From an optimization exercise on the open Yosys and OpenROAD flow, aimed at small area, a short achievable clock period and few clock cycles; shortcuts taken in it are not production practice. Where RTL was checked, it was by simulation tests only, not by an equivalence proof against the original. The series may have gaps, and a smaller design here may also do less where the tests do not look. Function not checked in runs 9 to 11: the RTL went through the layout flow alone. Power figures rest on the tool's default switching activity, not on a simulated workload.

### flow/config.mk
export PLATFORM = sky130hd
export DESIGN_NAME = CPU
export DESIGN_NICKNAME = CPU
export VERILOG_FILES = /design/flow/design.v
export SDC_FILE = /design/flow/constraint.sdc
export NUM_CORES = 4
export LEC_CHECK = 0
export CAP_MARGIN = 20
export CORE_MARGIN = 2
export CORE_UTILIZATION = 40
export SLEW_MARGIN = 20
### flow/constraint.sdc
create_clock -name core_clock -period 10.0 [get_ports {clk}]
set_input_delay 2.0000 -clock core_clock [delete_from_list [all_inputs] [get_ports {clk}]]
set_output_delay 2.0000 -clock core_clock [all_outputs]
set_load 0.01 [all_outputs]
### flow/design.v
`timescale 1ns/1ns
module ALU(input[7:0] A, B, input[1:0] ALUOP, output[7:0] out);
    assign out = ALUOP == 2'b00 ? A + B :
          ALUOP == 2'b01 ? A - B :
          ALUOP == 2'b10 ? A & B : 
          ~A;
endmodule
`timescale 1ns/1ns
module ALUReg(input[7:0] inp, input clk, rst, output reg[7:0] out);
    always @(posedge rst, posedge clk) begin
        if (rst)
            out <= 8'b0;
        else 
            out <= inp;
    end
endmodule
`timescale 1ns/1ns
module AReg(input[7:0] inp, input ldA, clk, rst, output reg[7:0] out);
    always @(posedge rst, posedge clk) begin
        if (rst)
            out <= 8'b0;
        else if (ldA)
            out <= inp;
        else
            out <= out;
    end
endmodule
`timescale 1ns/1ns
module BReg(input[7:0] inp, input ldB, clk, rst, output reg[7:0] out);
    always @(posedge rst, posedge clk) begin
        if (rst)
            out <= 8'b0;
        else if (ldB)
            out <= inp;
        else
            out <= out;
    end
endmodule
`timescale 1ns/1ns
module IR(input[7:0] inp, input IRWrite, clk, rst, output reg[7:0] out);
    always @(posedge rst, posedge clk) begin
        if (rst)
            out <= 8'b0;
        else if (IRWrite)
            out <= inp;
        else
            out <= out;
    end
endmodule
`timescale 1ns/1ns
module MDR(input[7:0] inp, input clk, rst, output reg[7:0] out);
    always @(posedge rst, posedge clk) begin
        if (rst)
            out <= 8'b0;
        else
            out <= inp;
    end
endmodule
`timescale 1ns/1ns
module ZReg(input[7:0] inp, input clk, rst, output out);
    assign out = (inp == 8'b0) ? 1'b1 : 1'b0;
endmodule
`timescale 1ns/1ns
module mem(input[4:0] address, input[7:0] writeData, input memRead, memWrite, clk, rst,
           input ld_we, input[4:0] ld_addr, input[7:0] ld_data, output[7:0] out);
    reg[7:0] mem [0:31];
    assign out = mem[address];
    always @(posedge clk) begin
        if (ld_we)
            mem[ld_addr] <= ld_data;
        else if (memWrite)
            mem[address] <= writeData;
    end
endmodule
`timescale 1ns/1ns
module pcReg(input[4:0] in, input write, clk, rst, output reg[4:0] out);
    always @(posedge clk, posedge rst) begin
        if (rst)
            out <= 0;
        else if (write)
            out <= in;
        else
            out <= out;
    end
endmodule
`timescale 1ns/1ns
module stack(input[7:0] din, input push, pop, tos, clk, rst, output reg[7:0] dout);
    reg[7:0] mem [0:31];
    reg[4:0] top;
    always @(posedge clk, posedge rst) begin
        if (rst) begin
            integer i;
            for (i = 0 ; i < 32 ; i = i + 1) begin
              mem[i] <= 0;
            end
            top <= 0;
            dout <= 0;
        end
        else begin
            if (push) begin
                top <= top + 1;
                mem[top] <= din;
            end
            else if (pop) begin
                top <= top - 1;
                dout <= mem[top - 1];
            end
            else if (tos) begin
                dout <= mem[top - 1];
            end
            else begin
              dout <= dout;
            end
        end
    end
endmodule
`timescale 1ns/1ns
module controller (input clk, rst, input [2:0] opcode,  output reg IorD, srcA, srcB, lda, ldb,
                  output reg PCsrc, PCwrite, memRead, IRwrite, tos, pop, push, MtoS, PCwriteCond, memWrite, output reg [1:0] ALUop);
      parameter If = 0, getTop = 1, readFromMem = 2, pushFromMem = 3, popStage = 4, secOprndPop = 5, loadB = 6, jump = 7,
                loadA = 8, branch = 9, ALUfuncNot = 10, ALUfunc = 11, pushRes = 12, writeToMem = 13;
      reg[3:0] ps, ns;
      always @ (posedge rst, posedge clk) begin
        if (rst) ps <= If;
        else ps <= ns;
      end
      always @ (ps, opcode) begin : State_changing_block
        case (ps)
          If: ns <= getTop;
          getTop: ns <= (opcode == 3'b100) ? readFromMem :
                        (opcode == 3'b110) ? jump :
                        (opcode == 3'b111) ? branch :
                        popStage;
          readFromMem: ns <= pushFromMem;
          pushFromMem: ns <= If;
          jump: ns <= If;
          branch: ns <= If;
          popStage: ns <= loadA;
          loadA: ns <= (opcode == 3'b101) ? writeToMem :
                       (opcode == 3'b011) ? ALUfuncNot :
                       secOprndPop;
          writeToMem: ns <= If;
          ALUfuncNot: ns <= pushRes;
          secOprndPop: ns <= loadB;
          loadB: ns <= ALUfunc;
          ALUfunc: ns <= pushRes;
          pushRes: ns <= If;
          default: ns <= If;
        endcase
      end
      always @ (ps) begin
        {IorD, srcA, srcB, lda, ldb, PCsrc, PCwrite, memRead, IRwrite, tos, pop, push, MtoS, PCwriteCond, memWrite, ALUop} = 16'b0;
        case (ps)
          If: begin
            IorD = 0;
            srcA = 1;
            srcB = 1;
            ALUop = 0;
            PCsrc = 0;
            PCwrite = 1;
            memRead = 1;
            IRwrite = 1;
          end
          getTop: begin
            tos = 1;
          end
          readFromMem: begin
            IorD = 1;
            memRead = 1;
          end
          pushFromMem: begin
            MtoS = 1;
            push = 1;
          end
          popStage: begin
            pop = 1;
          end
          secOprndPop: begin
            pop = 1;
          end
          loadB: begin
            ldb = 1;
          end
          jump: begin
            PCsrc = 1;
            PCwrite = 1;
          end
          loadA: begin
            lda = 1;
          end
          branch: begin
            PCwriteCond = 1;
            PCsrc = 1;
          end
          ALUfuncNot: begin
            ALUop = 3;
          end
          ALUfunc: begin
            ALUop = opcode[1:0];
          end
          pushRes: begin
            push = 1;
          end
          writeToMem: begin
            IorD = 1;
            memWrite = 1;
          end
        endcase
      end
endmodule
`timescale 1ns/1ns
module dataPath(input [1:0] ALUOP, input pcWriteUnCond, pcWriteCond, IorD, memRead, memWrite, IRWrite, MtoS, push, pop, tos, ldA, ldB, srcA, srcB, pcSrc, clk, rst,
                input ld_we, input[4:0] ld_addr, input[7:0] ld_data, output[2:0] opc, output[4:0] st_addr, output[7:0] st_data);
    wire pcWrite, zero;
    wire[4:0] pcIn, pcOut, address;
    wire[7:0] AOut, BOut, memOut, MDROut, stackOut, din, ALURegOut, ALUA, ALUB, ALUOut, IROut;
    assign pcWrite = pcWriteUnCond || (pcWriteCond && zero);
    assign pcIn = pcSrc == 1'b0 ? ALUOut[4:0] : IROut[4:0];
    pcReg pcModule(pcIn, pcWrite, clk, rst, pcOut);
    assign address = IorD == 1'b0 ? pcOut : IROut[4:0];
    mem memoryModule(address, AOut, memRead, memWrite, clk, rst, ld_we, ld_addr, ld_data, memOut);
    IR IRModule(memOut, IRWrite, clk, rst, IROut);
    MDR MDRModule(memOut, clk, rst, MDROut);
    assign din = MtoS == 1'b0 ? ALURegOut : MDROut;
    stack stackModule(din, push, pop, tos, clk, rst, stackOut);
    AReg ARegModule(stackOut, ldA, clk, rst, AOut);
    BReg BRegModule(stackOut, ldB, clk, rst, BOut);
    ZReg ZRegModule(stackOut, clk, rst, zero);
    assign ALUA = srcA == 1'b0 ? AOut : {3'b0, pcOut};
    assign ALUB = srcB == 1'b0 ? BOut : 8'b00000001;
    ALU ALUModule(ALUA, ALUB, ALUOP, ALUOut);
    ALUReg ALURegModule(ALUOut, clk, rst, ALURegOut);
    assign opc = IROut[7:5];
    assign st_addr = address;
    assign st_data = AOut;
endmodule
`timescale 1ns/1ns
module CPU (input clk, rst,
            input ld_we, input [4:0] ld_addr, input [7:0] ld_data,
            output st_valid, output [4:0] st_addr, output [7:0] st_data);
  wire [2:0] opc;
  wire [1:0] ALUop;
  wire IorD, srcA, srcB, lda, ldb, PCsrc, PCwrite, memRead, IRwrite, tos, pop, push, MtoS, PCwriteCond, memWrite;
  controller ctrl (clk, rst, opc, IorD, srcA, srcB, lda, ldb, PCsrc, PCwrite, memRead, IRwrite, tos, pop, push, MtoS, PCwriteCond, memWrite, ALUop);
  dataPath DP (ALUop, PCwrite, PCwriteCond, IorD, memRead, memWrite, IRwrite, MtoS, push, pop, tos, lda, ldb, srcA, srcB, PCsrc, clk, rst,
               ld_we, ld_addr, ld_data, opc, st_addr, st_data);
  assign st_valid = memWrite;
endmodule
### flow/run.sh
#!/bin/bash
# synth_recipe.tcl (not shown) runs the flow's synth.tcl, then flattens the netlist and writes it again
# the make line also repeats each setting of config.mk as NAME=value (left out here)
make -C /OpenROAD-flow-scripts/flow DESIGN_CONFIG=/design/flow/config.mk WORK_HOME=/design/flow/orfs CLKGATE_MAP_FILE= SYNTH_SCRIPT=/design/flow/synth_recipe.tcl finish
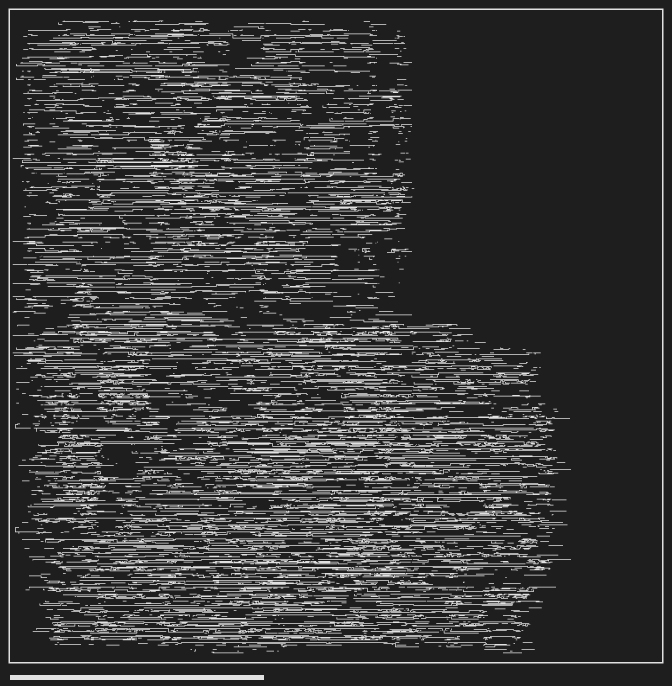
Figure 1: run 1, met1 routing.
The bar under the picture is 100 µm long.
2114 nets have wire on it. The wires run mostly horizontal. The longest straight run is 57.0 µm. The layer holds 44% of the routed length. The layer carries 31.4 mm of wire.

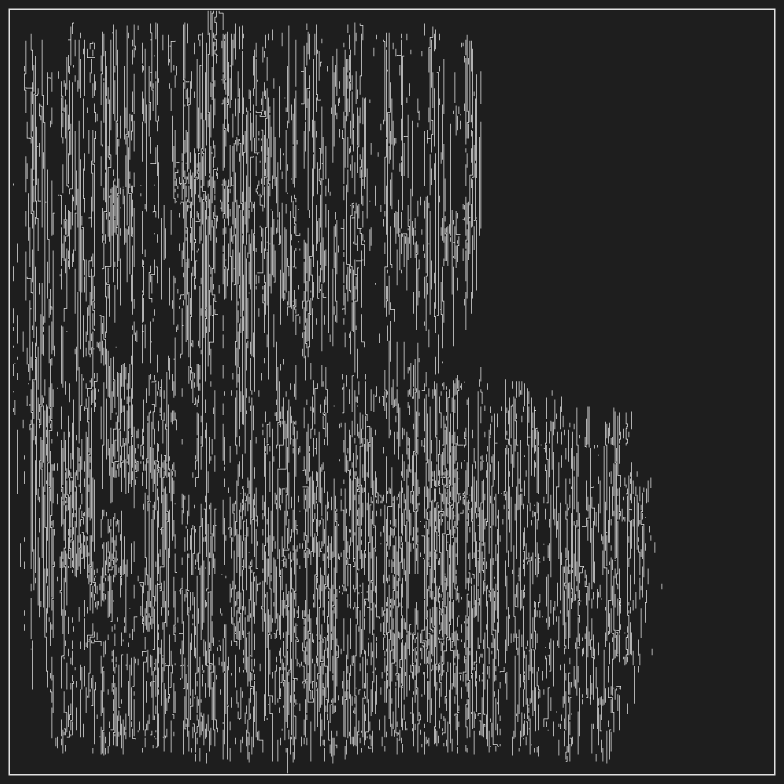
Figure 2: run 1, the metal 2 layer.
The layer carries 32.1 mm of wire. The wires run mostly vertical. 1803 nets have wire on it. The longest straight run is 81.6 µm.

==> flow_summary.json, run 1 <==
{
  "n_all_inverters": 31,
  "synth-seq-cells": 574,
  "max_stage_delay_ns": 0.68,
  "wl_per_cell_um": 23.17,
  "path_buf_inv": 4,
  "grtUsageTotal": 0.2162,
  "layout.nonclk_buf_frac": 0.02139,
  "cts.repair.resized": 0,
  "pwr_density_cell_mw_per_mm2": 321.0,
  "io_buffer_count": 29,
  "largest_class": "registers",
  "cts_hold_buffers": 0,
  "crit_chain": "inv_2 -> nand4_2 -> inv_2 -> a21oi_4 -> mux2i_1 -> inv_1 -> clkdlybuf4s50_1",
  "outcome": "no timing/DRC/antenna violations",
  "std_cell_rows": 92,
  "p_total_mw": 9.163,
  "grt_antenna_before_repair": 1,
  "worstSetupPathType": "reg -> out",
  "buffers": 63,
  "drv_slew": 0,
  "drv_cap": 0,
  "die_w_um": 256.4,
  "synthFlopType": "dfrtp_1",
  "postSynthCellCount": 2201,
  "route.detailed.drc": 0,
  "syn_avg_cell_area_um2": 11.58,
  "yosysSeqAreaShare": 0.6141,
  "synth_nets": 2243,
  "final_common_cell": "nand2_1",
  "critPathMostFrequentCell": "inv_2",
  "min_path_type": "reg -> reg"
}
Testbench counts for the RTL of run 1, summed over its fixed seeds: cycles 96,597.
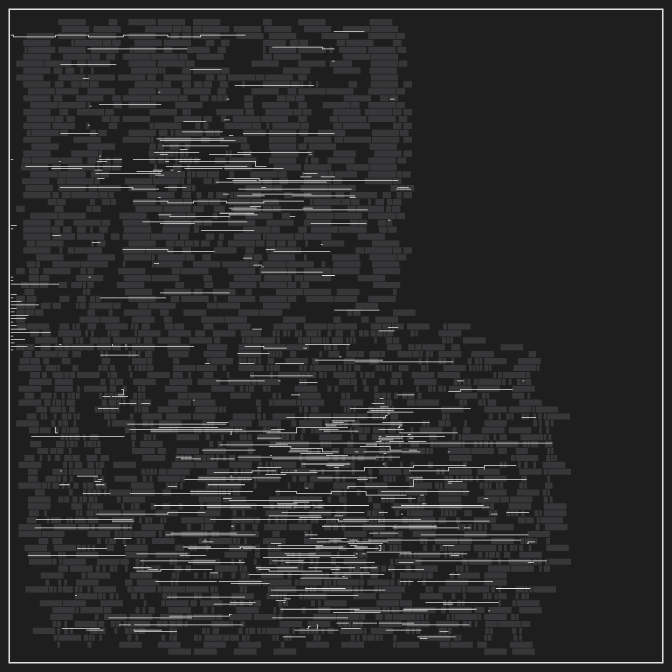
Figure 3: run 1, metal 3.
The wires run mostly horizontal. The layer holds 8.2% of the routed length. The layer carries 5820 µm of wire. 223 nets have wire on it. The longest straight run is 109 µm.

-- run 1: cell families after synthesis --
group | Yosys count | synth area share
adder cells (fa/ha/maj) | 26 | 0.01336
AO/OA/AOI/OAI | 546 | 0.1292
flip-flops | 574 | 0.6141
AND/OR/NAND/NOR | 610 | 0.1049
multiplexers | 270 | 0.1085
buffers and inverters | 170 | 0.02834
XOR/XNOR | 5 | 0.001719
-- run 1: worst paths after layout --
check,slack [ns],cells past startpoint,start,end
worst max-delay path,4.55,7,ctrl.ps[1],st_addr[0]
worst min-delay path,0.48,2,DP.stackModule.mem[24][1],DP.stackModule.mem[24][1]
worst max register to register,5.44,11,ctrl.ps[1],DP.IRModule.out[5]
worst min register to register,0.48,2,DP.stackModule.mem[24][1],DP.stackModule.mem[24][1]
max in group asynchronous,7.24,3,rst,DP.stackModule.mem[29][4]
min in group asynchronous,1.96,3,rst,DP.stackModule.mem[25][0]
-- run 1: Yosys cell counts, drive strengths merged (7+ instances only) --
library cell    n
inv            31
a31oi          25
nor4           16
mux2           46
buf            39
mux2i         224
edfxtp        256
a221oi         16
ha             24
nand3          60
dfrtp         318
nor2          128
nand4           8
a22o           14
clkbuf        100
a222oi          9
and3           10
a22oi          33
nor3           12
a21oi          78
nor2b          11
o22ai          52
nand2b          7
o21ai         259
nand2         331
-- run 1: flip-flops by register name (all words and copies together), names as in the netlist, 8 cells and up --
signal               cells
DP.stackModule.mem     256
DP.IRModule.out          8
DP.BRegModule.out        8
DP.MDRModule.out         8
DP.memoryModule.mem    256
DP.stackModule.dout      8
DP.ARegModule.out        8
DP.ALURegModule.out      8
-- run 1: power by group --
| part | total [mW] | leakage [nW] | internal (mW) | switching (mW) |
|---|---|---|---|---|
| clock | 2.09 | 0.877 | 1.17 | 0.920 |
| combinational | 3.71 | 3.90 | 1.30 | 2.41 |
| sequential | 3.36 | 6.56 | 2.96 | 0.399 |
| total | 9.16 | 11.3 | 5.44 | 3.73 |
-- run 1: metal layers --
layer / part of all wire / vias up / wire length, µm / GRT usage
li1: - / 8024 / - / -
met1: 0.44 / 8960 / 31390 / 0.3098
met2: 0.45 / 694 / 32070 / 0.3340
met3: 0.082 / 135 / 5817 / 0.04310
met4: 0.028 / 2 / 1969 / 0.06202
met5: 0.00020 / - / 14 / 0
## Run 2: what changed since run 1
==> flow/design.v (replaced) <==
`timescale 1ns/1ns
module CPU (input clk, rst,
            input ld_we, input [4:0] ld_addr, input [7:0] ld_data,
            output st_valid, output [4:0] st_addr, output [7:0] st_data);
  reg [7:0] mem [0:31];
  reg [7:0] stk [0:31];
  reg [4:0] pc;
  reg [7:0] ir;
  reg       iv;
  wire [2:0] op = ir[7:5];
  wire [4:0] a  = ir[4:0];
  wire e_push = iv & (op == 3'b100);
  wire e_pop  = iv & (op == 3'b101);
  wire e_alu  = iv & ~op[2] & (op[1:0] != 2'b11);
  wire e_not  = iv & (op == 3'b011);
  wire e_jz   = iv & (op == 3'b111);
  wire taken  = e_jz & (stk[0] == 8'd0);
  assign st_valid = e_pop;
  assign st_addr  = a;
  assign st_data  = stk[0];
  always @(posedge clk) begin
    if (ld_we)
      mem[ld_addr] <= ld_data;
    else if (e_pop)
      mem[a] <= stk[0];
  end
  wire [7:0] fm = mem[pc];
  wire [7:0] f  = (e_pop && a == pc) ? stk[0] : fm;
  always @(posedge clk, posedge rst) begin
    if (rst) begin
      pc <= 5'd0;
      ir <= 8'd0;
      iv <= 1'b0;
    end else if (taken) begin
      pc <= a;
      iv <= 1'b0;
    end else begin
      ir <= f;
      iv <= 1'b1;
      pc <= (f[7:5] == 3'b110) ? f[4:0] : pc + 5'd1;
    end
  end
  reg [7:0] top_n;
  always @* begin
    case (op[1:0])
      2'b00:   top_n = stk[0] + stk[1];
      2'b01:   top_n = stk[0] - stk[1];
      default: top_n = stk[0] & stk[1];
    endcase
    if (e_push)     top_n = mem[a];
    else if (e_pop) top_n = stk[1];
    else if (e_not) top_n = ~stk[0];
    else if (!e_alu) top_n = stk[0];
  end
  wire down = e_push;             
  wire up   = e_pop | e_alu;      
  integer k;
  always @(posedge clk, posedge rst) begin
    if (rst) begin
      for (k = 0; k < 32; k = k + 1)
        stk[k] <= 8'd0;
    end else begin
      stk[0] <= top_n;
      for (k = 1; k < 32; k = k + 1)
        if (down)
          stk[k] <= stk[k-1];
        else if (up)
          stk[k] <= stk[(k+1) % 32];
    end
  end
endmodule
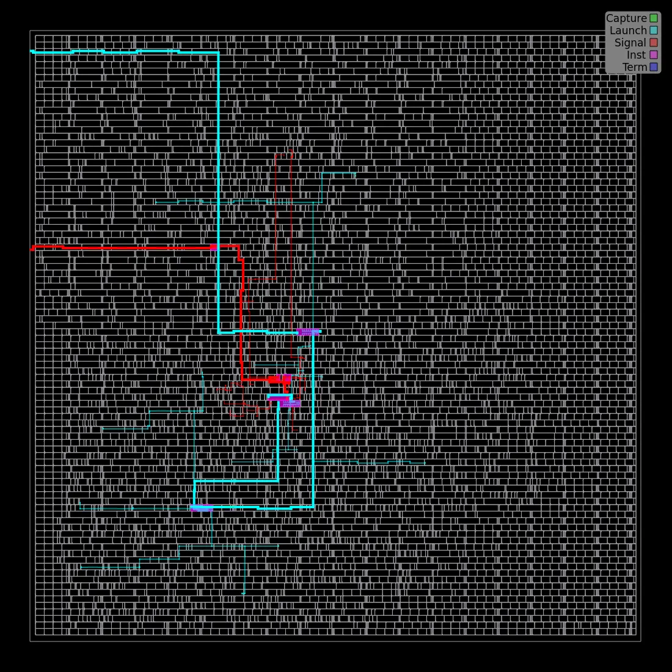
Figure 4: run 2, critical path on the layout.
Util after Layout: 0.4474
Fin Setup TNS: 0 ns
final non-filler cell total: 2751
worst setup margin: 4.869 ns

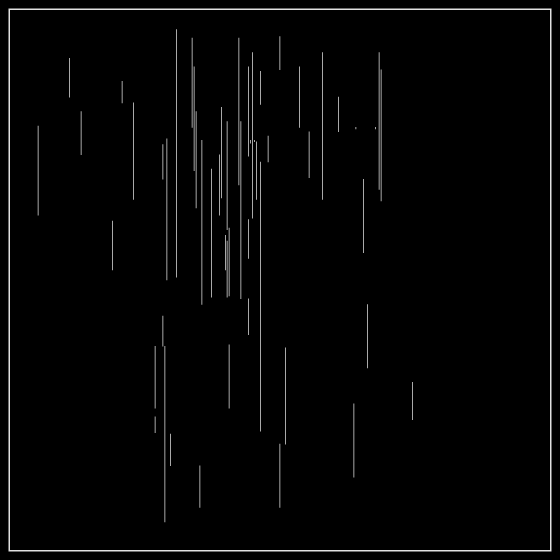
Figure 5: run 2, signal wires on met4.
The wires run mostly vertical. 32 nets have wire on it.
Routed Wire Length: 57350 µm
Via Count: 15410

==> flow_summary.json, run 2 <==
{
  "outcome": "no timing/DRC/antenna violations",
  "wl_met3_um": 4005,
  "grt.busiest_layer": "met2",
  "yosysMostFrequentCell": "nand2_1",
  "max_stage_delay_ns": 0.74,
  "use_met3": 0.03478,
  "grtUsageTotal": 0.1786,
  "seq_power_share": 0.366,
  "synth_nets": 1926,
  "clk_pin_slew_ns": 0.06,
  "syn_avg_cell_area_um2": 13.27,
  "yosysSeqAreaShare": 0.5731,
  "wl_per_cell_um": 20.85,
  "yosys-top-cells-count": "290 x nand2_1, 270 x dfrtp_1, 257 x mux2i_1",
  "worstSetupPathType": "reg -> out",
  "synth-seq-cells": 526,
  "synthFlopType": "dfrtp_1",
  "cts.repair.resized": 0,
  "grt_antenna_before_repair": 1,
  "clkPwrFrac": 0.233,
  "grt_util_met2": 0.2749,
  "synthArstFlopShare": 0.5133,
  "p_int_mw": 5.660,
  "drv_cap": 0,
  "postSynthCellCount": 1899,
  "std_cell_rows": 92,
  "drt-met1-wl_um": 24750,
  "crit_chain": "nand4b_1 -> inv_1 -> clkdlybuf4s50_1",
  "topRoutingLayerUsed": "met5",
  "final_common_cell": "nand2_1",
  "path_buf_inv": 2,
  "p_comb_frac": 0.401,
  "io_buffer_count": 29,
  "reg.largest.list": "mem (256), stk (256), ir (8)",
  "max_freq_ghz": 0.1949,
  "grtUsageMet1": 0.2515,
  "drv_slew": 0,
  "place_congestion": 0.8598,
  "wl_met2_um": 26590,
  "min_path_type": "reg -> reg",
  "pwr_density_cell_mw_per_mm2": 324.0,
  "die_w_um": 255.0,
  "swShare": 0.3776,
  "cts_hold_buffers": 0,
  "p_sw_mw": 3.434
}
Testbench counts for the RTL of run 2, summed over its fixed seeds: cycles 20,287.
-- run 2: cell types whose count changed in the layout (fill, tap and decap cells not counted), moves of 14 or more --
cell	delta
a21oi_1	-56
a22oi_1	-22
a31oi_1	-15
dfrtp_1	-52
ha_1	-14
inv_1	-14
mux2_2	-27
mux2i_1	+42
mux4_2	+137
nand2_1	-42
nand3_1	-46
nor2_1	-62
o22ai_1	-52
-- run 2: power by group through the flow --
stage	combinational [mW]	sequential, mW	clock [mW]
6_report	3.65	3.33	2.12
5_1_grt	3.99	3.41	2.26
4_1_cts	3.65	3.33	2.17
3_5_place_dp	3.65	3.37	0
3_3_place_gp	3.57	3.35	0
2_1_floorplan	2.98	3.05	0
-- run 2: layout make-up --
class | count | area, µm² | area share
flip-flops and latches | 526 | 14450 | 0.5149
multi-input cells | 1211 | 10120 | 0.3605
clock buffers | 69 | 1520 | 0.05416
well taps | 846 | 1059 | 0.03771
repair buffers | 52 | 474.2 | 0.01689
clock inverters | 30 | 374.1 | 0.01333
inverters | 17 | 71.32 | 0.002541
-- run 2: final timing paths --
| path | slack [ns] | endpoint | cells past startpoint | start |
|---|---|---|---|---|
| setup / recovery | 4.87 | st_valid | 3 | ir[6] |
| hold / removal | 0.48 | stk[31][7] | 2 | stk[31][7] |
| setup reg to reg | 5.96 | pc[2] | 8 | pc[0] |
| hold reg to reg | 0.48 | stk[31][7] | 2 | stk[31][7] |
| max in group asynchronous | 6.44 | ir[0] | 3 | rst |
| min in group asynchronous | 1.98 | stk[15][7] | 2 | rst |
-- run 2: stage by stage --
stage	hold slack [ns]	setup slack, ns	util	instance area, µm²	power (mW)
6_report	0.4848	4.869	0.4474	28070	9.094
5_1_grt	0.5335	4.816	0.4474	28070	9.654
4_1_cts	0.4877	4.954	0.4470	28040	9.150
3_5_place_dp	0.4746	4.847	0.4168	26150	7.015
3_3_place_gp	0.4619	4.969	0.4168	26150	6.916
2_1_floorplan	0.4496	0.5613	-	25200	6.031
-- run 2: worst reg2reg max path: stages (launching register included) --
cell and delay [ns]:
dfrtp_4 0.88, buf_4 0.70, mux4_1 0.75, mux2_2 0.30, mux4_2 0.48, mux2i_2 0.28
nor4_4 0.12, or3_1 0.37, nand3_1 0.09
-- run 2: cells by family after synthesis --
family | synth area share
compound gates | 0.07903
xor+xnor | 0.006255
fa+ha+maj | 0.005759
buf+inv | 0.02701
flops | 0.5731
mux | 0.2430
simple gates | 0.06588
## Run 3: what changed since run 2
==> flow/design.v (replaced) <==
`timescale 1ns/1ns
module CPU (input clk, rst,
            input ld_we, input [4:0] ld_addr, input [7:0] ld_data,
            output st_valid, output [4:0] st_addr, output [7:0] st_data);
  reg [7:0] mem [0:31];
  reg [7:0] stk [0:31];
  reg [4:0] pc;
  reg [4:0] a;                  
  reg       e_push, e_pop, e_add, e_sub, e_and, e_not, e_jz;
  reg       e_up;               
  reg       e_keep;             
  reg [7:0] sd;                 
  reg [4:0] sa;                 
  reg       lw;                 
  reg [4:0] la;
  reg [7:0] ldv;
  wire [7:0] s0 = stk[0];
  wire [7:0] s1 = stk[1];
  wire taken = e_jz & (s0 == 8'd0);
  assign st_valid = e_pop;
  assign st_addr  = sa;
  assign st_data  = sd;
  always @(posedge clk) begin
    lw  <= ld_we;
    la  <= ld_addr;
    ldv <= ld_data;
  end
  wire       wen   = lw | e_pop;
  wire [4:0] waddr = lw ? la : a;
  wire [7:0] wdata = lw ? ldv : s0;
  always @(posedge clk) begin
    if (wen)
      mem[waddr] <= wdata;
  end
  wire [7:0] fm = mem[pc];
  wire [7:0] f  = (wen && waddr == pc) ? wdata : fm;
  wire [2:0] fo = f[7:5];
  always @(posedge clk, posedge rst) begin
    if (rst) begin
      pc <= 5'd0;
      a  <= 5'd0;
      {e_push, e_pop, e_add, e_sub, e_and, e_not, e_jz, e_up} <= 8'd0;
      e_keep <= 1'b1;
    end else begin
      a <= f[4:0];
      if (taken) begin
        pc <= a;
        {e_push, e_pop, e_add, e_sub, e_and, e_not, e_jz, e_up} <= 8'd0;
        e_keep <= 1'b1;
      end else begin
        pc <= (fo == 3'b110) ? f[4:0] : pc + 5'd1;
        e_push <= fo == 3'b100;
        e_pop  <= fo == 3'b101;
        e_add  <= fo == 3'b000;
        e_sub  <= fo == 3'b001;
        e_and  <= fo == 3'b010;
        e_not  <= fo == 3'b011;
        e_jz   <= fo == 3'b111;
        e_up   <= (fo == 3'b101) | (~fo[2] & (fo[1:0] != 2'b11));
        e_keep <= fo[2] & fo[1];
      end
    end
  end
  always @(posedge clk) begin
    sa <= f[4:0];
  end
  wire [7:0] md   = mem[a];
  wire [7:0] sum  = s0 + s1;
  wire [7:0] diff = ~(~s0 + s1);           
  wire [7:0] top_n = ({8{e_push}} & md)
                   | ({8{e_pop}}  & s1)
                   | ({8{e_add}}  & sum)
                   | ({8{e_sub}}  & diff)
                   | ({8{e_and}}  & (s0 & s1))
                   | ({8{e_not}}  & ~s0)
                   | ({8{e_keep}} & s0);
  always @(posedge clk) begin
    sd <= top_n;
  end
  integer k;
  always @(posedge clk, posedge rst) begin
    if (rst) begin
      for (k = 0; k < 32; k = k + 1)
        stk[k] <= 8'd0;
    end else begin
      stk[0] <= top_n;
      for (k = 1; k < 32; k = k + 1)
        if (e_push)
          stk[k] <= stk[k-1];
        else if (e_up)
          stk[k] <= stk[(k+1) % 32];
    end
  end
endmodule
==> flow/flow/run.sh (new file) <==
#!/bin/bash
# Standard ORFS layout (standard.sh, unchanged synthesis), with extra
# settings appended to config.mk: repair_timing aims for a tighter setup slack,
# and the port buffers are plain buffers.
set -e
cat flow/extra.mk >> config.mk
bash standard.sh > standard.log 2>&1
==> flow/flow/extra.mk (new file) <==
export SETUP_SLACK_MARGIN = 7.0
export BUFFER_PORTS_ARGS = -buffer_cell sky130_fd_sc_hd__buf_4
==> flow/standard.sh (new file) <==
#!/bin/bash
# synth_recipe.tcl (not shown) runs the flow's synth.tcl, then flattens the netlist and writes it again
# the make line also repeats each setting of config.mk as NAME=value (left out here)
make -C /OpenROAD-flow-scripts/flow DESIGN_CONFIG=/design/flow/config.mk WORK_HOME=/design/flow/orfs CLKGATE_MAP_FILE= SYNTH_SCRIPT=/design/flow/synth_recipe.tcl "${@:-finish}"
--- a/flow/config.mk
+++ b/flow/config.mk
@@ -5,7 +5,13 @@
 export SDC_FILE = /design/flow/constraint.sdc
 export NUM_CORES = 4
 export LEC_CHECK = 0
+export ABC_CLOCK_PERIOD_IN_PS = 2800
 export CAP_MARGIN = 20
 export CORE_MARGIN = 2
 export CORE_UTILIZATION = 40
+export CTS_BUF_LIST = sky130_fd_sc_hd__clkbuf_8 sky130_fd_sc_hd__clkbuf_16
+export CTS_CLUSTER_DIAMETER = 60
+export CTS_CLUSTER_SIZE = 30
 export SLEW_MARGIN = 20
+export SETUP_SLACK_MARGIN = 7.0
+export BUFFER_PORTS_ARGS = -buffer_cell sky130_fd_sc_hd__buf_4
removed: flow/run.sh
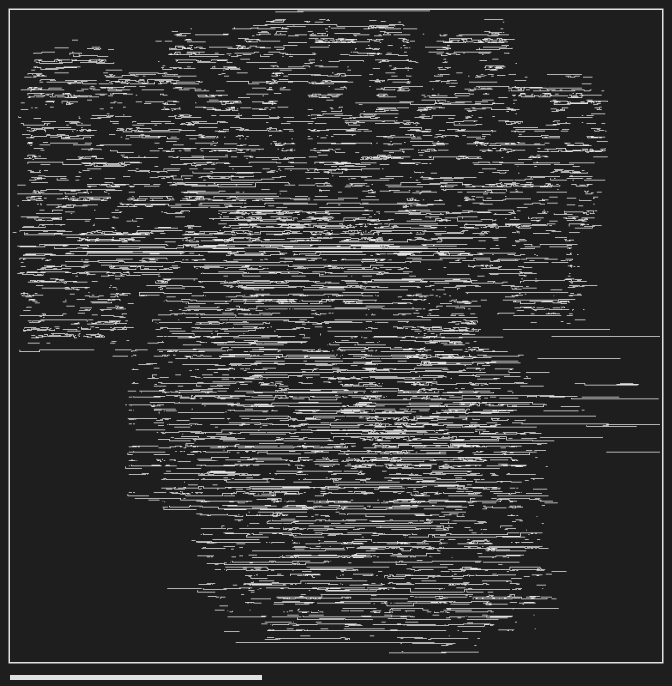
Figure 6: run 3, met1 routing.
The bar under the picture is 100 µm long.
M1 GR Usage: 0.2594
Routed Wire Length: 59530 µm
Via Count: 15560

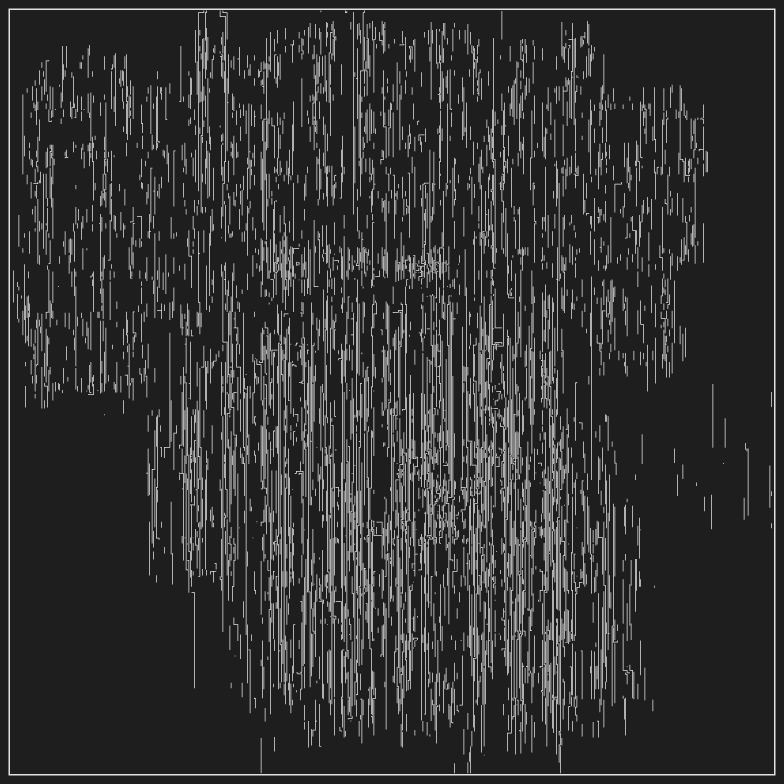
Figure 7: run 3, the metal 2 layer.
The layer carries 26.5 mm of wire. The wires run mostly vertical. The layer holds 44% of the routed length. 1605 nets have wire on it. The longest straight run is 97.6 µm.

==> flow_summary.json, run 3 <==
{
  "outcome": "no timing/DRC/antenna violations",
  "placed_area_mm2": 0.02682,
  "final_design_area_no_fill_mm2": 0.02889,
  "min_path_type": "reg -> reg",
  "wl_per_cell_um": 21.21,
  "drv_cap": 0,
  "grt_antenna_before_repair": 0,
  "postSynthCellCount": 1930,
  "grtUsageTotal": 0.1781,
  "synthFlopType": "dfrtp_1",
  "synth_mux_area_frac": 0.2400,
  "die_w_um": 258.3,
  "worstSetupPathType": "reg -> out",
  "final_common_cell": "nand2_1",
  "route.detailed.drc": 0,
  "synth-compound-area-share": 0.07456,
  "synth_nets": 1964,
  "std_cell_rows": 93,
  "synthAdderAreaFrac": 0.009289,
  "max_freq_ghz": 0.3091,
  "yosys.area_share.simple": 0.06130,
  "synth-seq-cells": 558,
  "io_buffer_count": 29,
  "path_buf_inv": 1,
  "synth_top_family_by_area": "multiplexers",
  "reg.largest.list": "mem (256), stk (256)",
  "max_stage_delay_ns": 0.50,
  "drv_slew": 0,
  "clk_pin_slew_ns": 0.10
}
Testbench counts for the RTL of run 3, summed over its fixed seeds: cycles 20,287.
==> run 3: cell families (layout without fill, tap and decap cells) <==
group           Yosys count  count (layout)
flops                   558             558
mux                     443             443
simple gates            394             394
compound gates          346             346
buf+inv                 160             182
fa+ha+maj                18              18
xor+xnor                 11              11
==> run 3: area by class of cell <==
cell class	instances	area, µm²	area share
Tap cell	855	1070	0.03703
Clock buffer	42	1051	0.03638
Inverter	23	92.59	0.003205
Multi-Input combinational cell	1212	10120	0.3503
Sequential cell	558	15170	0.5250
Clock inverter	34	481.7	0.01667
Timing Repair Buffer	83	907.1	0.03140
==> run 3: path summary, 6_finish.rpt <==
| kind | startpoint | to | slack, ns | cells past startpoint |
|---|---|---|---|---|
| max in group asynchronous | rst | stk[22][0] | 7.32 | 4 |
| max | e_pop | st_valid | 6.76 | 1 |
| min | stk[16][0] | stk[17][0] | 0.50 | 2 |
| min in group asynchronous | rst | e_pop | 1.35 | 2 |
| max reg2reg | a[0] | stk[0][1] | 7.09 | 7 |
| min reg2reg | stk[16][0] | stk[17][0] | 0.50 | 2 |
==> run 3: where the power goes <==
part	switching, mW	total (mW)	leakage (nW)	internal, mW
sequential	0.487	3.47	6.22	2.98
combinational	1.78	3.36	4.40	1.58
clock	0.954	1.85	0.733	0.897
==> run 3: stage by stage <==
| step | worst slack (ns) | util | hold slack [ns] | instances | total power, mW |
|---|---|---|---|---|---|
| final | 6.765 | 0.4498 | 0.4992 | 2807 | 8.676 |
| after global placement | 5.840 | 0.4173 | 0.4878 | 2704 | 6.571 |
| after detailed placement | 5.815 | 0.4175 | 0.4938 | 2704 | 6.656 |
| after floorplan | 4.363 | - | 0.4704 | 1930 | 5.774 |
| after CTS | 6.710 | 0.4463 | 0.4923 | 2790 | 8.657 |
| after global routing | 6.702 | 0.4498 | 0.5355 | 2807 | 9.158 |
==> run 3: what timing repair did <==
item,CTS,global route
pin swaps,1,2
setup endpoints to repair,494,117
hold buffers,0,0
gates cloned,2,2
buffers inserted,8,14
resized for setup,53,16
==> run 3: metal layers <==
layer / vias to the layer above / global-route usage / share of wire
met4: 0 / 0.05186 / 0.029
met1: 7801 / 0.2594 / 0.45
met5: - / 0 / 0
li1: 7162 / - / -
met2: 501 / 0.2674 / 0.44
met3: 91 / 0.04137 / 0.079
## Run 4: what changed since run 3
==> flow/flow/extra.mk (replaced) <==
export SETUP_SLACK_MARGIN = 7.2
export TNS_END_PERCENT = 20
export BUFFER_PORTS_ARGS = -buffer_cell sky130_fd_sc_hd__buf_4
--- a/flow/config.mk
+++ b/flow/config.mk
@@ -13,5 +13,6 @@
 export CTS_CLUSTER_DIAMETER = 60
 export CTS_CLUSTER_SIZE = 30
 export SLEW_MARGIN = 20
-export SETUP_SLACK_MARGIN = 7.0
+export SETUP_SLACK_MARGIN = 7.2
+export TNS_END_PERCENT = 20
 export BUFFER_PORTS_ARGS = -buffer_cell sky130_fd_sc_hd__buf_4
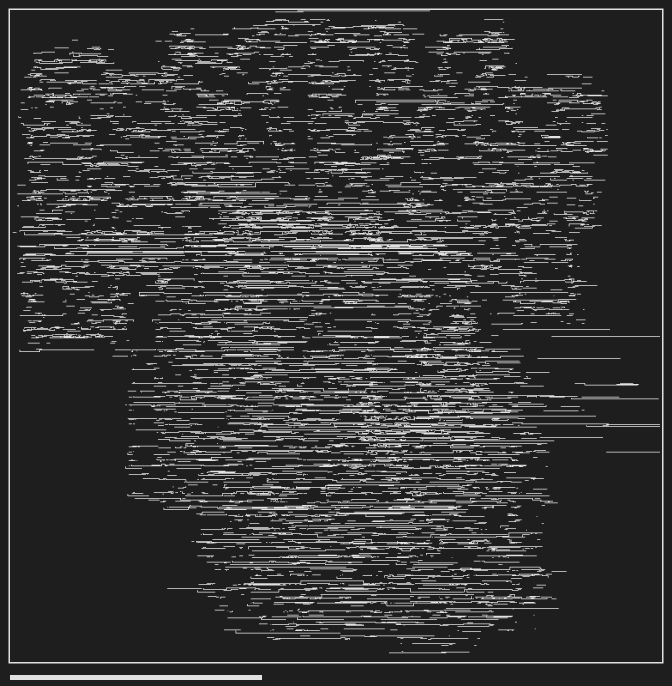
Figure 8: run 4, met1 routing.
The bar under the picture is 100 µm long.
1827 nets have wire on it. The layer carries 26.5 mm of wire. The wires run mostly horizontal. The longest straight run is 66.2 µm. The layer holds 44% of the routed length.

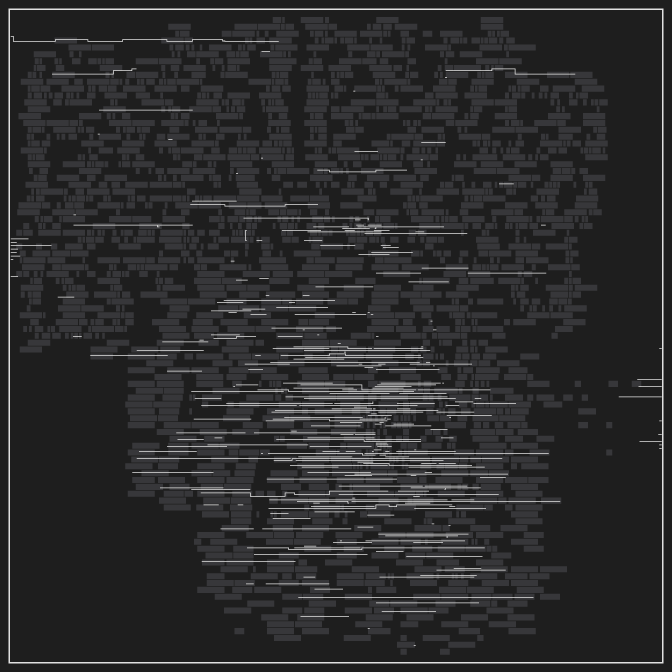
Figure 9: run 4, metal 3.
Routed Wire Length: 60230 µm
Via Count: 15520
M3 GR Usage: 0.04362

==> flow_summary.json, run 4 <==
{
  "crit_chain": "buf_6",
  "min_to": "stk[17][0]",
  "grt_antenna_before_repair": 0,
  "rr_endpoint": "stk[0][6]",
  "rr_worst_depth": 11,
  "yosys-top-cells-count": "303 x nand2_1, 283 x mux2i_1, 274 x dfrtp_1",
  "grt.busiest_layer": "met2",
  "holdPathStages": 2,
  "place_congestion": 0.8279,
  "syn_avg_cell_area_um2": 13.40,
  "yosysSeqAreaShare": 0.5843,
  "drv_slew": 0,
  "route.detailed.drc": 0,
  "synth_nets": 1964,
  "final.setup.tns_ns": 0,
  "postSynthCellCount": 1930,
  "die_w_um": 258.3,
  "yosysMostFrequentCell": "nand2_1",
  "max_freq_ghz": 0.3090,
  "drv_cap": 0,
  "worstSetupPathType": "reg -> out",
  "synthFlopType": "dfrtp_1",
  "outcome": "no timing/DRC/antenna violations",
  "max_stage_delay_ns": 0.50,
  "rr_startpoint": "stk[0][0]",
  "final_design_area_no_fill_mm2": 0.02909,
  "p_sw_mw": 3.262,
  "grtUsageTotal": 0.1794,
  "io_buffer_count": 29,
  "wl_per_cell_um": 21.42
}
## run 4: final cells by class
type	instances	area, µm²	share of cell area
sequential	558	15170	0.5214
multi-input combinational	1212	10140	0.3486
timing repair buffer	88	1085	0.03729
tap	855	1070	0.03677
clock buffer	42	1051	0.03612
clock inverter	34	481.7	0.01656
inverter	23	95.09	0.003268
## run 4: metrics by stage
step | worst slack, ns | total power [mW]
after CTS | 6.710 | 8.675
after floorplan | 4.363 | 5.774
after global placement | 5.840 | 6.571
after detailed placement | 5.815 | 6.656
final | 6.763 | 8.769
after global routing | 6.702 | 9.253
## run 4: cell families (layout without fill, tap and decap cells)
group / after synthesis / in the layout / share of synthesized area
AOI/OAI and AO/OA: 346 / 346 / 0.07456
muxes: 443 / 443 / 0.2400
and+or+nand+nor: 394 / 394 / 0.06130
xor gates and xnor gates: 11 / 11 / 0.003726
adders and majority gates: 18 / 18 / 0.009289
DFF: 558 / 558 / 0.5843
buffers and inverters: 160 / 187 / 0.02685
## run 4: worst register-to-register path: stages (launching register included)
cell and delay [ns]:
dfrtp_1 0.57, inv_1 0.13, ha_1 0.26, fa_1 0.43, a21oi_1 0.22, nor2_1 0.06, nor2_1 0.19, o21bai_1 0.10
a21oi_1 0.22, nor2_1 0.06, o21ai_0 0.17, o2111ai_1 0.18
## run 4: what timing repair did
| action | in CTS | in global routing |
|---|---|---|
| resized for setup | 38 | 52 |
| setup buffers | 11 | 13 |
| endpoints found under the setup margin | 635 | 299 |
| hold buffers | 0 | 0 |
| pin swaps | 3 | 4 |
| cloned | 4 | 3 |
## run 4: power by group through the flow
stage	clock (mW)	sequential (mW)	combinational [mW]
2_1_floorplan	0	3.28	2.49
3_3_place_gp	0	3.55	3.03
3_5_place_dp	0	3.57	3.09
4_1_cts	1.91	3.45	3.32
5_1_grt	1.99	3.55	3.72
6_report	1.85	3.47	3.45
## run 4: per-layer routing
layer  vias to the layer above  routed length, µm
met5                         -                  0
met4                         0               2040
met3                        97               5139
met2                       507              26510
met1                      7743              26540
li1                       7174                  -
## run 4: worst max-delay path by stage
stage,start,to,slack [ns],depth (start not counted)
3_3_place_gp,rst,stk[16][0],5.84,4
4_1_cts,e_pop,st_valid,6.71,1
3_5_place_dp,rst,stk[15][0],5.82,4
2_1_floorplan,rst,a[0],4.36,1
6_report,e_pop,st_valid,6.76,1
5_1_grt,e_pop,st_valid,6.70,1
## Run 5: what changed since run 4
--- a/flow/design.v
+++ b/flow/design.v
@@ -11,9 +11,9 @@
   reg       e_keep;             
   reg [7:0] sd;                 
   reg [4:0] sa;                 
-  reg       lw;                 
-  reg [4:0] la;
-  reg [7:0] ldv;
+  reg       wen;                
+  reg [4:0] wa;                 
+  reg [7:0] wd;
   wire [7:0] s0 = stk[0];
   wire [7:0] s1 = stk[1];
   wire taken = e_jz & (s0 == 8'd0);
@@ -21,19 +21,11 @@
   assign st_addr  = sa;
   assign st_data  = sd;
   always @(posedge clk) begin
-    lw  <= ld_we;
-    la  <= ld_addr;
-    ldv <= ld_data;
-  end
-  wire       wen   = lw | e_pop;
-  wire [4:0] waddr = lw ? la : a;
-  wire [7:0] wdata = lw ? ldv : s0;
-  always @(posedge clk) begin
     if (wen)
-      mem[waddr] <= wdata;
+      mem[wa] <= wd;
   end
   wire [7:0] fm = mem[pc];
-  wire [7:0] f  = (wen && waddr == pc) ? wdata : fm;
+  wire [7:0] f  = (wen && wa == pc) ? wd : fm;
   wire [2:0] fo = f[7:5];
   always @(posedge clk, posedge rst) begin
     if (rst) begin
@@ -68,7 +60,7 @@
   wire [7:0] sum  = s0 + s1;
   wire [7:0] diff = ~(~s0 + s1);           
   wire [7:0] top_n = ({8{e_push}} & md)
-                   | ({8{e_pop}}  & s1)
+                   | ({8{e_up & ~(e_add | e_sub | e_and)}} & s1)
                    | ({8{e_add}}  & sum)
                    | ({8{e_sub}}  & diff)
                    | ({8{e_and}}  & (s0 & s1))
@@ -76,6 +68,11 @@
                    | ({8{e_keep}} & s0);
   always @(posedge clk) begin
     sd <= top_n;
+  end
+  always @(posedge clk) begin
+    wen <= ld_we | (~rst & ~taken & (fo == 3'b101));
+    wa  <= ld_we ? ld_addr : f[4:0];
+    wd  <= ld_we ? ld_data : top_n;
   end
   integer k;
   always @(posedge clk, posedge rst) begin
--- a/flow/config.mk
+++ b/flow/config.mk
@@ -5,13 +5,13 @@
 export SDC_FILE = /design/flow/constraint.sdc
 export NUM_CORES = 4
 export LEC_CHECK = 0
-export ABC_CLOCK_PERIOD_IN_PS = 2800
 export CAP_MARGIN = 20
 export CORE_MARGIN = 2
-export CORE_UTILIZATION = 40
+export CORE_UTILIZATION = 60
 export CTS_BUF_LIST = sky130_fd_sc_hd__clkbuf_8 sky130_fd_sc_hd__clkbuf_16
 export CTS_CLUSTER_DIAMETER = 60
 export CTS_CLUSTER_SIZE = 30
+export PLACE_DENSITY = 0.7
 export SLEW_MARGIN = 20
 export SETUP_SLACK_MARGIN = 7.2
 export TNS_END_PERCENT = 20
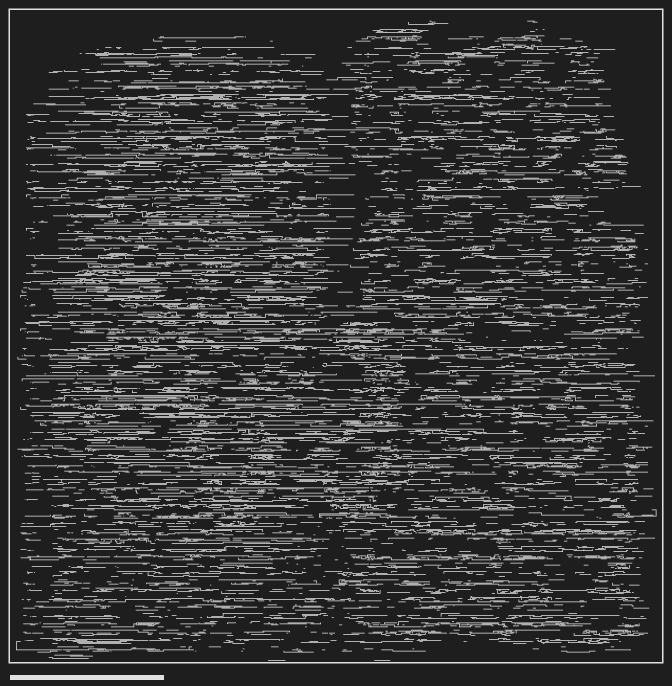
Figure 10: run 5, met1 routing.
The bar under the picture is 50 µm long.
1894 nets have wire on it. The layer carries 24.1 mm of wire. The layer holds 41% of the routed length. The wires run mostly horizontal.
Via Count: 16120
M1 GR Usage: 0.3739
Routed Wire Length: 59520 µm

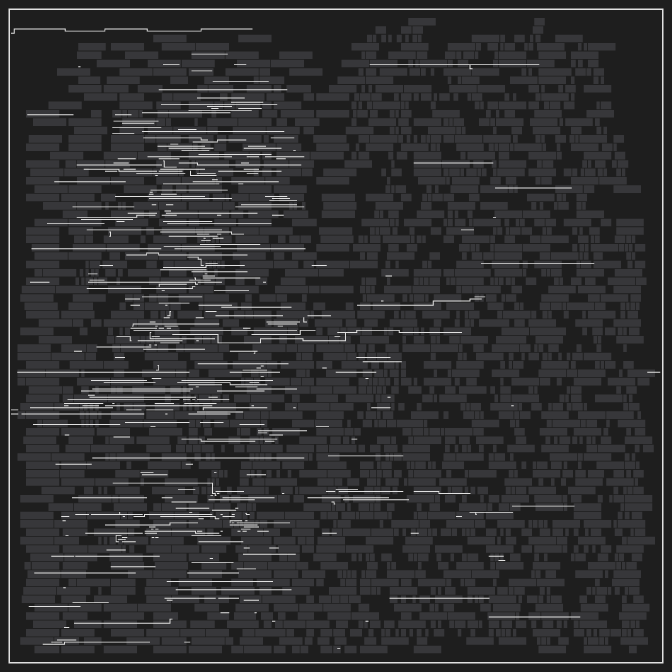
Figure 11: run 5, metal 3.
M3 GR Usage: 0.04762

==> flow_summary.json, run 5 <==
{
  "outcome": "no timing/DRC/antenna violations",
  "reg2reg_slack_ns": 7.00,
  "max_freq_ghz": 0.3174,
  "drv_slew": 0,
  "std_cell_rows": 76,
  "p_comb_frac": 0.414,
  "io_buffer_count": 29,
  "route.detailed.drc": 0,
  "p_total_mw": 9.183,
  "final.setup.tns_ns": 0,
  "rr_startpoint": "a[0]",
  "max_stage_delay_ns": 0.43,
  "p_int_mw": 5.748,
  "grtUsageTotal": 0.2725,
  "grt.busiest_layer": "met2",
  "synth-seq-cells": 558,
  "syn_to_final_growth_pct": 11.37,
  "die_w_um": 211.9,
  "cp_num_cells": 1,
  "grt_antenna_before_repair": 0,
  "swShare": 0.3741,
  "topRoutingLayerUsed": "met4",
  "syn_avg_cell_area_um2": 13.12,
  "grt_util_met2": 0.4351,
  "drv_cap": 0,
  "clk_pin_slew_ns": 0.09,
  "crit_start": "e_pop",
  "yosysMostFrequentCell": "mux2i_1",
  "p_sw_mw": 3.435,
  "synth_nets": 2011,
  "reg.largest.list": "mem (256), stk (256)",
  "place_congestion": 0.8542,
  "drt-met1-wl_um": 24120,
  "worstSetupPathType": "reg -> out",
  "wl_per_cell_um": 23.12,
  "tightest_slew_ns": 1.140,
  "cp_max_fo": 1,
  "htreeDepth": 2,
  "worst-endpoint-arrival_ns": 1.15,
  "yosys-top-cells-count": "316 x mux2i_1, 284 x nand2_1, 274 x dfrtp_1",
  "cts_made_buffers": 39,
  "finalCriticalPeriod_ns": 3.150,
  "synthArstFlopShare": 0.4928,
  "cts_hold_buffers": 0,
  "wl_met3_um": 4233,
  "postSynthCellCount": 1977,
  "wl_met2_um": 28520,
  "min_to": "stk[24][3]",
  "holdPathStages": 2,
  "seq_power_share": 0.400,
  "min_path_type": "reg -> reg",
  "rr_worst_depth": 8,
  "pwr_density_cell_mw_per_mm2": 318.0,
  "yosysSeqAreaShare": 0.5828,
  "crit_chain": "buf_6",
  "synthFlopType": "dfrtp_1"
}
Testbench counts for the RTL of run 5, summed over its fixed seeds: cycles 20,287.
[run 5: cell count changes after synthesis, sizes merged, moves of 8 or more]
cell,before,now
nand2,303,284
mux4,137,113
a221o,1,13
clkbuf,93,107
nand2b,0,8
a221oi,4,12
mux2i,286,316
[run 5: cell type report]
cell class	instances	area, µm²	share of cell area
Timing Repair Buffer	87	1234	0.04272
Inverter	17	67.56	0.002340
Multi-Input combinational cell	1257	10310	0.3569
Tap cell	585	732.0	0.02535
Timing Repair inverter	1	7.507	0.0002600
Clock buffer	43	1065	0.03687
Sequential cell	558	15160	0.5250
Clock inverter	26	306.5	0.01062
[run 5: how the worst max path moves through the flow]
| stage | endpoint |
|---|---|
| floorplan | wen |
| global placement | a[0] |
| detailed placement | a[0] |
| CTS | st_valid |
| global route | st_valid |
| finish | st_valid |
[run 5: power by group through the flow]
| stage | logic, mW | registers (mW) | clock network, mW |
|---|---|---|---|
| finish | 3.80 | 3.67 | 1.71 |
| global route | 4.06 | 3.74 | 1.83 |
| CTS | 3.64 | 3.65 | 1.75 |
| detailed placement | 3.10 | 3.83 | 0 |
| global placement | 3.04 | 3.80 | 0 |
| floorplan | 2.54 | 3.45 | 0 |
[run 5: logic make-up after synthesis]
family                     after synthesis  synth area share
DFF                                    558            0.5828
and+or+nand+nor                        404           0.06471
buffers and inverters                  162           0.02572
muxes                                  456            0.2319
adders and majority gates               18          0.009265
AOI/OAI and AO/OA                      362           0.07996
xor gates and xnor gates                17          0.005742
[run 5: worst min-delay path, cell delays in order, from the launching register on]
cell and delay (ns):
dfrtp_1 0.36, nand2_1 0.05, o21ai_0 0.06
[run 5: metrics by stage]
step / utilization / hold WS (ns) / cells / instance area (µm²) / setup WS [ns]
6_report: 0.6734 / 0.5035 / 2574 / 28880 / 6.850
5_1_grt: 0.6734 / 0.5365 / 2574 / 28880 / 6.829
4_1_cts: 0.6674 / 0.5100 / 2568 / 28620 / 6.826
3_5_place_dp: 0.6177 / 0.4944 / 2466 / 26490 / 5.735
3_3_place_gp: 0.6177 / 0.4810 / 2466 / 26490 / 5.763
2_1_floorplan: - / 0.4704 / 1977 / 25930 / 3.487
[run 5: what timing repair did]
action                                  4_1_cts  5_1_grt
endpoints found under the setup margin      433      104
resized for setup                            56       51
gates cloned                                  9        2
setup buffers                                24        4
pin swaps                                     4        4
## Run 6: what changed since run 5
--- a/flow/config.mk
+++ b/flow/config.mk
@@ -5,6 +5,7 @@
 export SDC_FILE = /design/flow/constraint.sdc
 export NUM_CORES = 4
 export LEC_CHECK = 0
+export ABC_CLOCK_PERIOD_IN_PS = 2800
 export CAP_MARGIN = 20
 export CORE_MARGIN = 2
 export CORE_UTILIZATION = 60
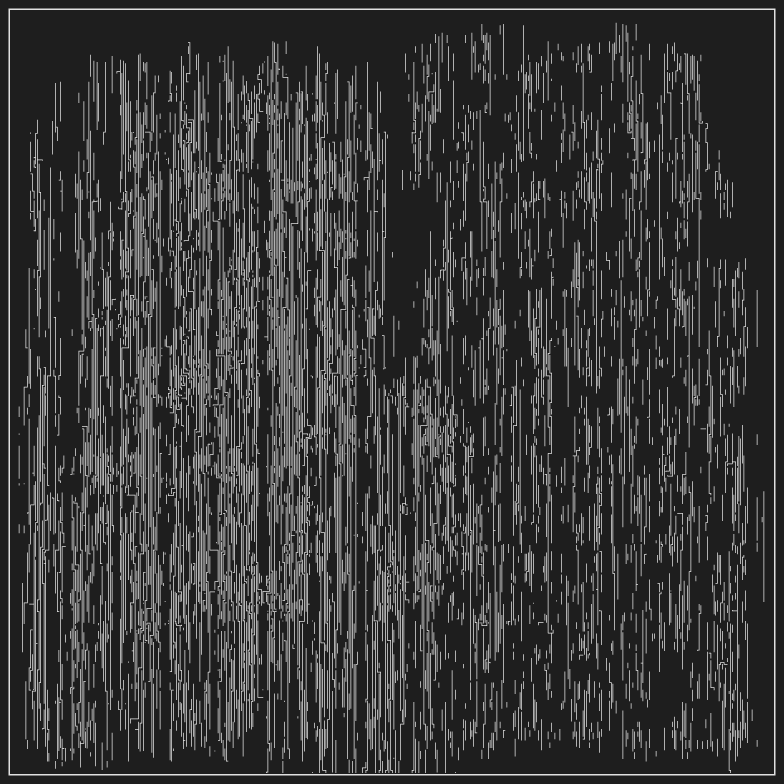
Figure 12: run 6, the metal 2 layer.
The longest straight run is 86.4 µm. The layer carries 28.5 mm of wire. The wires run mostly vertical. The layer holds 48% of the routed length.

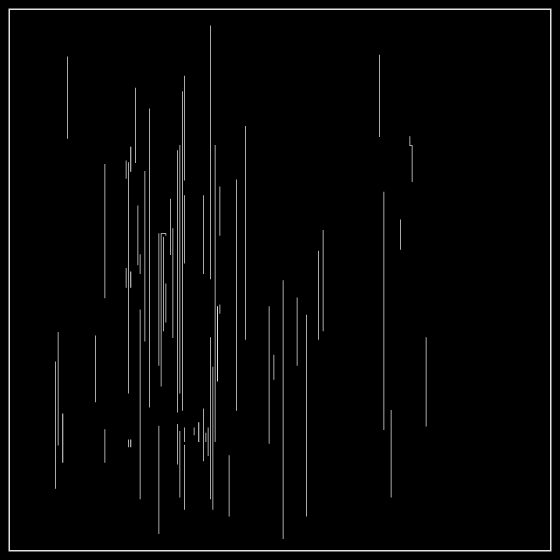
Figure 13: run 6, signal wires on met4.

==> flow_summary.json, run 6 <==
{
  "syn_to_final_growth_pct": 11.37,
  "synth-seq-cells": 558,
  "crit_chain": "buf_6",
  "cts_made_buffers": 39,
  "outcome": "no timing/DRC/antenna violations",
  "htreeDepth": 2,
  "synthFlopType": "dfrtp_1",
  "min_to": "stk[24][3]",
  "die_w_um": 211.9,
  "syn_avg_cell_area_um2": 13.12,
  "crit_start": "e_pop",
  "max_freq_ghz": 0.3174,
  "utilization": 0.6734,
  "rr_worst_depth": 8,
  "rr_endpoint": "wd[4]",
  "place_congestion": 0.8542,
  "cp_max_fo": 1,
  "grt_antenna_before_repair": 0,
  "grtUsageTotal": 0.2725,
  "multi_input_area_mm2": 0.01031,
  "yosysMostFrequentCell": "mux2i_1",
  "pwr_density_cell_mw_per_mm2": 318.0,
  "placed_area_mm2": 0.02649,
  "finalCriticalPeriod_ns": 3.150,
  "via_count": 16120,
  "route.detailed.drc": 0,
  "path_buf_inv": 1,
  "wl_per_cell_um": 23.12,
  "postSynthCellCount": 1977,
  "fin_ws_ns": 6.850,
  "reg2reg_slack_ns": 7.00,
  "place_ws_ns": 5.735,
  "yosysSeqAreaShare": 0.5828,
  "whs_ns": 0.5035,
  "final.setup.tns_ns": 0
}
run 6: cell counts in the layout (fill, tap and decap cells not counted):
No cell type changed its count.
run 6: what timing repair did:
action                     CTS  global route
setup endpoints to repair  433           104
cloned                       9             2
pin swaps                    4             4
setup buffers               24             4
resized for setup           56            51
hold buffers                 0             0
run 6: power by group:
part / switching, mW / internal [mW]
clock network: 0.851 / 0.859
logic: 2.00 / 1.80
registers: 0.585 / 3.09
run 6: per-layer routing:
metal  up-vias  global-route usage  wire length, µm
met5         -                   0                0
met4         0              0.1144             2643
met3       148             0.04762             4233
met2       650              0.4351            28520
met1      8001              0.3739            24120
li1       7322                   -                -
run 6: layout make-up:
cell class	instances	share of cell area
clock buffers	43	0.03687
clock inverters	26	0.01062
inverters	17	0.002340
multi-input cells	1257	0.3569
flip-flops and latches	558	0.5250
well taps	585	0.02535
repair buffers	87	0.04272
repair inverters	1	0.0002600
run 6: logic make-up (layout without fill, tap and decap cells):
group                      Yosys count  after routing  synth area share
and+or+nand+nor                    404            404           0.06471
AOI/OAI and AO/OA                  362            362           0.07996
DFF                                558            558            0.5828
xor gates and xnor gates            17             17          0.005742
muxes                              456            456            0.2319
buffers and inverters              162            174           0.02572
adders and majority gates           18             18          0.009265
run 6: how the worst max path moves through the flow:
| stage | to | slack, ns | cells past startpoint |
|---|---|---|---|
| after floorplan | wen | 3.49 | 2 |
| after global placement | a[0] | 5.76 | 4 |
| after detailed placement | a[0] | 5.73 | 4 |
| after CTS | st_valid | 6.83 | 1 |
| after global routing | st_valid | 6.83 | 1 |
| final | st_valid | 6.85 | 1 |
run 6: metrics by stage:
step,instances,power (mW)
finish,2574,9.183
global route,2574,9.627
CTS,2568,9.040
detailed placement,2466,6.927
global placement,2466,6.837
floorplan,1977,5.987
## Run 7: what changed since run 6
--- a/flow/config.mk
+++ b/flow/config.mk
@@ -5,14 +5,13 @@
 export SDC_FILE = /design/flow/constraint.sdc
 export NUM_CORES = 4
 export LEC_CHECK = 0
-export ABC_CLOCK_PERIOD_IN_PS = 2800
 export CAP_MARGIN = 20
 export CORE_MARGIN = 2
-export CORE_UTILIZATION = 60
+export CORE_UTILIZATION = 70
 export CTS_BUF_LIST = sky130_fd_sc_hd__clkbuf_8 sky130_fd_sc_hd__clkbuf_16
 export CTS_CLUSTER_DIAMETER = 60
 export CTS_CLUSTER_SIZE = 30
-export PLACE_DENSITY = 0.7
+export PLACE_DENSITY = 0.8
 export SLEW_MARGIN = 20
 export SETUP_SLACK_MARGIN = 7.2
 export TNS_END_PERCENT = 20
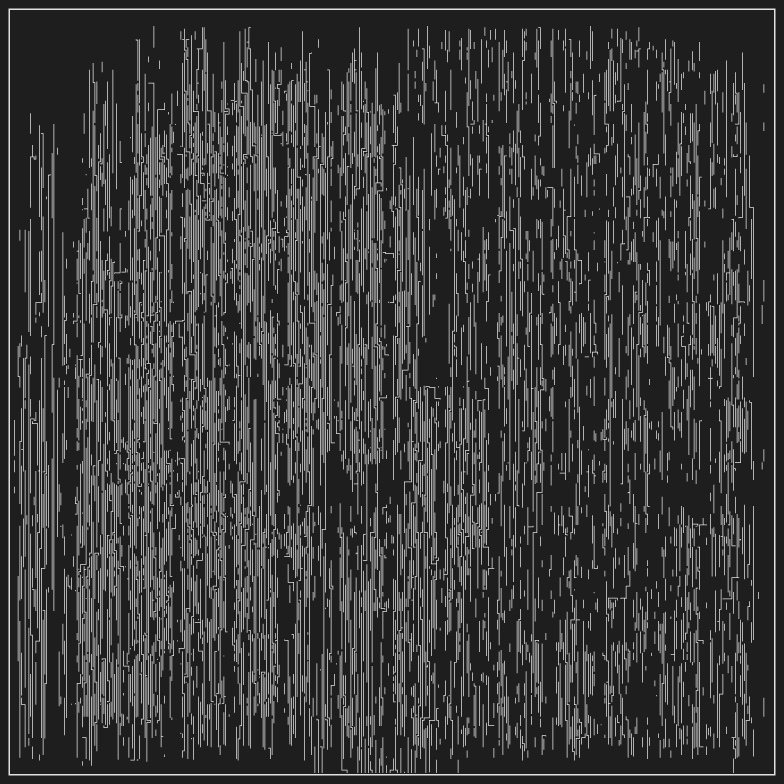
Figure 14: run 7, the metal 2 layer.
Routed Wire Length: 59430 µm
met2 Usage GRT: 0.5137
Via Count: 16470

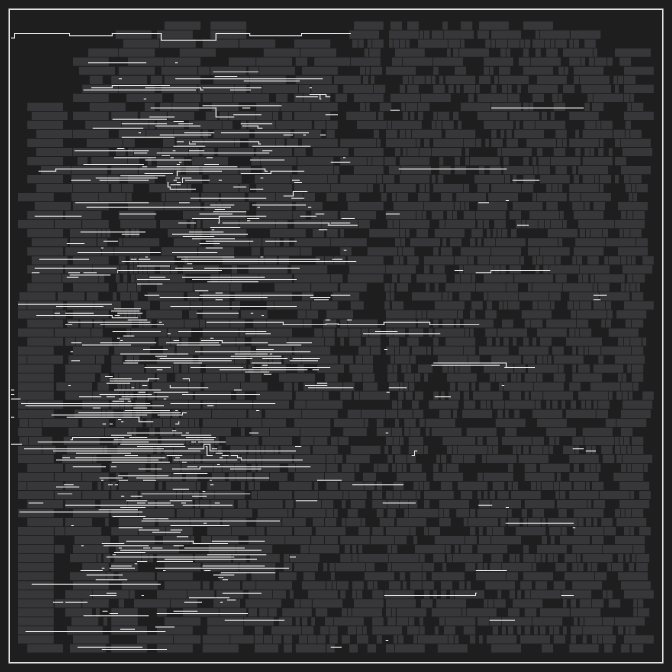
Figure 15: run 7, metal 3.
M3 GR Usage: 0.05270

==> flow_summary.json, run 7 <==
{
  "yosys-top-cells-count": "316 x mux2i_1, 284 x nand2_1, 274 x dfrtp_1",
  "cts_made_buffers": 37,
  "p_int_mw": 5.573,
  "swShare": 0.3736,
  "outcome": "no timing/DRC/antenna violations",
  "syn_to_final_growth_pct": 9.129,
  "p_comb_frac": 0.400,
  "placed_area_mm2": 0.02632,
  "worst-endpoint-arrival_ns": 1.12,
  "rr_startpoint": "a[0]",
  "seq_power_share": 0.420,
  "wl_per_cell_um": 24.34,
  "postSynthCellCount": 1977,
  "p_total_mw": 8.898,
  "grt.busiest_layer": "met2",
  "path_buf_inv": 1,
  "reg.largest.list": "mem (256), stk (256)",
  "place_congestion": 0.8835,
  "placedCellCount": 2347,
  "place_ws_ns": 5.961,
  "multi_input_area_mm2": 0.01026,
  "reg2reg_slack_ns": 6.97,
  "regArea_mm2": 0.01514,
  "grt_antenna_before_repair": 0,
  "crit_chain": "buf_6",
  "final.setup.tns_ns": 0,
  "yosysSeqAreaShare": 0.5828,
  "rr_worst_depth": 9,
  "min_path_type": "reg -> reg",
  "synthFlopType": "dfrtp_1",
  "max_stage_delay_ns": 0.41,
  "final_common_cell": "mux2i_1",
  "cp_max_fo": 1,
  "tightest_slew_ns": 1.191,
  "drv_slew": 0,
  "synth-seq-cells": 558,
  "pwr_density_cell_mw_per_mm2": 314.4,
  "grtUsageTotal": 0.3184,
  "cts_hold_buffers": 0,
  "utilization": 0.7748,
  "io_buffer_count": 29,
  "synthArstFlopShare": 0.4928,
  "syn_avg_cell_area_um2": 13.12,
  "clkPwrFrac": 0.180,
  "holdPathStages": 2,
  "htreeDepth": 2,
  "finalCriticalPeriod_ns": 3.120,
  "max_freq_ghz": 0.3205,
  "min_to": "stk[9][4]",
  "min_from": "stk[8][4]",
  "worstSetupPathType": "reg -> out",
  "final_design_area_no_fill_mm2": 0.02830,
  "yosysMostFrequentCell": "mux2i_1"
}
-- run 7: cell counts after synthesis --
Identical to the previous run, type by type.
-- run 7: layer usage --
metal  share of wire  vias to the layer above
met5               0                        -
met4           0.054                        0
met3           0.082                      209
met2            0.49                      800
met1            0.38                     8176
li1                -                     7282
-- run 7: worst register-to-register path, cell delays in order, from the launching register on --
cell and delay (ns):
dfrtp_4 0.51, buf_12 0.16, buf_8 0.14, bufbuf_16 0.27, mux4_2 0.41, mux4_2 0.46, mux2_2 0.28, a221oi_1 0.24
o21ai_1 0.17, mux2_2 0.29
-- run 7: how the worst max path moves through the flow --
stage / startpoint / to / slack, ns / cells after the start
floorplan: rst / wen / 3.49 / 2
global placement: pc[1] / pc[3] / 6.06 / 9
global route: e_pop / st_valid / 6.85 / 1
finish: e_pop / st_valid / 6.88 / 1
detailed placement: pc[1] / pc[3] / 5.96 / 9
CTS: e_pop / st_valid / 6.87 / 1
-- run 7: area by class of cell --
cell class                      instances  area share
Inverter                               17    0.002388
Timing Repair Buffer                   78     0.03612
Tap cell                              468     0.02069
Clock buffer                           37     0.03272
Clock inverter                         27     0.01026
Sequential cell                       558      0.5351
Multi-Input combinational cell       1257      0.3628
-- run 7: repair_timing --
item / 4_1_cts / 5_1_grt
endpoints found under the setup margin: 440 / 362
setup buffers: 22 / 0
cloned: 6 / 1
pin swaps: 7 / 0
endpoints found under the hold margin: 0 / 0
resized for setup: 58 / 5
-- run 7: power groups by stage --
| stage | Combinational, mW | Clock, mW | Sequential [mW] |
|---|---|---|---|
| after global routing | 3.78 | 1.70 | 3.81 |
| after floorplan | 2.54 | 0 | 3.45 |
| after CTS | 3.49 | 1.62 | 3.72 |
| final | 3.55 | 1.60 | 3.74 |
| after detailed placement | 3.01 | 0 | 3.86 |
| after global placement | 2.92 | 0 | 3.82 |
-- run 7: kinds of logic (layout without fill, tap and decap cells) --
logic type,Yosys count,after routing,synth area share
xor gates and xnor gates,17,17,0.005742
adders and majority gates,18,18,0.009265
buffers and inverters,162,159,0.02572
and+or+nand+nor,404,404,0.06471
DFF,558,558,0.5828
muxes,456,456,0.2319
AOI/OAI and AO/OA,362,362,0.07996
## Run 8: what changed since run 7
==> flow/config.mk (replaced) <==
export PLATFORM = sky130hd
export DESIGN_NAME = CPU
export DESIGN_NICKNAME = CPU
export VERILOG_FILES = /design/flow/design.v
export SDC_FILE = /design/flow/constraint.sdc
export NUM_CORES = 4
export LEC_CHECK = 0
export ABC_CLOCK_PERIOD_IN_PS = 2800
export CAP_MARGIN = 20
export CORE_MARGIN = 2
export CORE_UTILIZATION = 60
export CTS_BUF_LIST = sky130_fd_sc_hd__clkbuf_4 sky130_fd_sc_hd__clkbuf_8
export CTS_CLUSTER_DIAMETER = 50
export CTS_CLUSTER_SIZE = 20
export PLACE_DENSITY = 0.7
export SLEW_MARGIN = 20
export SETUP_SLACK_MARGIN = 7.2
export TNS_END_PERCENT = 20
export BUFFER_PORTS_ARGS = -buffer_cell sky130_fd_sc_hd__buf_4
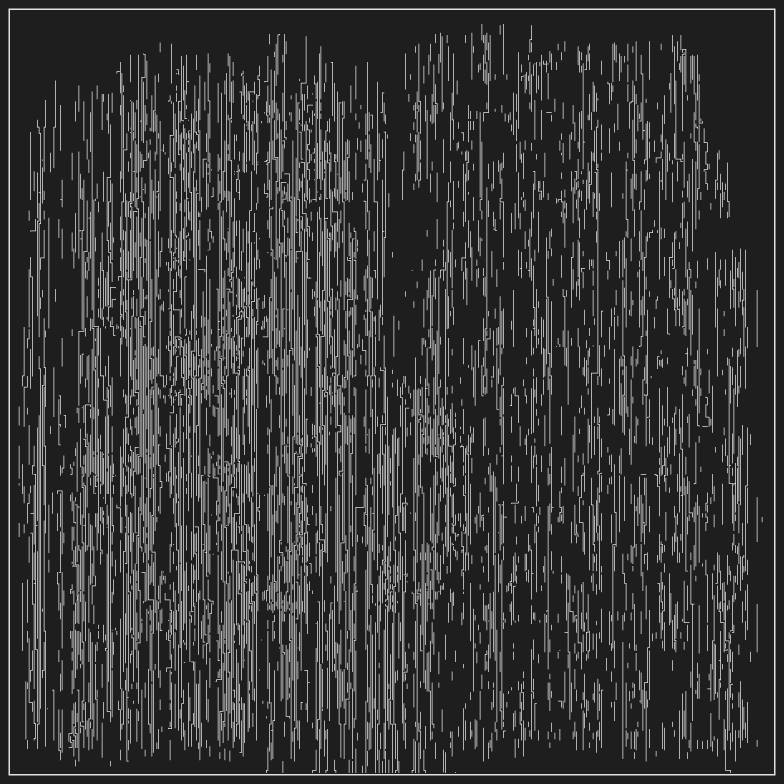
Figure 16: run 8, the metal 2 layer.
1658 nets have wire on it. The layer holds 47% of the routed length.
Routed Wire Length: 58820 µm
met2 Usage GRT: 0.4280
Via Count: 16030

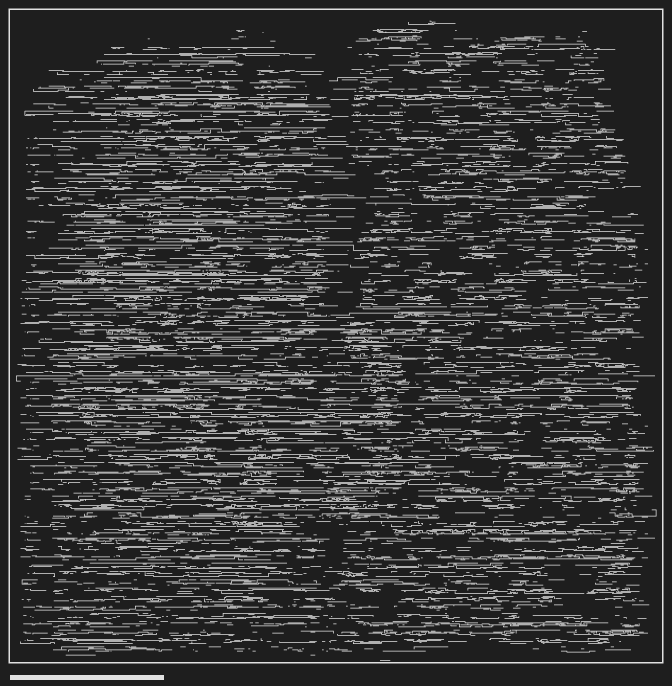
Figure 17: run 8, met1 routing.
The bar under the picture is 50 µm long.
The layer holds 41% of the routed length. The layer carries 24.1 mm of wire. The wires run mostly horizontal.

==> flow_summary.json, run 8 <==
{
  "min_path_type": "reg -> reg",
  "whs_ns": 0.4896,
  "synthFlopType": "dfrtp_1",
  "worstSetupPathType": "reg -> out",
  "place_congestion": 0.8542,
  "final_design_area_no_fill_mm2": 0.02839,
  "stdcell_count": 2590,
  "finalCriticalPeriod_ns": 3.270,
  "rr_startpoint": "a[0]",
  "p_int_mw": 5.439,
  "clkPwrFrac": 0.169,
  "yosysSeqAreaShare": 0.5828,
  "max_freq_ghz": 0.3058,
  "cts_made_buffers": 48,
  "grt_antenna_before_repair": 1,
  "reg.largest.list": "mem (256), stk (256)",
  "wl_met3_um": 4169,
  "cts_hold_buffers": 0,
  "p_comb_frac": 0.416,
  "outcome": "no timing/DRC/antenna violations",
  "io_buffer_count": 29,
  "path_buf_inv": 1,
  "pwr_density_cell_mw_per_mm2": 310.3,
  "seq_power_share": 0.415,
  "swShare": 0.3827,
  "drt-met1-wl_um": 24090,
  "clk_pin_slew_ns": 0.12,
  "use_met3": 0.05044,
  "min_from": "stk[2][3]",
  "grtUsageMet1": 0.3694,
  "worst-endpoint-arrival_ns": 1.27,
  "reg2reg_slack_ns": 7.02,
  "cp-endpoint": "st_valid",
  "synth-seq-cells": 558,
  "rr_worst_depth": 7,
  "crit_start": "e_pop",
  "drv_cap": 0,
  "syn_avg_cell_area_um2": 13.12,
  "rr_endpoint": "wd[4]",
  "htreeDepth": 2,
  "cp_num_cells": 1,
  "synthArstFlopShare": 0.4928,
  "syn_to_final_growth_pct": 9.496,
  "yosysMostFrequentCell": "mux2i_1",
  "max_stage_delay_ns": 0.44,
  "grt.busiest_layer": "met2",
  "placedCellCount": 2466,
  "final_common_cell": "mux2i_1",
  "crit_chain": "buf_6",
  "wl_per_cell_um": 22.71,
  "std_cell_rows": 76,
  "placed_area_mm2": 0.02649,
  "synth_nets": 2011,
  "tightest_slew_ns": 1.117,
  "cp_max_fo": 1,
  "yosys-top-cells-count": "316 x mux2i_1, 284 x nand2_1, 274 x dfrtp_1",
  "postSynthCellCount": 1977,
  "grtUsageTotal": 0.2709
}
## run 8: cell count changes in the layout (fill, tap and decap cells not counted), moves of 4 or more
cell and delta:
nor2_1 +4, buf_6 -5, mux2_2 +7, clkbuf_4 +5, mux2_4 -7, clkbuf_8 +51
nor2_2 -4, clkbuf_16 -37, buf_4 +8
## run 8: how the worst min path moves through the flow
stage | to | depth (start not counted)
finish | stk[3][3] | 2
global route | stk[30][4] | 2
CTS | stk[3][3] | 2
detailed placement | stk[24][3] | 2
global placement | stk[6][0] | 2
floorplan | stk[10][2] | 2
## run 8: cells by family (layout without fill, tap and decap cells)
family	count (synthesis)	in the layout	synth area share
XOR/XNOR	17	17	0.005742
AND/OR/NAND/NOR	404	404	0.06471
buffers and inverters	162	190	0.02572
flip-flops	558	558	0.5828
adder cells (fa/ha/maj)	18	18	0.009265
AO/OA/AOI/OAI	362	362	0.07996
multiplexers	456	456	0.2319
## run 8: timing repair
action,CTS,global route
buffers inserted,25,0
cloned,8,1
pin swaps,4,0
resized for setup,52,1
endpoints found under the setup margin,375,171
## run 8: layout make-up
| class | count | area, µm² |
|---|---|---|
| repair buffers | 82 | 1089 |
| repair inverters | 1 | 7.507 |
| fillers | 3114 | 14490 |
| flip-flops and latches | 558 | 15140 |
| well taps | 585 | 732.0 |
| clock inverters | 34 | 392.9 |
| multi-input cells | 1257 | 10230 |
| clock buffers | 56 | 739.5 |
| inverters | 17 | 67.56 |
## run 8: metrics by stage
stage,util,setup WS (ns)
5_1_grt,0.6620,6.703
2_1_floorplan,-,3.487
4_1_cts,0.6613,6.691
3_3_place_gp,0.6177,5.763
3_5_place_dp,0.6177,5.735
6_report,0.6620,6.730
## run 8: power groups by stage
stage / clock, mW / combinational (mW) / sequential (mW)
6_report: 1.48 / 3.67 / 3.66
5_1_grt: 1.60 / 3.93 / 3.73
4_1_cts: 1.52 / 3.64 / 3.65
3_5_place_dp: 0 / 3.10 / 3.83
3_3_place_gp: 0 / 3.04 / 3.80
2_1_floorplan: 0 / 2.54 / 3.45
## run 8: tightest hold or removal path, stage by stage (launching register included)
cell and delay, ns:
dfrtp_1 0.38, nand2_1 0.06, o21ai_0 0.06
## Run 9: what changed since run 8
--- a/flow/design.v
+++ b/flow/design.v
@@ -5,21 +5,18 @@
   reg [7:0] mem [0:31];
   reg [7:0] stk [0:31];
   reg [4:0] pc;
-  reg [4:0] a;                  
   reg       e_push, e_pop, e_add, e_sub, e_and, e_not, e_jz;
   reg       e_up;               
   reg       e_keep;             
-  reg [7:0] sd;                 
-  reg [4:0] sa;                 
   reg       wen;                
   reg [4:0] wa;                 
-  reg [7:0] wd;
+  reg [7:0] wd;                 
   wire [7:0] s0 = stk[0];
   wire [7:0] s1 = stk[1];
   wire taken = e_jz & (s0 == 8'd0);
   assign st_valid = e_pop;
-  assign st_addr  = sa;
-  assign st_data  = sd;
+  assign st_addr  = wa;
+  assign st_data  = wd;
   always @(posedge clk) begin
     if (wen)
       mem[wa] <= wd;
@@ -30,13 +27,11 @@
   always @(posedge clk, posedge rst) begin
     if (rst) begin
       pc <= 5'd0;
-      a  <= 5'd0;
       {e_push, e_pop, e_add, e_sub, e_and, e_not, e_jz, e_up} <= 8'd0;
       e_keep <= 1'b1;
     end else begin
-      a <= f[4:0];
       if (taken) begin
-        pc <= a;
+        pc <= wa;
         {e_push, e_pop, e_add, e_sub, e_and, e_not, e_jz, e_up} <= 8'd0;
         e_keep <= 1'b1;
       end else begin
@@ -53,10 +48,7 @@
       end
     end
   end
-  always @(posedge clk) begin
-    sa <= f[4:0];
-  end
-  wire [7:0] md   = mem[a];
+  wire [7:0] md   = mem[wa];
   wire [7:0] sum  = s0 + s1;
   wire [7:0] diff = ~(~s0 + s1);           
   wire [7:0] top_n = ({8{e_push}} & md)
@@ -66,9 +58,6 @@
                    | ({8{e_and}}  & (s0 & s1))
                    | ({8{e_not}}  & ~s0)
                    | ({8{e_keep}} & s0);
-  always @(posedge clk) begin
-    sd <= top_n;
-  end
   always @(posedge clk) begin
     wen <= ld_we | (~rst & ~taken & (fo == 3'b101));
     wa  <= ld_we ? ld_addr : f[4:0];
--- a/flow/config.mk
+++ b/flow/config.mk
@@ -9,9 +9,9 @@
 export CAP_MARGIN = 20
 export CORE_MARGIN = 2
 export CORE_UTILIZATION = 60
-export CTS_BUF_LIST = sky130_fd_sc_hd__clkbuf_4 sky130_fd_sc_hd__clkbuf_8
-export CTS_CLUSTER_DIAMETER = 50
-export CTS_CLUSTER_SIZE = 20
+export CTS_BUF_LIST = sky130_fd_sc_hd__clkbuf_8 sky130_fd_sc_hd__clkbuf_16
+export CTS_CLUSTER_DIAMETER = 60
+export CTS_CLUSTER_SIZE = 30
 export PLACE_DENSITY = 0.7
 export SLEW_MARGIN = 20
 export SETUP_SLACK_MARGIN = 7.2
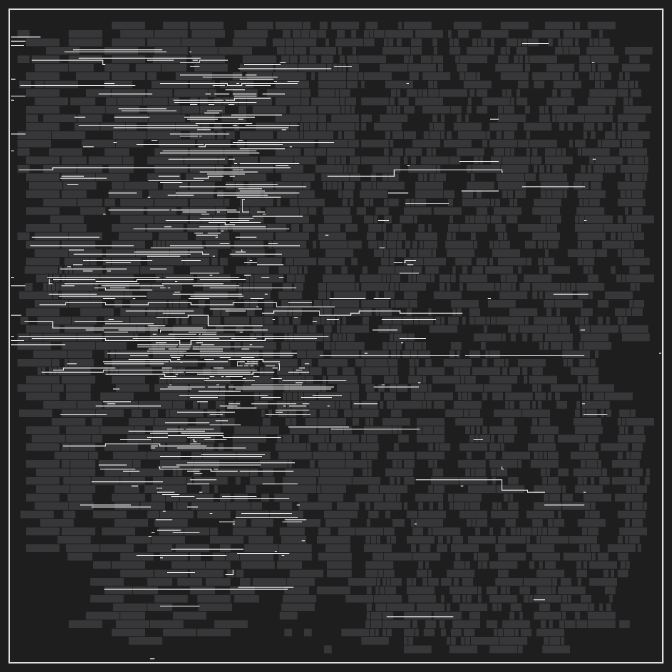
Figure 18: run 9, metal 3.
219 nets have wire on it. The longest straight run is 99.6 µm. The wires run mostly horizontal. The layer holds 8.4% of the routed length.
Routed Wire Length: 61410 µm
M3 GR Usage: 0.05796
Via Count: 16380

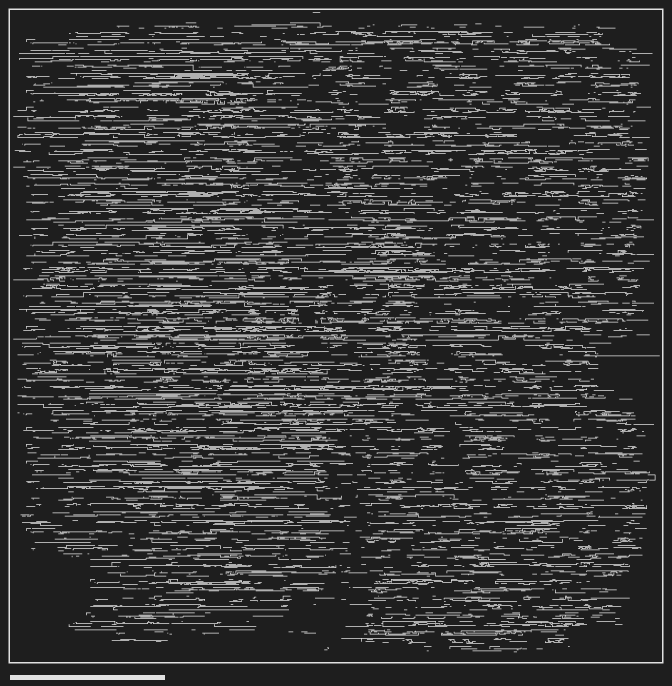
Figure 19: run 9, met1 routing.
The bar under the picture is 50 µm long.
The wires run mostly horizontal. 1874 nets have wire on it. The longest straight run is 52.4 µm. The layer carries 23.8 mm of wire. The layer holds 39% of the routed length.

==> flow_summary.json, run 9 <==
{
  "outcome": "no timing/DRC/antenna violations",
  "max_freq_ghz": 0.3110,
  "reg.largest.list": "mem (256), stk (256), wd (8)",
  "pwr_density_cell_mw_per_mm2": 319.9,
  "grtUsageTotal": 0.2818,
  "multi_input_area_mm2": 0.01024,
  "cts_made_buffers": 40,
  "nFillCells": 2862,
  "regArea_mm2": 0.01479,
  "yosys-top-cells-count": "278 x mux2i_1, 271 x nand2_1, 269 x dfrtp_1",
  "rr_startpoint": "wa[0]",
  "cp-endpoint": "st_addr[1]",
  "tightest_slew_ns": 1.048,
  "io_buffer_count": 29,
  "p_sw_mw": 3.499,
  "syn_to_final_growth_pct": 12.94,
  "rr_endpoint": "wd[3]",
  "postSynthCellCount": 1925,
  "htreeDepth": 2,
  "p_int_mw": 5.732,
  "place_congestion": 0.9624,
  "swShare": 0.3791,
  "die_w_um": 210.4,
  "synth-seq-cells": 540,
  "final_common_cell": "mux2i_1",
  "cts_hold_buffers": 0,
  "min_path_type": "reg -> reg",
  "yosysSeqAreaShare": 0.5763,
  "p_comb_frac": 0.443,
  "worstSetupPathType": "reg -> out"
}
run 9: layer usage:
metal,global-route usage,part of all wire,up-vias
met5,0,0,-
met4,0.1592,0.065,0
met3,0.05796,0.084,199
met2,0.4370,0.46,727
met1,0.3764,0.39,8167
li1,-,-,7285
run 9: worst max-delay path, cell delays in order, from the launching register on:
cell     delay (ns)
dfxtp_4        0.38
buf_16         0.13
buf_6          0.11
run 9: power by group through the flow:
stage	registers, mW	clock network, mW	logic [mW]
6_report	3.44	1.70	4.09
5_1_grt	3.51	1.81	4.31
2_1_floorplan	3.31	0	2.50
3_5_place_dp	3.55	0	3.10
4_1_cts	3.43	1.73	3.85
3_3_place_gp	3.53	0	3.03
run 9: area by class of cell:
type	instances	area share
Timing Repair Buffer	123	0.05832
Multi-Input combinational cell	1226	0.3550
Inverter	22	0.003512
Tap cell	539	0.02337
Clock buffer	42	0.03603
Antenna cell	1	0.00008672
Clock inverter	30	0.01106
Sequential cell	540	0.5127
run 9: cell families after synthesis:
kind of cell | after synthesis | share of synthesized area
compound gates | 368 | 0.08320
buf+inv | 159 | 0.02894
simple gates | 405 | 0.06763
mux | 420 | 0.2294
fa+ha+maj | 18 | 0.009402
xor+xnor | 15 | 0.005142
flops | 540 | 0.5763
run 9: how the worst min path moves through the flow:
stage	start	endpoint	slack, ns	cells after the start
after floorplan	stk[9][0]	stk[10][0]	0.47	2
after global placement	stk[2][2]	stk[3][2]	0.49	2
after detailed placement	stk[21][4]	stk[22][4]	0.49	2
after CTS	stk[26][3]	stk[27][3]	0.51	2
after global routing	stk[24][6]	stk[25][6]	0.53	2
final	stk[26][4]	stk[27][4]	0.51	2
run 9: repair_timing:
| item | 4_1_cts | 5_1_grt |
|---|---|---|
| setup buffers | 44 | 12 |
| cloned | 16 | 0 |
| pin swaps | 7 | 10 |
| gates resized for setup | 98 | 48 |
| endpoints found under the setup margin | 606 | 353 |
run 9: stage by stage:
stage	worst slack (ns)	cell area, µm²	power (mW)	cells	utilization
2_1_floorplan	4.433	25550	5.801	1925	-
3_3_place_gp	6.011	26000	6.561	2378	0.6197
3_5_place_dp	5.971	26000	6.650	2378	0.6197
4_1_cts	6.769	28560	9.017	2510	0.6810
5_1_grt	6.767	28860	9.623	2522	0.6879
6_report	6.785	28860	9.231	2523	0.6880
## Run 10: files that changed since run 9, shown whole
==> flow/design.v <==
`timescale 1ns/1ns
module CPU (input clk, rst,
            input ld_we, input [4:0] ld_addr, input [7:0] ld_data,
            output st_valid, output [4:0] st_addr, output [7:0] st_data);
  reg [7:0] mem [0:31];
  reg [7:0] stk [0:31];
  reg [4:0] pc, pc1;            
  reg       e_pop;              
  reg       e_jz;               
  reg       e_add, e_sub, e_and;
  reg       r_dn, r_up;         
  reg       t_md, t_nmd, t_s1, t_ns1, t_alu, t_nalu, t_ns0, t_s0;   
  reg       u_ns0, u_alu;       
  reg [4:0] ra;                 
  reg       wen;
  reg [4:0] wa;
  reg [7:0] wd;
  wire [7:0] s0 = stk[0];
  wire [7:0] s1 = stk[1];
  wire [7:0] s2 = stk[2];
  wire taken = e_jz & (s0 == 8'd0);
  assign st_valid = e_pop;
  assign st_addr  = wa;
  assign st_data  = wd;
  always @(posedge clk) begin
    if (wen)
      mem[wa] <= wd;
  end
  wire [7:0] f0 = (wen && wa == pc)  ? wd : mem[pc];
  wire [7:0] f1 = (wen && wa == pc1) ? wd : mem[pc1];
  wire [2:0] o0 = f0[7:5];
  wire [2:0] o1 = f1[7:5];
  wire [4:0] a0 = f0[4:0];
  wire [4:0] a1 = f1[4:0];
  wire i0_push = o0 == 3'b100;
  wire i0_pop  = o0 == 3'b101;
  wire i0_not  = o0 == 3'b011;
  wire i0_alu  = ~o0[2] & ~(o0[1] & o0[0]);
  wire i0_jmp  = o0 == 3'b110;
  wire i0_jz   = o0 == 3'b111;
  wire i1_push = o1 == 3'b100;
  wire i1_not  = o1 == 3'b011;
  wire i1_jmp  = o1 == 3'b110;
  wire hz   = i0_pop & (a0 == pc1);           
  wire x0   = i0_pop | i0_alu | i0_not;
  wire p_j  = ~i0_jmp & i1_jmp & ~hz;          
  wire p_p  = x0 & i1_push & ~hz;              
  wire p_n  = (x0 | i0_push) & i1_not & ~hz;   
  wire same = a0 == a1;                        
  always @(posedge clk, posedge rst) begin
    if (rst) begin
      pc  <= 5'd0;
      pc1 <= 5'd1;
      {e_pop, e_jz, r_dn, r_up, u_ns0, u_alu} <= 6'd0;
      {t_md, t_nmd, t_s1, t_ns1, t_alu, t_nalu, t_ns0} <= 7'd0;
      t_s0 <= 1'b1;
    end else if (taken) begin
      pc  <= wa;
      pc1 <= wa + 5'd1;
      {e_pop, e_jz, r_dn, r_up, u_ns0, u_alu} <= 6'd0;
      {t_md, t_nmd, t_s1, t_ns1, t_alu, t_nalu, t_ns0} <= 7'd0;
      t_s0 <= 1'b1;
    end else begin
      if (i0_jmp) begin
        pc  <= a0;
        pc1 <= a0 + 5'd1;
      end else if (p_j) begin
        pc  <= a1;
        pc1 <= a1 + 5'd1;
      end else if (p_p | p_n) begin
        pc  <= pc1 + 5'd1;
        pc1 <= pc1 + 5'd2;
      end else begin
        pc  <= pc1;
        pc1 <= pc1 + 5'd1;
      end
      e_pop  <= i0_pop;
      e_jz   <= i0_jz;
      r_dn   <= i0_push | (i0_not & p_p);
      r_up   <= (i0_pop | i0_alu) & ~p_p;
      u_ns0  <= i0_not & p_p;
      u_alu  <= i0_alu & p_p;
      t_md   <= (i0_push & ~p_n) | (p_p & ~(i0_pop & same));
      t_nmd  <= i0_push & p_n;
      t_s1   <= i0_pop & ~p_p & ~p_n;
      t_ns1  <= i0_pop & p_n;
      t_alu  <= i0_alu & ~p_p & ~p_n;
      t_nalu <= i0_alu & p_n;
      t_ns0  <= i0_not & ~p_p & ~p_n;
      t_s0   <= i0_jmp | i0_jz | (i0_not & p_n) | (p_p & i0_pop & same);
    end
  end
  always @(posedge clk) begin
    e_add <= o0[1:0] == 2'b00;
    e_sub <= o0[1:0] == 2'b01;
    e_and <= o0[1:0] == 2'b10;
    ra    <= p_p ? a1 : a0;
  end
  wire [7:0] md   = mem[ra];
  wire [7:0] sum  = s0 + s1;
  wire [7:0] diff = ~(~s0 + s1);           
  wire [7:0] alu  = ({8{e_add}} & sum) | ({8{e_sub}} & diff) | ({8{e_and}} & (s0 & s1));
  wire [7:0] top_n = ({8{t_md}}   & md)
                   | ({8{t_nmd}}  & ~md)
                   | ({8{t_s1}}   & s1)
                   | ({8{t_ns1}}  & ~s1)
                   | ({8{t_alu}}  & alu)
                   | ({8{t_nalu}} & ~alu)
                   | ({8{t_ns0}}  & ~s0)
                   | ({8{t_s0}}   & s0);
  always @(posedge clk) begin
    wen <= ld_we | (~rst & ~taken & i0_pop);
    wa  <= ld_we ? ld_addr : a0;
    wd  <= ld_we ? ld_data : top_n;
  end
  integer k;
  always @(posedge clk, posedge rst) begin
    if (rst) begin
      for (k = 0; k < 32; k = k + 1)
        stk[k] <= 8'd0;
    end else begin
      stk[0] <= top_n;
      if (r_dn)
        stk[1] <= u_ns0 ? ~s0 : s0;
      else if (r_up)
        stk[1] <= s2;
      else if (u_alu)
        stk[1] <= alu;
      for (k = 2; k < 32; k = k + 1)
        if (r_dn)
          stk[k] <= stk[k-1];
        else if (r_up)
          stk[k] <= stk[(k+1) % 32];
    end
  end
endmodule
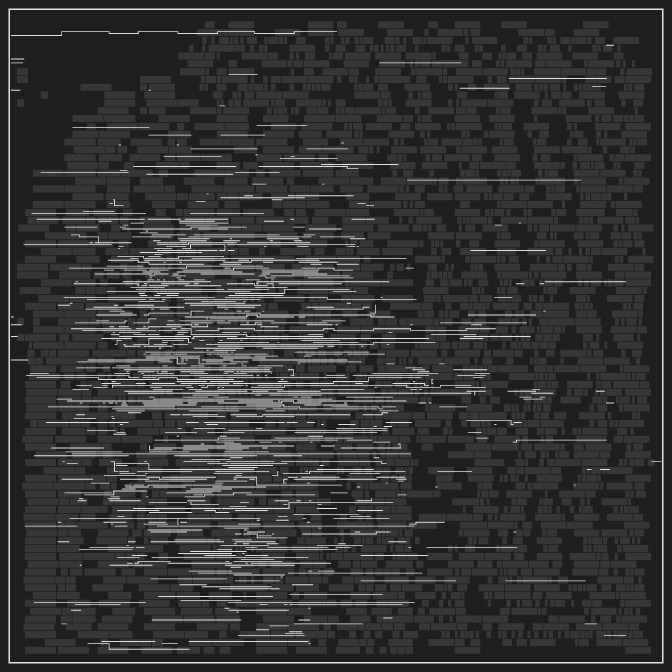
Figure 20: run 10, metal 3.
The longest straight run is 119 µm. The layer holds 11% of the routed length. 336 nets have wire on it.

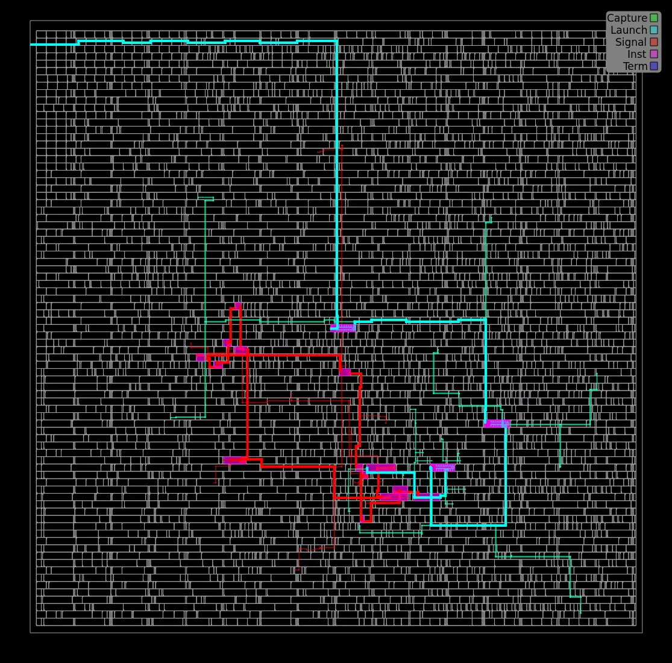
Figure 21: run 10, critical path on the layout.
final non-filler cell total: 3168
Util after Layout: 0.7086
Tmin final: 3.620 ns
worst setup margin: 6.380 ns

==> flow_summary.json, run 10 <==
{
  "min_path_type": "reg -> reg",
  "postCtsSetupRepairBufs": 82,
  "worst-endpoint-arrival_ns": 4.10,
  "rr_worst_depth": 12,
  "place_ws_ns": 5.155,
  "seq_power_share": 0.283,
  "final_design_area_no_fill_mm2": 0.03468,
  "cts_made_buffers": 41,
  "yosysMostFrequentCell": "mux2i_1",
  "std_cell_rows": 81,
  "worstSetupPathType": "reg -> reg",
  "tightest_slew_ns": 1.308,
  "drv_slew": 0,
  "reg2reg_slack_ns": 6.38,
  "yosysSeqAreaShare": 0.5082,
  "p_comb_frac": 0.577,
  "cp_max_fo": 7,
  "max_freq_ghz": 0.2763,
  "clk_pin_slew_ns": 0.09,
  "grtUsageTotal": 0.3245,
  "p_int_mw": 7.426,
  "drt-met1-wl_um": 30300,
  "reg.largest.list": "mem (256), stk (256), wd (8)",
  "swShare": 0.4269,
  "topRoutingLayerUsed": "met5",
  "route.detailed.drc": 0,
  "postSynthCellCount": 2398,
  "synth-seq-cells": 558,
  "rr_endpoint": "pc[2]",
  "p_total_mw": 12.96,
  "nFillCells": 3256,
  "outcome": "no timing/DRC/antenna violations",
  "grt_antenna_before_repair": 1,
  "p_sw_mw": 5.532,
  "via_count": 21220,
  "wl_met3_um": 9516,
  "rr_startpoint": "pc[0]",
  "crit_start": "pc[0]",
  "synth_nets": 2440,
  "cts_hold_buffers": 0,
  "placed_area_mm2": 0.03020,
  "final.setup.tns_ns": 0,
  "syn_avg_cell_area_um2": 12.42,
  "clkPwrFrac": 0.140,
  "place_congestion": 0.9752,
  "synthArstFlopShare": 0.5018,
  "htreeDepth": 2,
  "wl_per_cell_um": 26.60,
  "whs_ns": 0.5067,
  "pwr_density_cell_mw_per_mm2": 373.6,
  "syn_to_final_growth_pct": 16.45,
  "synthFlopType": "dfrtp_1"
}
==> run 10: cell count changes after synthesis, sizes merged, moves of 10 or more <==
cell / change
mux2i: +136
buf: +47
a21oi: +35
mux4: +26
nor2: +26
inv: +25
xnor2: +22
nand2: +13
a22oi: +12
o221ai: +11
nor2b: +10
nor3: +10
==> run 10: power groups by stage <==
stage	sequential, mW	combinational [mW]	clock (mW)
global placement	3.72	5.14	0
floorplan	3.45	4.05	0
finish	3.67	7.47	1.81
detailed placement	3.75	5.23	0
CTS	3.64	6.65	1.85
global route	3.73	7.75	1.93
==> run 10: routing by layer <==
layer / up-vias / GRT usage
li1: 9170 / -
met1: 10410 / 0.4151
met2: 1241 / 0.5019
met3: 399 / 0.08578
met4: 2 / 0.1889
met5: - / 0
==> run 10: cell families (layout without fill, tap and decap cells) <==
kind of cell,count (synthesis),count (layout),share of synthesized area
muxes,588,588,0.2624
adders and majority gates,26,26,0.01143
AOI/OAI and AO/OA,474,474,0.09598
DFF,558,558,0.5082
buffers and inverters,228,333,0.03797
other,0,1,0
xor gates and xnor gates,46,46,0.01353
and+or+nand+nor,478,478,0.07053
==> run 10: critical path: stages (launching register included) <==
cell and delay [ns]:
dfrtp_4 0.58, buf_16 0.19, mux4_2 0.55, nor3b_2 0.18, nor4_1 0.34, o211ai_1 0.21
xnor2_1 0.18, a41o_1 0.32, and3_4 0.22, buf_4 0.15, o21ai_1 0.23, inv_1 0.13
a221oi_2 0.23
==> run 10: worst min-delay path by stage <==
stage	startpoint	endpoint	slack [ns]	depth (start not counted)
finish	stk[2][4]	stk[3][4]	0.51	2
global placement	stk[26][0]	stk[27][0]	0.49	2
global route	stk[26][3]	stk[27][3]	0.53	2
CTS	stk[3][6]	stk[4][6]	0.51	2
detailed placement	stk[3][5]	stk[4][5]	0.50	2
floorplan	stk[2][2]	stk[3][2]	0.47	2
==> run 10: area by class of cell <==
type	count	area (µm²)	share of cell area
timing repair buffer	212	2684	0.07738
multi-input combinational	1612	14320	0.4128
antenna	1	2.502	0.00007215
clock inverter	32	435.4	0.01255
sequential	558	15200	0.4383
tap	664	830.8	0.02395
inverter	47	180.2	0.005195
timing repair inverter	1	5.005	0.0001443
clock buffer	41	1026	0.02958
## Run 11: what changed since run 10
--- a/flow/design.v
+++ b/flow/design.v
@@ -41,12 +41,20 @@
   wire i1_push = o1 == 3'b100;
   wire i1_not  = o1 == 3'b011;
   wire i1_jmp  = o1 == 3'b110;
-  wire hz   = i0_pop & (a0 == pc1);           
+  wire hz   = i0_pop & (a0[4:3] == pc1[4:3]);
   wire x0   = i0_pop | i0_alu | i0_not;
   wire p_j  = ~i0_jmp & i1_jmp & ~hz;          
   wire p_p  = x0 & i1_push & ~hz;              
   wire p_n  = (x0 | i0_push) & i1_not & ~hz;   
   wire same = a0 == a1;                        
+  wire n_a0 = i0_jmp;
+  wire n_a1 = p_j;
+  wire n_p2 = p_p | p_n;
+  wire n_p1 = ~i0_jmp & ~p_j & ~p_p & ~p_n;
+  wire [4:0] pc2 = pc1 + 5'd1;
+  wire [4:0] pc3 = pc1 + 5'd2;
+  wire [4:0] a0i = a0 + 5'd1;
+  wire [4:0] a1i = a1 + 5'd1;
   always @(posedge clk, posedge rst) begin
     if (rst) begin
       pc  <= 5'd0;
@@ -61,19 +69,8 @@
       {t_md, t_nmd, t_s1, t_ns1, t_alu, t_nalu, t_ns0} <= 7'd0;
       t_s0 <= 1'b1;
     end else begin
-      if (i0_jmp) begin
-        pc  <= a0;
-        pc1 <= a0 + 5'd1;
-      end else if (p_j) begin
-        pc  <= a1;
-        pc1 <= a1 + 5'd1;
-      end else if (p_p | p_n) begin
-        pc  <= pc1 + 5'd1;
-        pc1 <= pc1 + 5'd2;
-      end else begin
-        pc  <= pc1;
-        pc1 <= pc1 + 5'd1;
-      end
+      pc  <= ({5{n_a0}} & a0) | ({5{n_a1}} & a1) | ({5{n_p2}} & pc2) | ({5{n_p1}} & pc1);
+      pc1 <= ({5{n_a0}} & a0i) | ({5{n_a1}} & a1i) | ({5{n_p2}} & pc3) | ({5{n_p1}} & pc2);
       e_pop  <= i0_pop;
       e_jz   <= i0_jz;
       r_dn   <= i0_push | (i0_not & p_p);
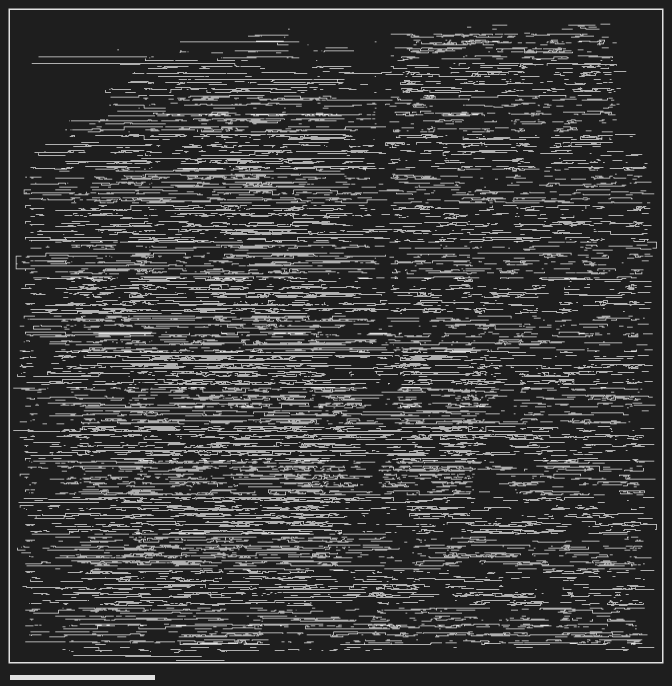
Figure 22: run 11, met1 routing.
The bar under the picture is 50 µm long.
The longest straight run is 69.9 µm. The layer carries 29.1 mm of wire. 2266 nets have wire on it. The layer holds 33% of the routed length. The wires run mostly horizontal.
Via Count: 20940
M1 GR Usage: 0.4056
Routed Wire Length: 86890 µm

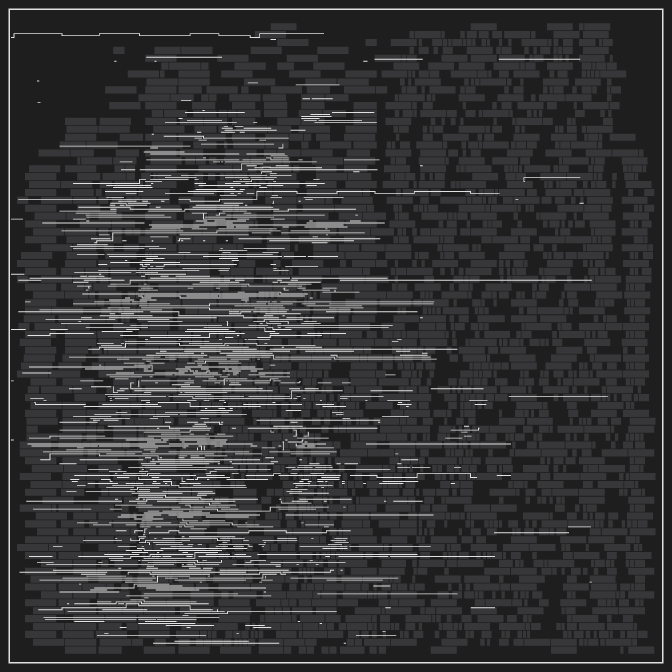
Figure 23: run 11, metal 3.
M3 GR Usage: 0.1172

==> flow_summary.json, run 11 <==
{
  "finalCriticalPeriod_ns": 3.609,
  "final.setup.tns_ns": 0,
  "route.detailed.drc": 0,
  "start_util": 0.6096,
  "min_from": "stk[21][3]",
  "cts_made_buffers": 39,
  "htreeDepth": 2,
  "irDropWorstVdd_mv": 0.2344,
  "outcome": "no timing/DRC/antenna violations",
  "postSynthCellCount": 2281,
  "synthArstFlopShare": 0.5018,
  "final-hold-violation-count": 0,
  "crit_start": "pc[3]",
  "drv_slew": 0,
  "stdcell_count": 3003,
  "drv_cap": 0,
  "syn_to_final_growth_pct": 16.97,
  "grt_pass1_wl_um": 125100,
  "yosysMostFrequentCell": "mux2i_1",
  "placed_area_mm2": 0.02972,
  "reg2reg_slack_ns": 6.39,
  "pwr_density_cell_mw_per_mm2": 374.3,
  "p_total_mw": 12.80,
  "grt_setup_unrepaired": "true",
  "synthFlopType": "dfrtp_1",
  "placedCellCount": 2784,
  "io_buffer_count": 29,
  "place_congestion": 0.9771,
  "whs_ns": 0.5083,
  "tightest_slew_ns": 1.166,
  "fin_ws_ns": 6.391,
  "die_w_um": 224.7,
  "cp_max_fo": 21,
  "synth_nets": 2322,
  "rr_startpoint": "pc[3]",
  "utilization": 0.7131,
  "worstSetupPathType": "reg -> reg",
  "worst-endpoint-arrival_ns": 4.10,
  "syn_avg_cell_area_um2": 12.81,
  "clk-insertion-delay-late_ns": 0.61,
  "yosysSeqAreaShare": 0.5179,
  "grtUsageTotal": 0.3402,
  "yosys-top-cells-count": "322 x mux2i_1, 299 x nand2_1, 278 x dfrtp_1",
  "coreArea_mm2": 0.04795,
  "nFillCells": 3104,
  "reg.largest.list": "mem (256), stk (256), wd (8)",
  "synthTopCellsByArea": "edfxtp_1 26%, dfrtp_1 24%, mux4_2 15%, mux2i_1 11%, o21ai_0 4.6%",
  "final_design_area_no_fill_mm2": 0.03419,
  "rr_worst_depth": 10,
  "max_freq_ghz": 0.2771,
  "place_ws_ns": 4.966,
  "holdPathStages": 2,
  "min_path_type": "reg -> reg",
  "final_common_cell": "mux2i_1"
}
run 11: changes by cell type in the layout (fill, tap and decap cells not counted), sizes merged, moves of 8 or more:
| cell | change |
|---|---|
| a22oi | -20 |
| nor4 | -8 |
| mux2i | -91 |
| bufbuf | +8 |
| buf | -16 |
| a21oi | -16 |
| nand2 | +15 |
| mux2 | -8 |
| mux4 | +46 |
| inv | -21 |
run 11: worst max-delay path, cell delays in order (launching register included):
cell and delay (ns):
dfrtp_2 0.81, xnor2_1 0.20, nand4_1 0.28, or2_4 0.38, buf_12 0.16, nor3_2 0.42, a211oi_1 0.12, or2_1 0.27
nor2b_4 0.17, a221o_1 0.32, o32a_1 0.35
run 11: timing repair:
action	4_1_cts	5_1_grt
hold buffers	0	0
buffers inserted	76	38
gates cloned	22	6
hold endpoints to repair	0	0
endpoints found under the setup margin	322	318
gates resized for setup	204	86
pin swaps	27	38
run 11: cell families after synthesis:
| kind of cell | Yosys count | share of synthesized area |
|---|---|---|
| fa+ha+maj | 25 | 0.01122 |
| xor+xnor | 44 | 0.01318 |
| mux | 535 | 0.2696 |
| flops | 558 | 0.5179 |
| simple gates | 485 | 0.07132 |
| buf+inv | 206 | 0.03168 |
| compound gates | 428 | 0.08514 |
run 11: final cells by class:
class	instances	area (µm²)	share of cell area
Sequential cell	558	15220	0.4451
Multi-Input combinational cell	1518	13880	0.4059
Timing Repair Buffer	203	2790	0.08161
Clock buffer	41	1015	0.02968
Tap cell	615	769.5	0.02251
Clock inverter	31	376.6	0.01102
Inverter	33	132.6	0.003879
Antenna cell	4	10.01	0.0002928
run 11: final timing paths:
check	endpoint
setup / recovery	pc[0]
hold / removal	stk[22][3]
setup reg to reg	pc[0]
hold reg to reg	stk[22][3]
max in group asynchronous	stk[30][2]
min in group asynchronous	stk[10][6]
run 11: layer usage:
| layer | wire length [µm] | track usage | up-vias |
|---|---|---|---|
| met4 | 8571 | 0.2534 | 4 |
| met5 | 30 | 0 | - |
| met2 | 38510 | 0.5146 | 1464 |
| met1 | 29090 | 0.4056 | 10170 |
| met3 | 10690 | 0.1172 | 525 |
| li1 | - | - | 8773 |
run 11: power by group:
part           leakage, nW  switching [mW]  internal [mW]  total [mW]
clock                0.688           0.911          0.844        1.75
combinational         6.25            4.00           3.40        7.40
sequential            6.26           0.558           3.09        3.65
## Run 12: what changed since run 11
--- a/flow/design.v
+++ b/flow/design.v
@@ -26,8 +26,10 @@
     if (wen)
       mem[wa] <= wd;
   end
-  wire [7:0] f0 = (wen && wa == pc)  ? wd : mem[pc];
-  wire [7:0] f1 = (wen && wa == pc1) ? wd : mem[pc1];
+  wire [7:0] f0 = mem[pc];
+  wire [7:0] f1 = mem[pc1];
+  wire hit0 = wen & (wa == pc);
+  wire hit1 = wen & (wa == pc1);
   wire [2:0] o0 = f0[7:5];
   wire [2:0] o1 = f1[7:5];
   wire [4:0] a0 = f0[4:0];
@@ -41,7 +43,7 @@
   wire i1_push = o1 == 3'b100;
   wire i1_not  = o1 == 3'b011;
   wire i1_jmp  = o1 == 3'b110;
-  wire hz   = i0_pop & (a0[4:3] == pc1[4:3]);
+  wire hz   = (i0_pop & (a0[4:3] == pc1[4:3])) | hit1;
   wire x0   = i0_pop | i0_alu | i0_not;
   wire p_j  = ~i0_jmp & i1_jmp & ~hz;          
   wire p_p  = x0 & i1_push & ~hz;              
@@ -62,9 +64,11 @@
       {e_pop, e_jz, r_dn, r_up, u_ns0, u_alu} <= 6'd0;
       {t_md, t_nmd, t_s1, t_ns1, t_alu, t_nalu, t_ns0} <= 7'd0;
       t_s0 <= 1'b1;
-    end else if (taken) begin
-      pc  <= wa;
-      pc1 <= wa + 5'd1;
+    end else if (taken | hit0) begin
+      if (taken) begin
+        pc  <= wa;
+        pc1 <= wa + 5'd1;
+      end
       {e_pop, e_jz, r_dn, r_up, u_ns0, u_alu} <= 6'd0;
       {t_md, t_nmd, t_s1, t_ns1, t_alu, t_nalu, t_ns0} <= 7'd0;
       t_s0 <= 1'b1;
@@ -106,7 +110,7 @@
                    | ({8{t_ns0}}  & ~s0)
                    | ({8{t_s0}}   & s0);
   always @(posedge clk) begin
-    wen <= ld_we | (~rst & ~taken & i0_pop);
+    wen <= ld_we | (~rst & ~taken & ~hit0 & i0_pop);
     wa  <= ld_we ? ld_addr : a0;
     wd  <= ld_we ? ld_data : top_n;
   end
--- a/flow/config.mk
+++ b/flow/config.mk
@@ -8,11 +8,11 @@
 export ABC_CLOCK_PERIOD_IN_PS = 2800
 export CAP_MARGIN = 20
 export CORE_MARGIN = 2
-export CORE_UTILIZATION = 60
+export CORE_UTILIZATION = 65
 export CTS_BUF_LIST = sky130_fd_sc_hd__clkbuf_8 sky130_fd_sc_hd__clkbuf_16
 export CTS_CLUSTER_DIAMETER = 60
 export CTS_CLUSTER_SIZE = 30
-export PLACE_DENSITY = 0.7
+export PLACE_DENSITY = 0.75
 export SLEW_MARGIN = 20
 export SETUP_SLACK_MARGIN = 7.2
 export TNS_END_PERCENT = 20
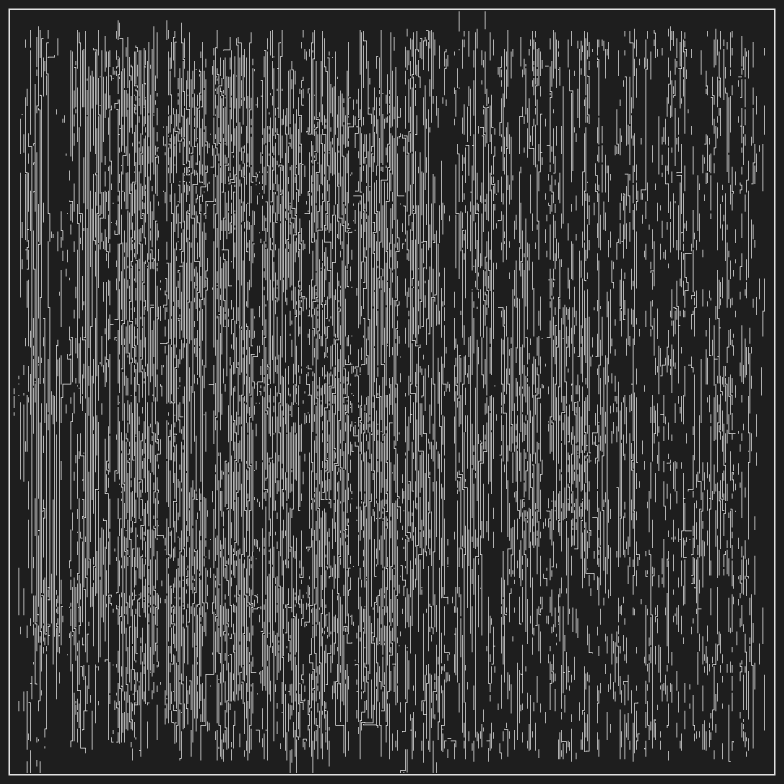
Figure 24: run 12, the metal 2 layer.
met2 Usage GRT: 0.5600
Via Count: 20720
Routed Wire Length: 82020 µm

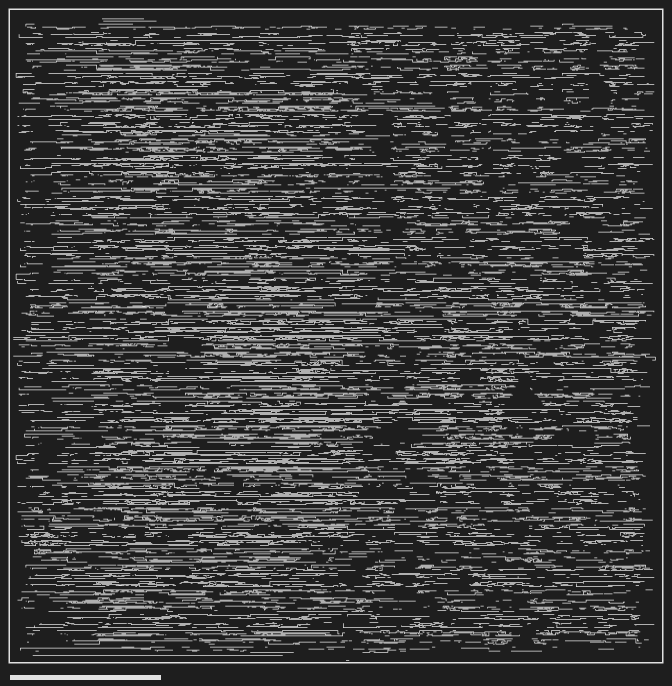
Figure 25: run 12, met1 routing.
The bar under the picture is 50 µm long.
The longest straight run is 82.8 µm. The layer holds 37% of the routed length. 2322 nets have wire on it.

==> flow_summary.json, run 12 <==
{
  "outcome": "no timing/DRC/antenna violations",
  "drv_cap": 0,
  "grtUsageTotal": 0.3536,
  "fin_ws_ns": 6.686,
  "final_common_cell": "mux2i_1",
  "p_comb_mw": 6.99,
  "max_freq_ghz": 0.3018,
  "max_stage_delay_ns": 0.52,
  "final.setup.tns_ns": 0,
  "min_path_type": "reg -> reg",
  "place_ws_ns": 5.543,
  "grt_pass1_wl_um": 124400,
  "p_sw_mw": 5.163,
  "swShare": 0.4138,
  "std_cell_rows": 77,
  "reg.largest.list": "mem (256), stk (256), wd (8)",
  "seq_power_share": 0.301,
  "synthArstFlopShare": 0.5018,
  "io_buffer_count": 29,
  "coreArea_mm2": 0.04432,
  "clkPwrFrac": 0.139,
  "grt_setup_unrepaired": "true",
  "synth_nets": 2376,
  "worst-endpoint-arrival_ns": 3.83,
  "syn_avg_cell_area_um2": 12.55,
  "die_w_um": 216.3,
  "synth-seq-cells": 558,
  "clk-insertion-delay-late_ns": 0.62,
  "synthTopCellsByArea": "edfxtp_1 26%, dfrtp_1 24%, mux2i_1 14%, mux4_2 12%, o21ai_0 4.7%",
  "cp_max_fo": 7,
  "critPathMostFrequentCell": "buf_6",
  "grt_antenna_before_repair": 0,
  "route.detailed.drc": 0,
  "p_comb_frac": 0.560,
  "place_congestion": 0.9711,
  "crit_family": "compound AO/OA/AOI/OAI gates"
}
Testbench counts for the RTL of run 12, summed over its fixed seeds: cycles 15,319.
[run 12: cell types whose count changed after synthesis, sizes merged, moves of 7 or more]
cell | previous run | this run
mux2i | 323 | 407
mux4 | 198 | 161
buf | 61 | 73
a21oi | 42 | 53
a22oi | 30 | 39
clkbuf | 112 | 104
nand2 | 299 | 291
nor2 | 85 | 93
nor3 | 17 | 10
o221ai | 4 | 11
[run 12: metal layers]
metal  wire length [µm]  track usage
met4               5575       0.1904
met5                  0            0
met3               7888      0.08463
met1              30330       0.4563
met2              38230       0.5600
[run 12: cells by family (layout without fill, tap and decap cells)]
kind of cell,count (synthesis),after routing,synth area share
AOI/OAI and AO/OA,453,453,0.09009
adders and majority gates,25,25,0.01119
buffers and inverters,212,313,0.03322
DFF,558,558,0.5165
xor gates and xnor gates,43,43,0.01285
muxes,579,579,0.2675
and+or+nand+nor,465,466,0.06861
[run 12: layout make-up]
class,count,area (µm²)
clock buffer,39,975.9
clock inverter,31,399.1
fill,2761,10330
inverter,35,135.1
multi-input combinational,1566,13820
sequential,558,15220
tap,592,740.7
timing repair buffer,208,2698
[run 12: path summary, 6_finish.rpt]
check	startpoint	to	slack (ns)	depth (start not counted)
hold reg to reg	stk[23][4]	stk[24][4]	0.51	2
max in group asynchronous	rst	stk[1][0]	7.33	4
setup reg to reg	pc[0]	pc1[3]	6.69	15
hold / removal	stk[23][4]	stk[24][4]	0.51	2
min in group asynchronous	rst	stk[23][6]	1.37	2
setup / recovery	pc[0]	pc1[3]	6.69	15
[run 12: metrics by stage]
| stage | hold slack [ns] | cell area [µm²] | utilization | power [mW] | cells |
|---|---|---|---|---|---|
| final | 0.5081 | 33990 | 0.7669 | 12.48 | 3029 |
| after global routing | 0.5322 | 33990 | 0.7669 | 12.95 | 3029 |
| after CTS | 0.5143 | 33730 | 0.7612 | 12.12 | 3018 |
| after detailed placement | 0.4943 | 29760 | 0.6714 | 8.714 | 2814 |
| after global placement | 0.4850 | 29720 | 0.6707 | 8.587 | 2812 |
| after floorplan | 0.4668 | 29310 | - | 7.376 | 2335 |
[run 12: what timing repair did]
| item | CTS | global route |
|---|---|---|
| cloned | 24 | 2 |
| resized for setup | 239 | 38 |
| pin swaps | 55 | 19 |
| endpoints found under the setup margin | 270 | 259 |
| setup buffers | 110 | 8 |
## Run 13: what changed since run 12
--- a/flow/config.mk
+++ b/flow/config.mk
@@ -8,11 +8,11 @@
 export ABC_CLOCK_PERIOD_IN_PS = 2800
 export CAP_MARGIN = 20
 export CORE_MARGIN = 2
-export CORE_UTILIZATION = 65
+export CORE_UTILIZATION = 60
 export CTS_BUF_LIST = sky130_fd_sc_hd__clkbuf_8 sky130_fd_sc_hd__clkbuf_16
 export CTS_CLUSTER_DIAMETER = 60
 export CTS_CLUSTER_SIZE = 30
-export PLACE_DENSITY = 0.75
+export PLACE_DENSITY = 0.7
 export SLEW_MARGIN = 20
 export SETUP_SLACK_MARGIN = 7.2
 export TNS_END_PERCENT = 20
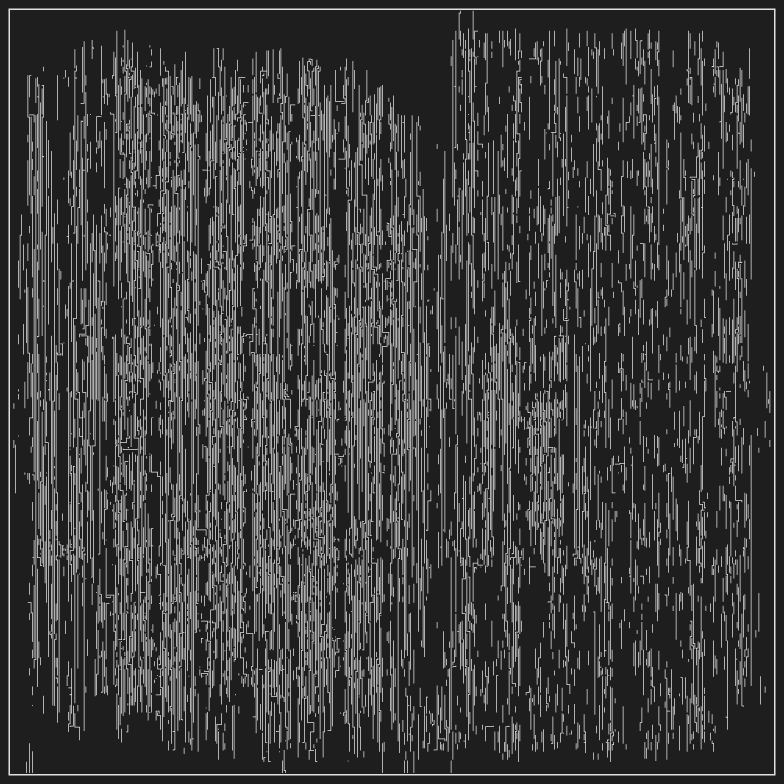
Figure 26: run 13, the metal 2 layer.
The wires run mostly vertical. The longest straight run is 160 µm. The layer carries 36.4 mm of wire.
Routed Wire Length: 78180 µm
Via Count: 20420

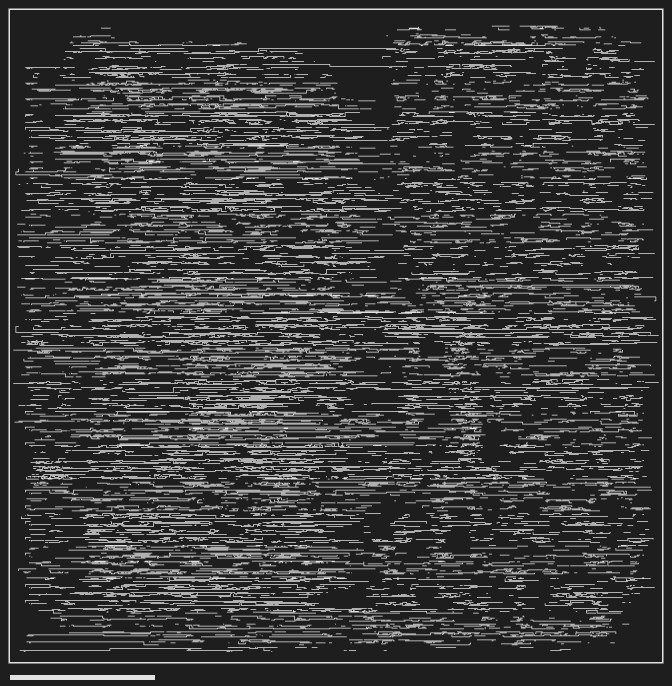
Figure 27: run 13, met1 routing.
The bar under the picture is 50 µm long.
M1 GR Usage: 0.4151

==> flow_summary.json, run 13 <==
{
  "io_buffer_count": 29,
  "final_design_area_no_fill_mm2": 0.03373,
  "finalCriticalPeriod_ns": 3.312,
  "grt_setup_unrepaired": "true",
  "yosysSeqAreaShare": 0.5165,
  "synthArstFlopShare": 0.5018,
  "regArea_mm2": 0.01522,
  "stdcell_count": 3043,
  "irDropWorstVdd_mv": 0.2836,
  "clk-insertion-delay-late_ns": 0.62,
  "placedCellCount": 2838,
  "critPathMostFrequentCell": "buf_4",
  "yosysMostFrequentCell": "mux2i_1",
  "crit_chain": "buf_12 -> mux4_2 -> mux2i_1 -> o211ai_1 -> buf_4 -> buf_4 -> o211ai_1 -> o22ai_2 -> a211o_1 -> buf_4 -> o21ai_1 -> a211oi_2 -> o22ai_1",
  "critical-path-slowest-cell": "dfstp_4",
  "pwr_density_cell_mw_per_mm2": 361.1,
  "outcome": "no timing/DRC/antenna violations",
  "max_freq_ghz": 0.3020,
  "route.detailed.drc": 0,
  "synth-seq-cells": 558,
  "syn_to_final_growth_pct": 15.10,
  "nFillCells": 3257,
  "grtUsageTotal": 0.3146,
  "die_w_um": 225.0,
  "place_congestion": 0.9083,
  "drv_slew": 0,
  "wl_per_cell_um": 25.69,
  "start_util": 0.6112,
  "yosys-top-cells-count": "406 x mux2i_1, 291 x nand2_1, 278 x dfrtp_1",
  "tightest_slew_ns": 1.233,
  "min_path_type": "reg -> reg",
  "reg.largest.list": "mem (256), stk (256), wd (8)",
  "cp_max_fo": 5,
  "coreArea_mm2": 0.04795,
  "n_antenna_cell": 0,
  "htreeDepth": 2,
  "drv_cap": 0,
  "worstSetupPathType": "reg -> reg"
}
-- run 13: cell counts after synthesis --
No cell type changed its count.
-- run 13: cells by family (layout without fill, tap and decap cells) --
group | after synthesis | in the layout | share of synthesized area
and+or+nand+nor | 465 | 466 | 0.06861
adders and majority gates | 25 | 25 | 0.01119
AOI/OAI and AO/OA | 453 | 453 | 0.09009
muxes | 579 | 579 | 0.2675
DFF | 558 | 558 | 0.5165
buffers and inverters | 212 | 304 | 0.03322
xor gates and xnor gates | 43 | 43 | 0.01285
-- run 13: worst max-delay path, delay by kind of cell, from the launching register on --
family / cells / cell delay [ns]
compound gates: 7 / 1.19
buf+inv: 4 / 0.65
flops: 1 / 0.70
mux: 2 / 0.66
-- run 13: where the power goes --
part / internal, mW / total, mW / switching, mW
clock: 0.868 / 1.85 / 0.986
sequential: 3.12 / 3.69 / 0.573
combinational: 3.20 / 6.63 / 3.43
-- run 13: repair_timing --
| item | 4_1_cts | 5_1_grt |
|---|---|---|
| gates resized for setup | 199 | 22 |
| cloned | 21 | 0 |
| setup endpoints to repair | 284 | 275 |
| buffers inserted | 98 | 10 |
| pin swaps | 37 | 18 |
-- run 13: path summary, 6_finish.rpt --
| kind | start | to | slack [ns] | cells past startpoint |
|---|---|---|---|---|
| setup / recovery | pc1[0] | pc[1] | 6.69 | 13 |
| hold / removal | stk[14][1] | stk[15][1] | 0.51 | 2 |
| setup reg to reg | pc1[0] | pc[1] | 6.69 | 13 |
| hold reg to reg | stk[14][1] | stk[15][1] | 0.51 | 2 |
| max in group asynchronous | rst | stk[12][1] | 7.09 | 4 |
| min in group asynchronous | rst | u_ns0 | 1.61 | 3 |
-- run 13: layer usage --
| layer | track usage | vias to the layer above | share of wire |
|---|---|---|---|
| met5 | 0 | - | 0.00019 |
| met4 | 0.1579 | 2 | 0.057 |
| met3 | 0.06532 | 273 | 0.095 |
| met2 | 0.4994 | 1135 | 0.47 |
| met1 | 0.4151 | 10110 | 0.38 |
| li1 | - | 8902 | - |
-- run 13: area by class of cell --
type | instances | area share
tap | 615 | 0.02281
multi-input combinational | 1566 | 0.4038
clock inverter | 35 | 0.01413
timing repair buffer | 193 | 0.07360
inverter | 35 | 0.004043
clock buffer | 41 | 0.03042
sequential | 558 | 0.4512

==> screenshots <==
Critical path on the layout.
image #1
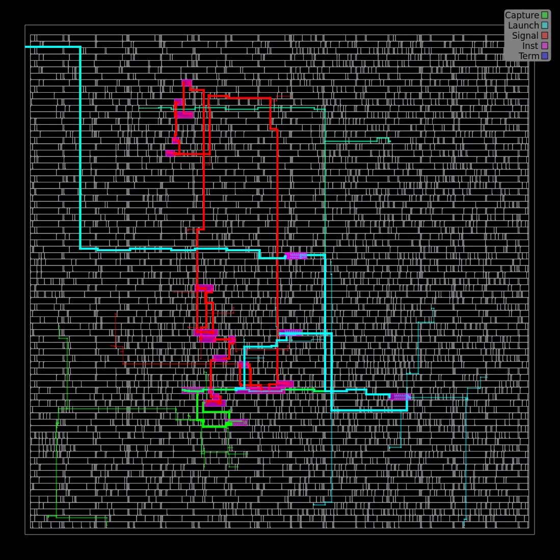
image #2
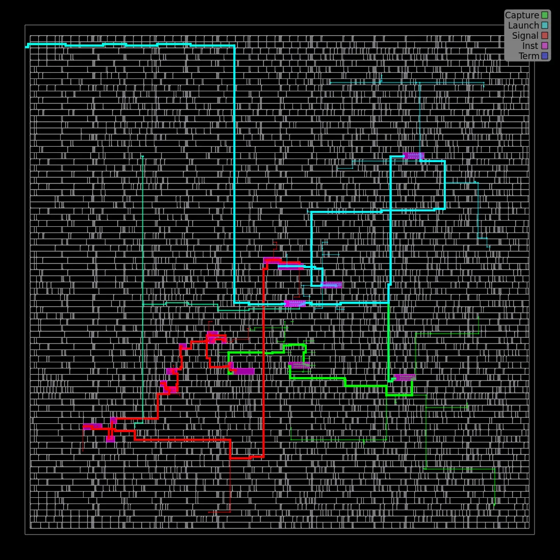
image #3
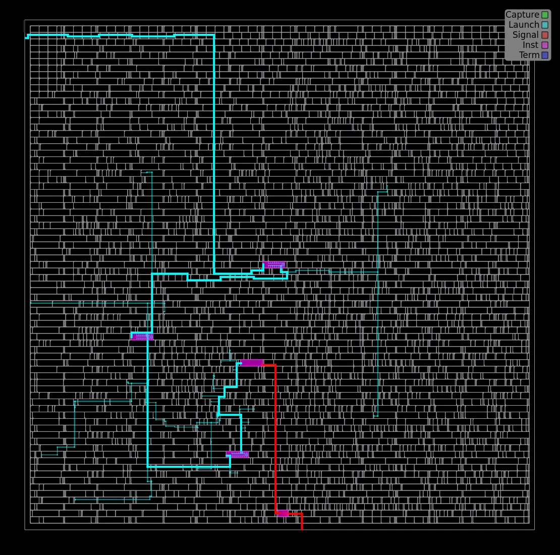
run 5 -> image #3
run 12 -> image #1
run 13 -> image #2


## Gallery

Met1 routing.
Plate I
The bar under the picture is 50 µm long.
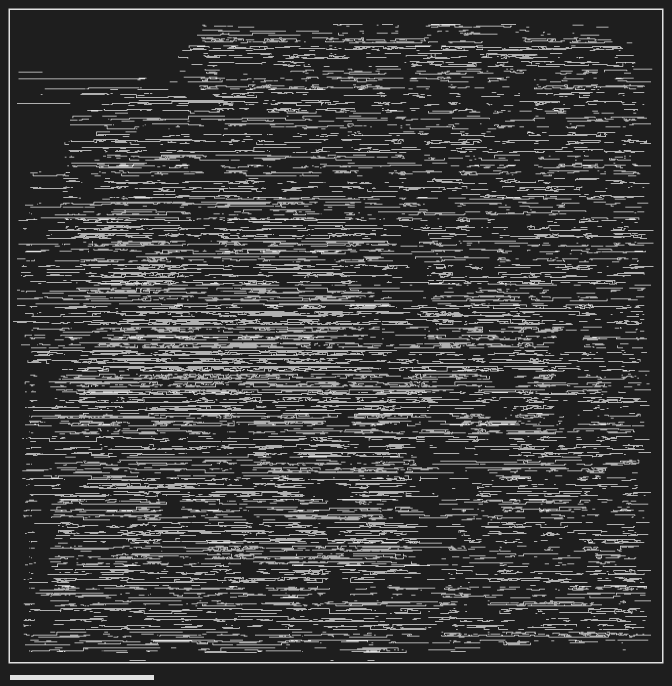
Plate II
The bar under the picture is 100 µm long.
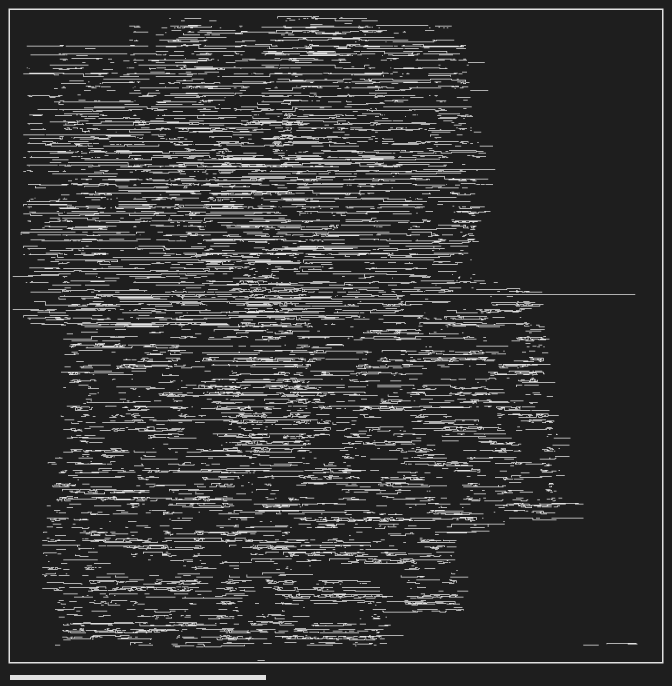
For run 10, see Plate I.
For run 2, see Plate II.

Key to Plate I:
The longest straight run is 56.6 µm. The layer holds 36% of the routed length. The wires run mostly horizontal. The layer carries 30.3 mm of wire.

[afterwards: timing with drivers on the ports]
Ports are ideal in the flow. The routed layouts listed here were re-timed in OpenROAD.
Step 1 sets driving cells, clkbuf_16 on the clock port and buf_2 on the other inputs (assumed; they add their load-dependent delay and slew).
Step 2 adds t to the input delays and takes it off the output delays; t is the mean of the earliest and latest rising clock arrival at the registers after step 1. Input paths then give back, and output paths get back, about the clock's delay inside the block.
Slacks: ideal ports / drivers / drivers and shift; pairs: ideal ports / drivers.
run	shift t [ns]	slack for setup (ns)	clock arrival spread, ns	pins driven straight from the clock port
run 1	0.675	4.548 / 4.485 / 4.893	0.022 / 0.023	1
run 2	0.667	4.869 / 4.807 / 4.797	0.030 / 0.031	1
run 3	0.655	6.765 / 6.705 / 6.696	0.027 / 0.026	1
run 4	0.657	6.763 / 6.704 / 6.693	0.029 / 0.029	1
run 5	0.625	6.850 / 6.794 / 6.631	0.032 / 0.032	1
run 6	0.625	6.850 / 6.794 / 6.631	0.032 / 0.032	1
run 7	0.613	6.880 / 6.826 / 6.884	0.041 / 0.041	1
run 8	0.702	6.730 / 6.680 / 6.654	0.064 / 0.063	1
run 9	0.643	6.785 / 6.725 / 6.735	0.031 / 0.032	1
run 10	0.637	6.380 / 6.380 / 6.380	0.027 / 0.027	1
run 11	0.663	6.391 / 6.391 / 6.391	0.020 / 0.020	1
run 12	0.665	6.686 / 6.686 / 6.547	0.042 / 0.041	1
run 13	0.665	6.688 / 6.688 / 6.460	0.026 / 0.025	1
After both steps every run listed still meets setup and hold. The setup slack of run 13, which loses most, moves by 0.000 ns with the drivers and by -0.228 ns with both steps. The worst setup slack also covers recovery checks on asynchronous resets.
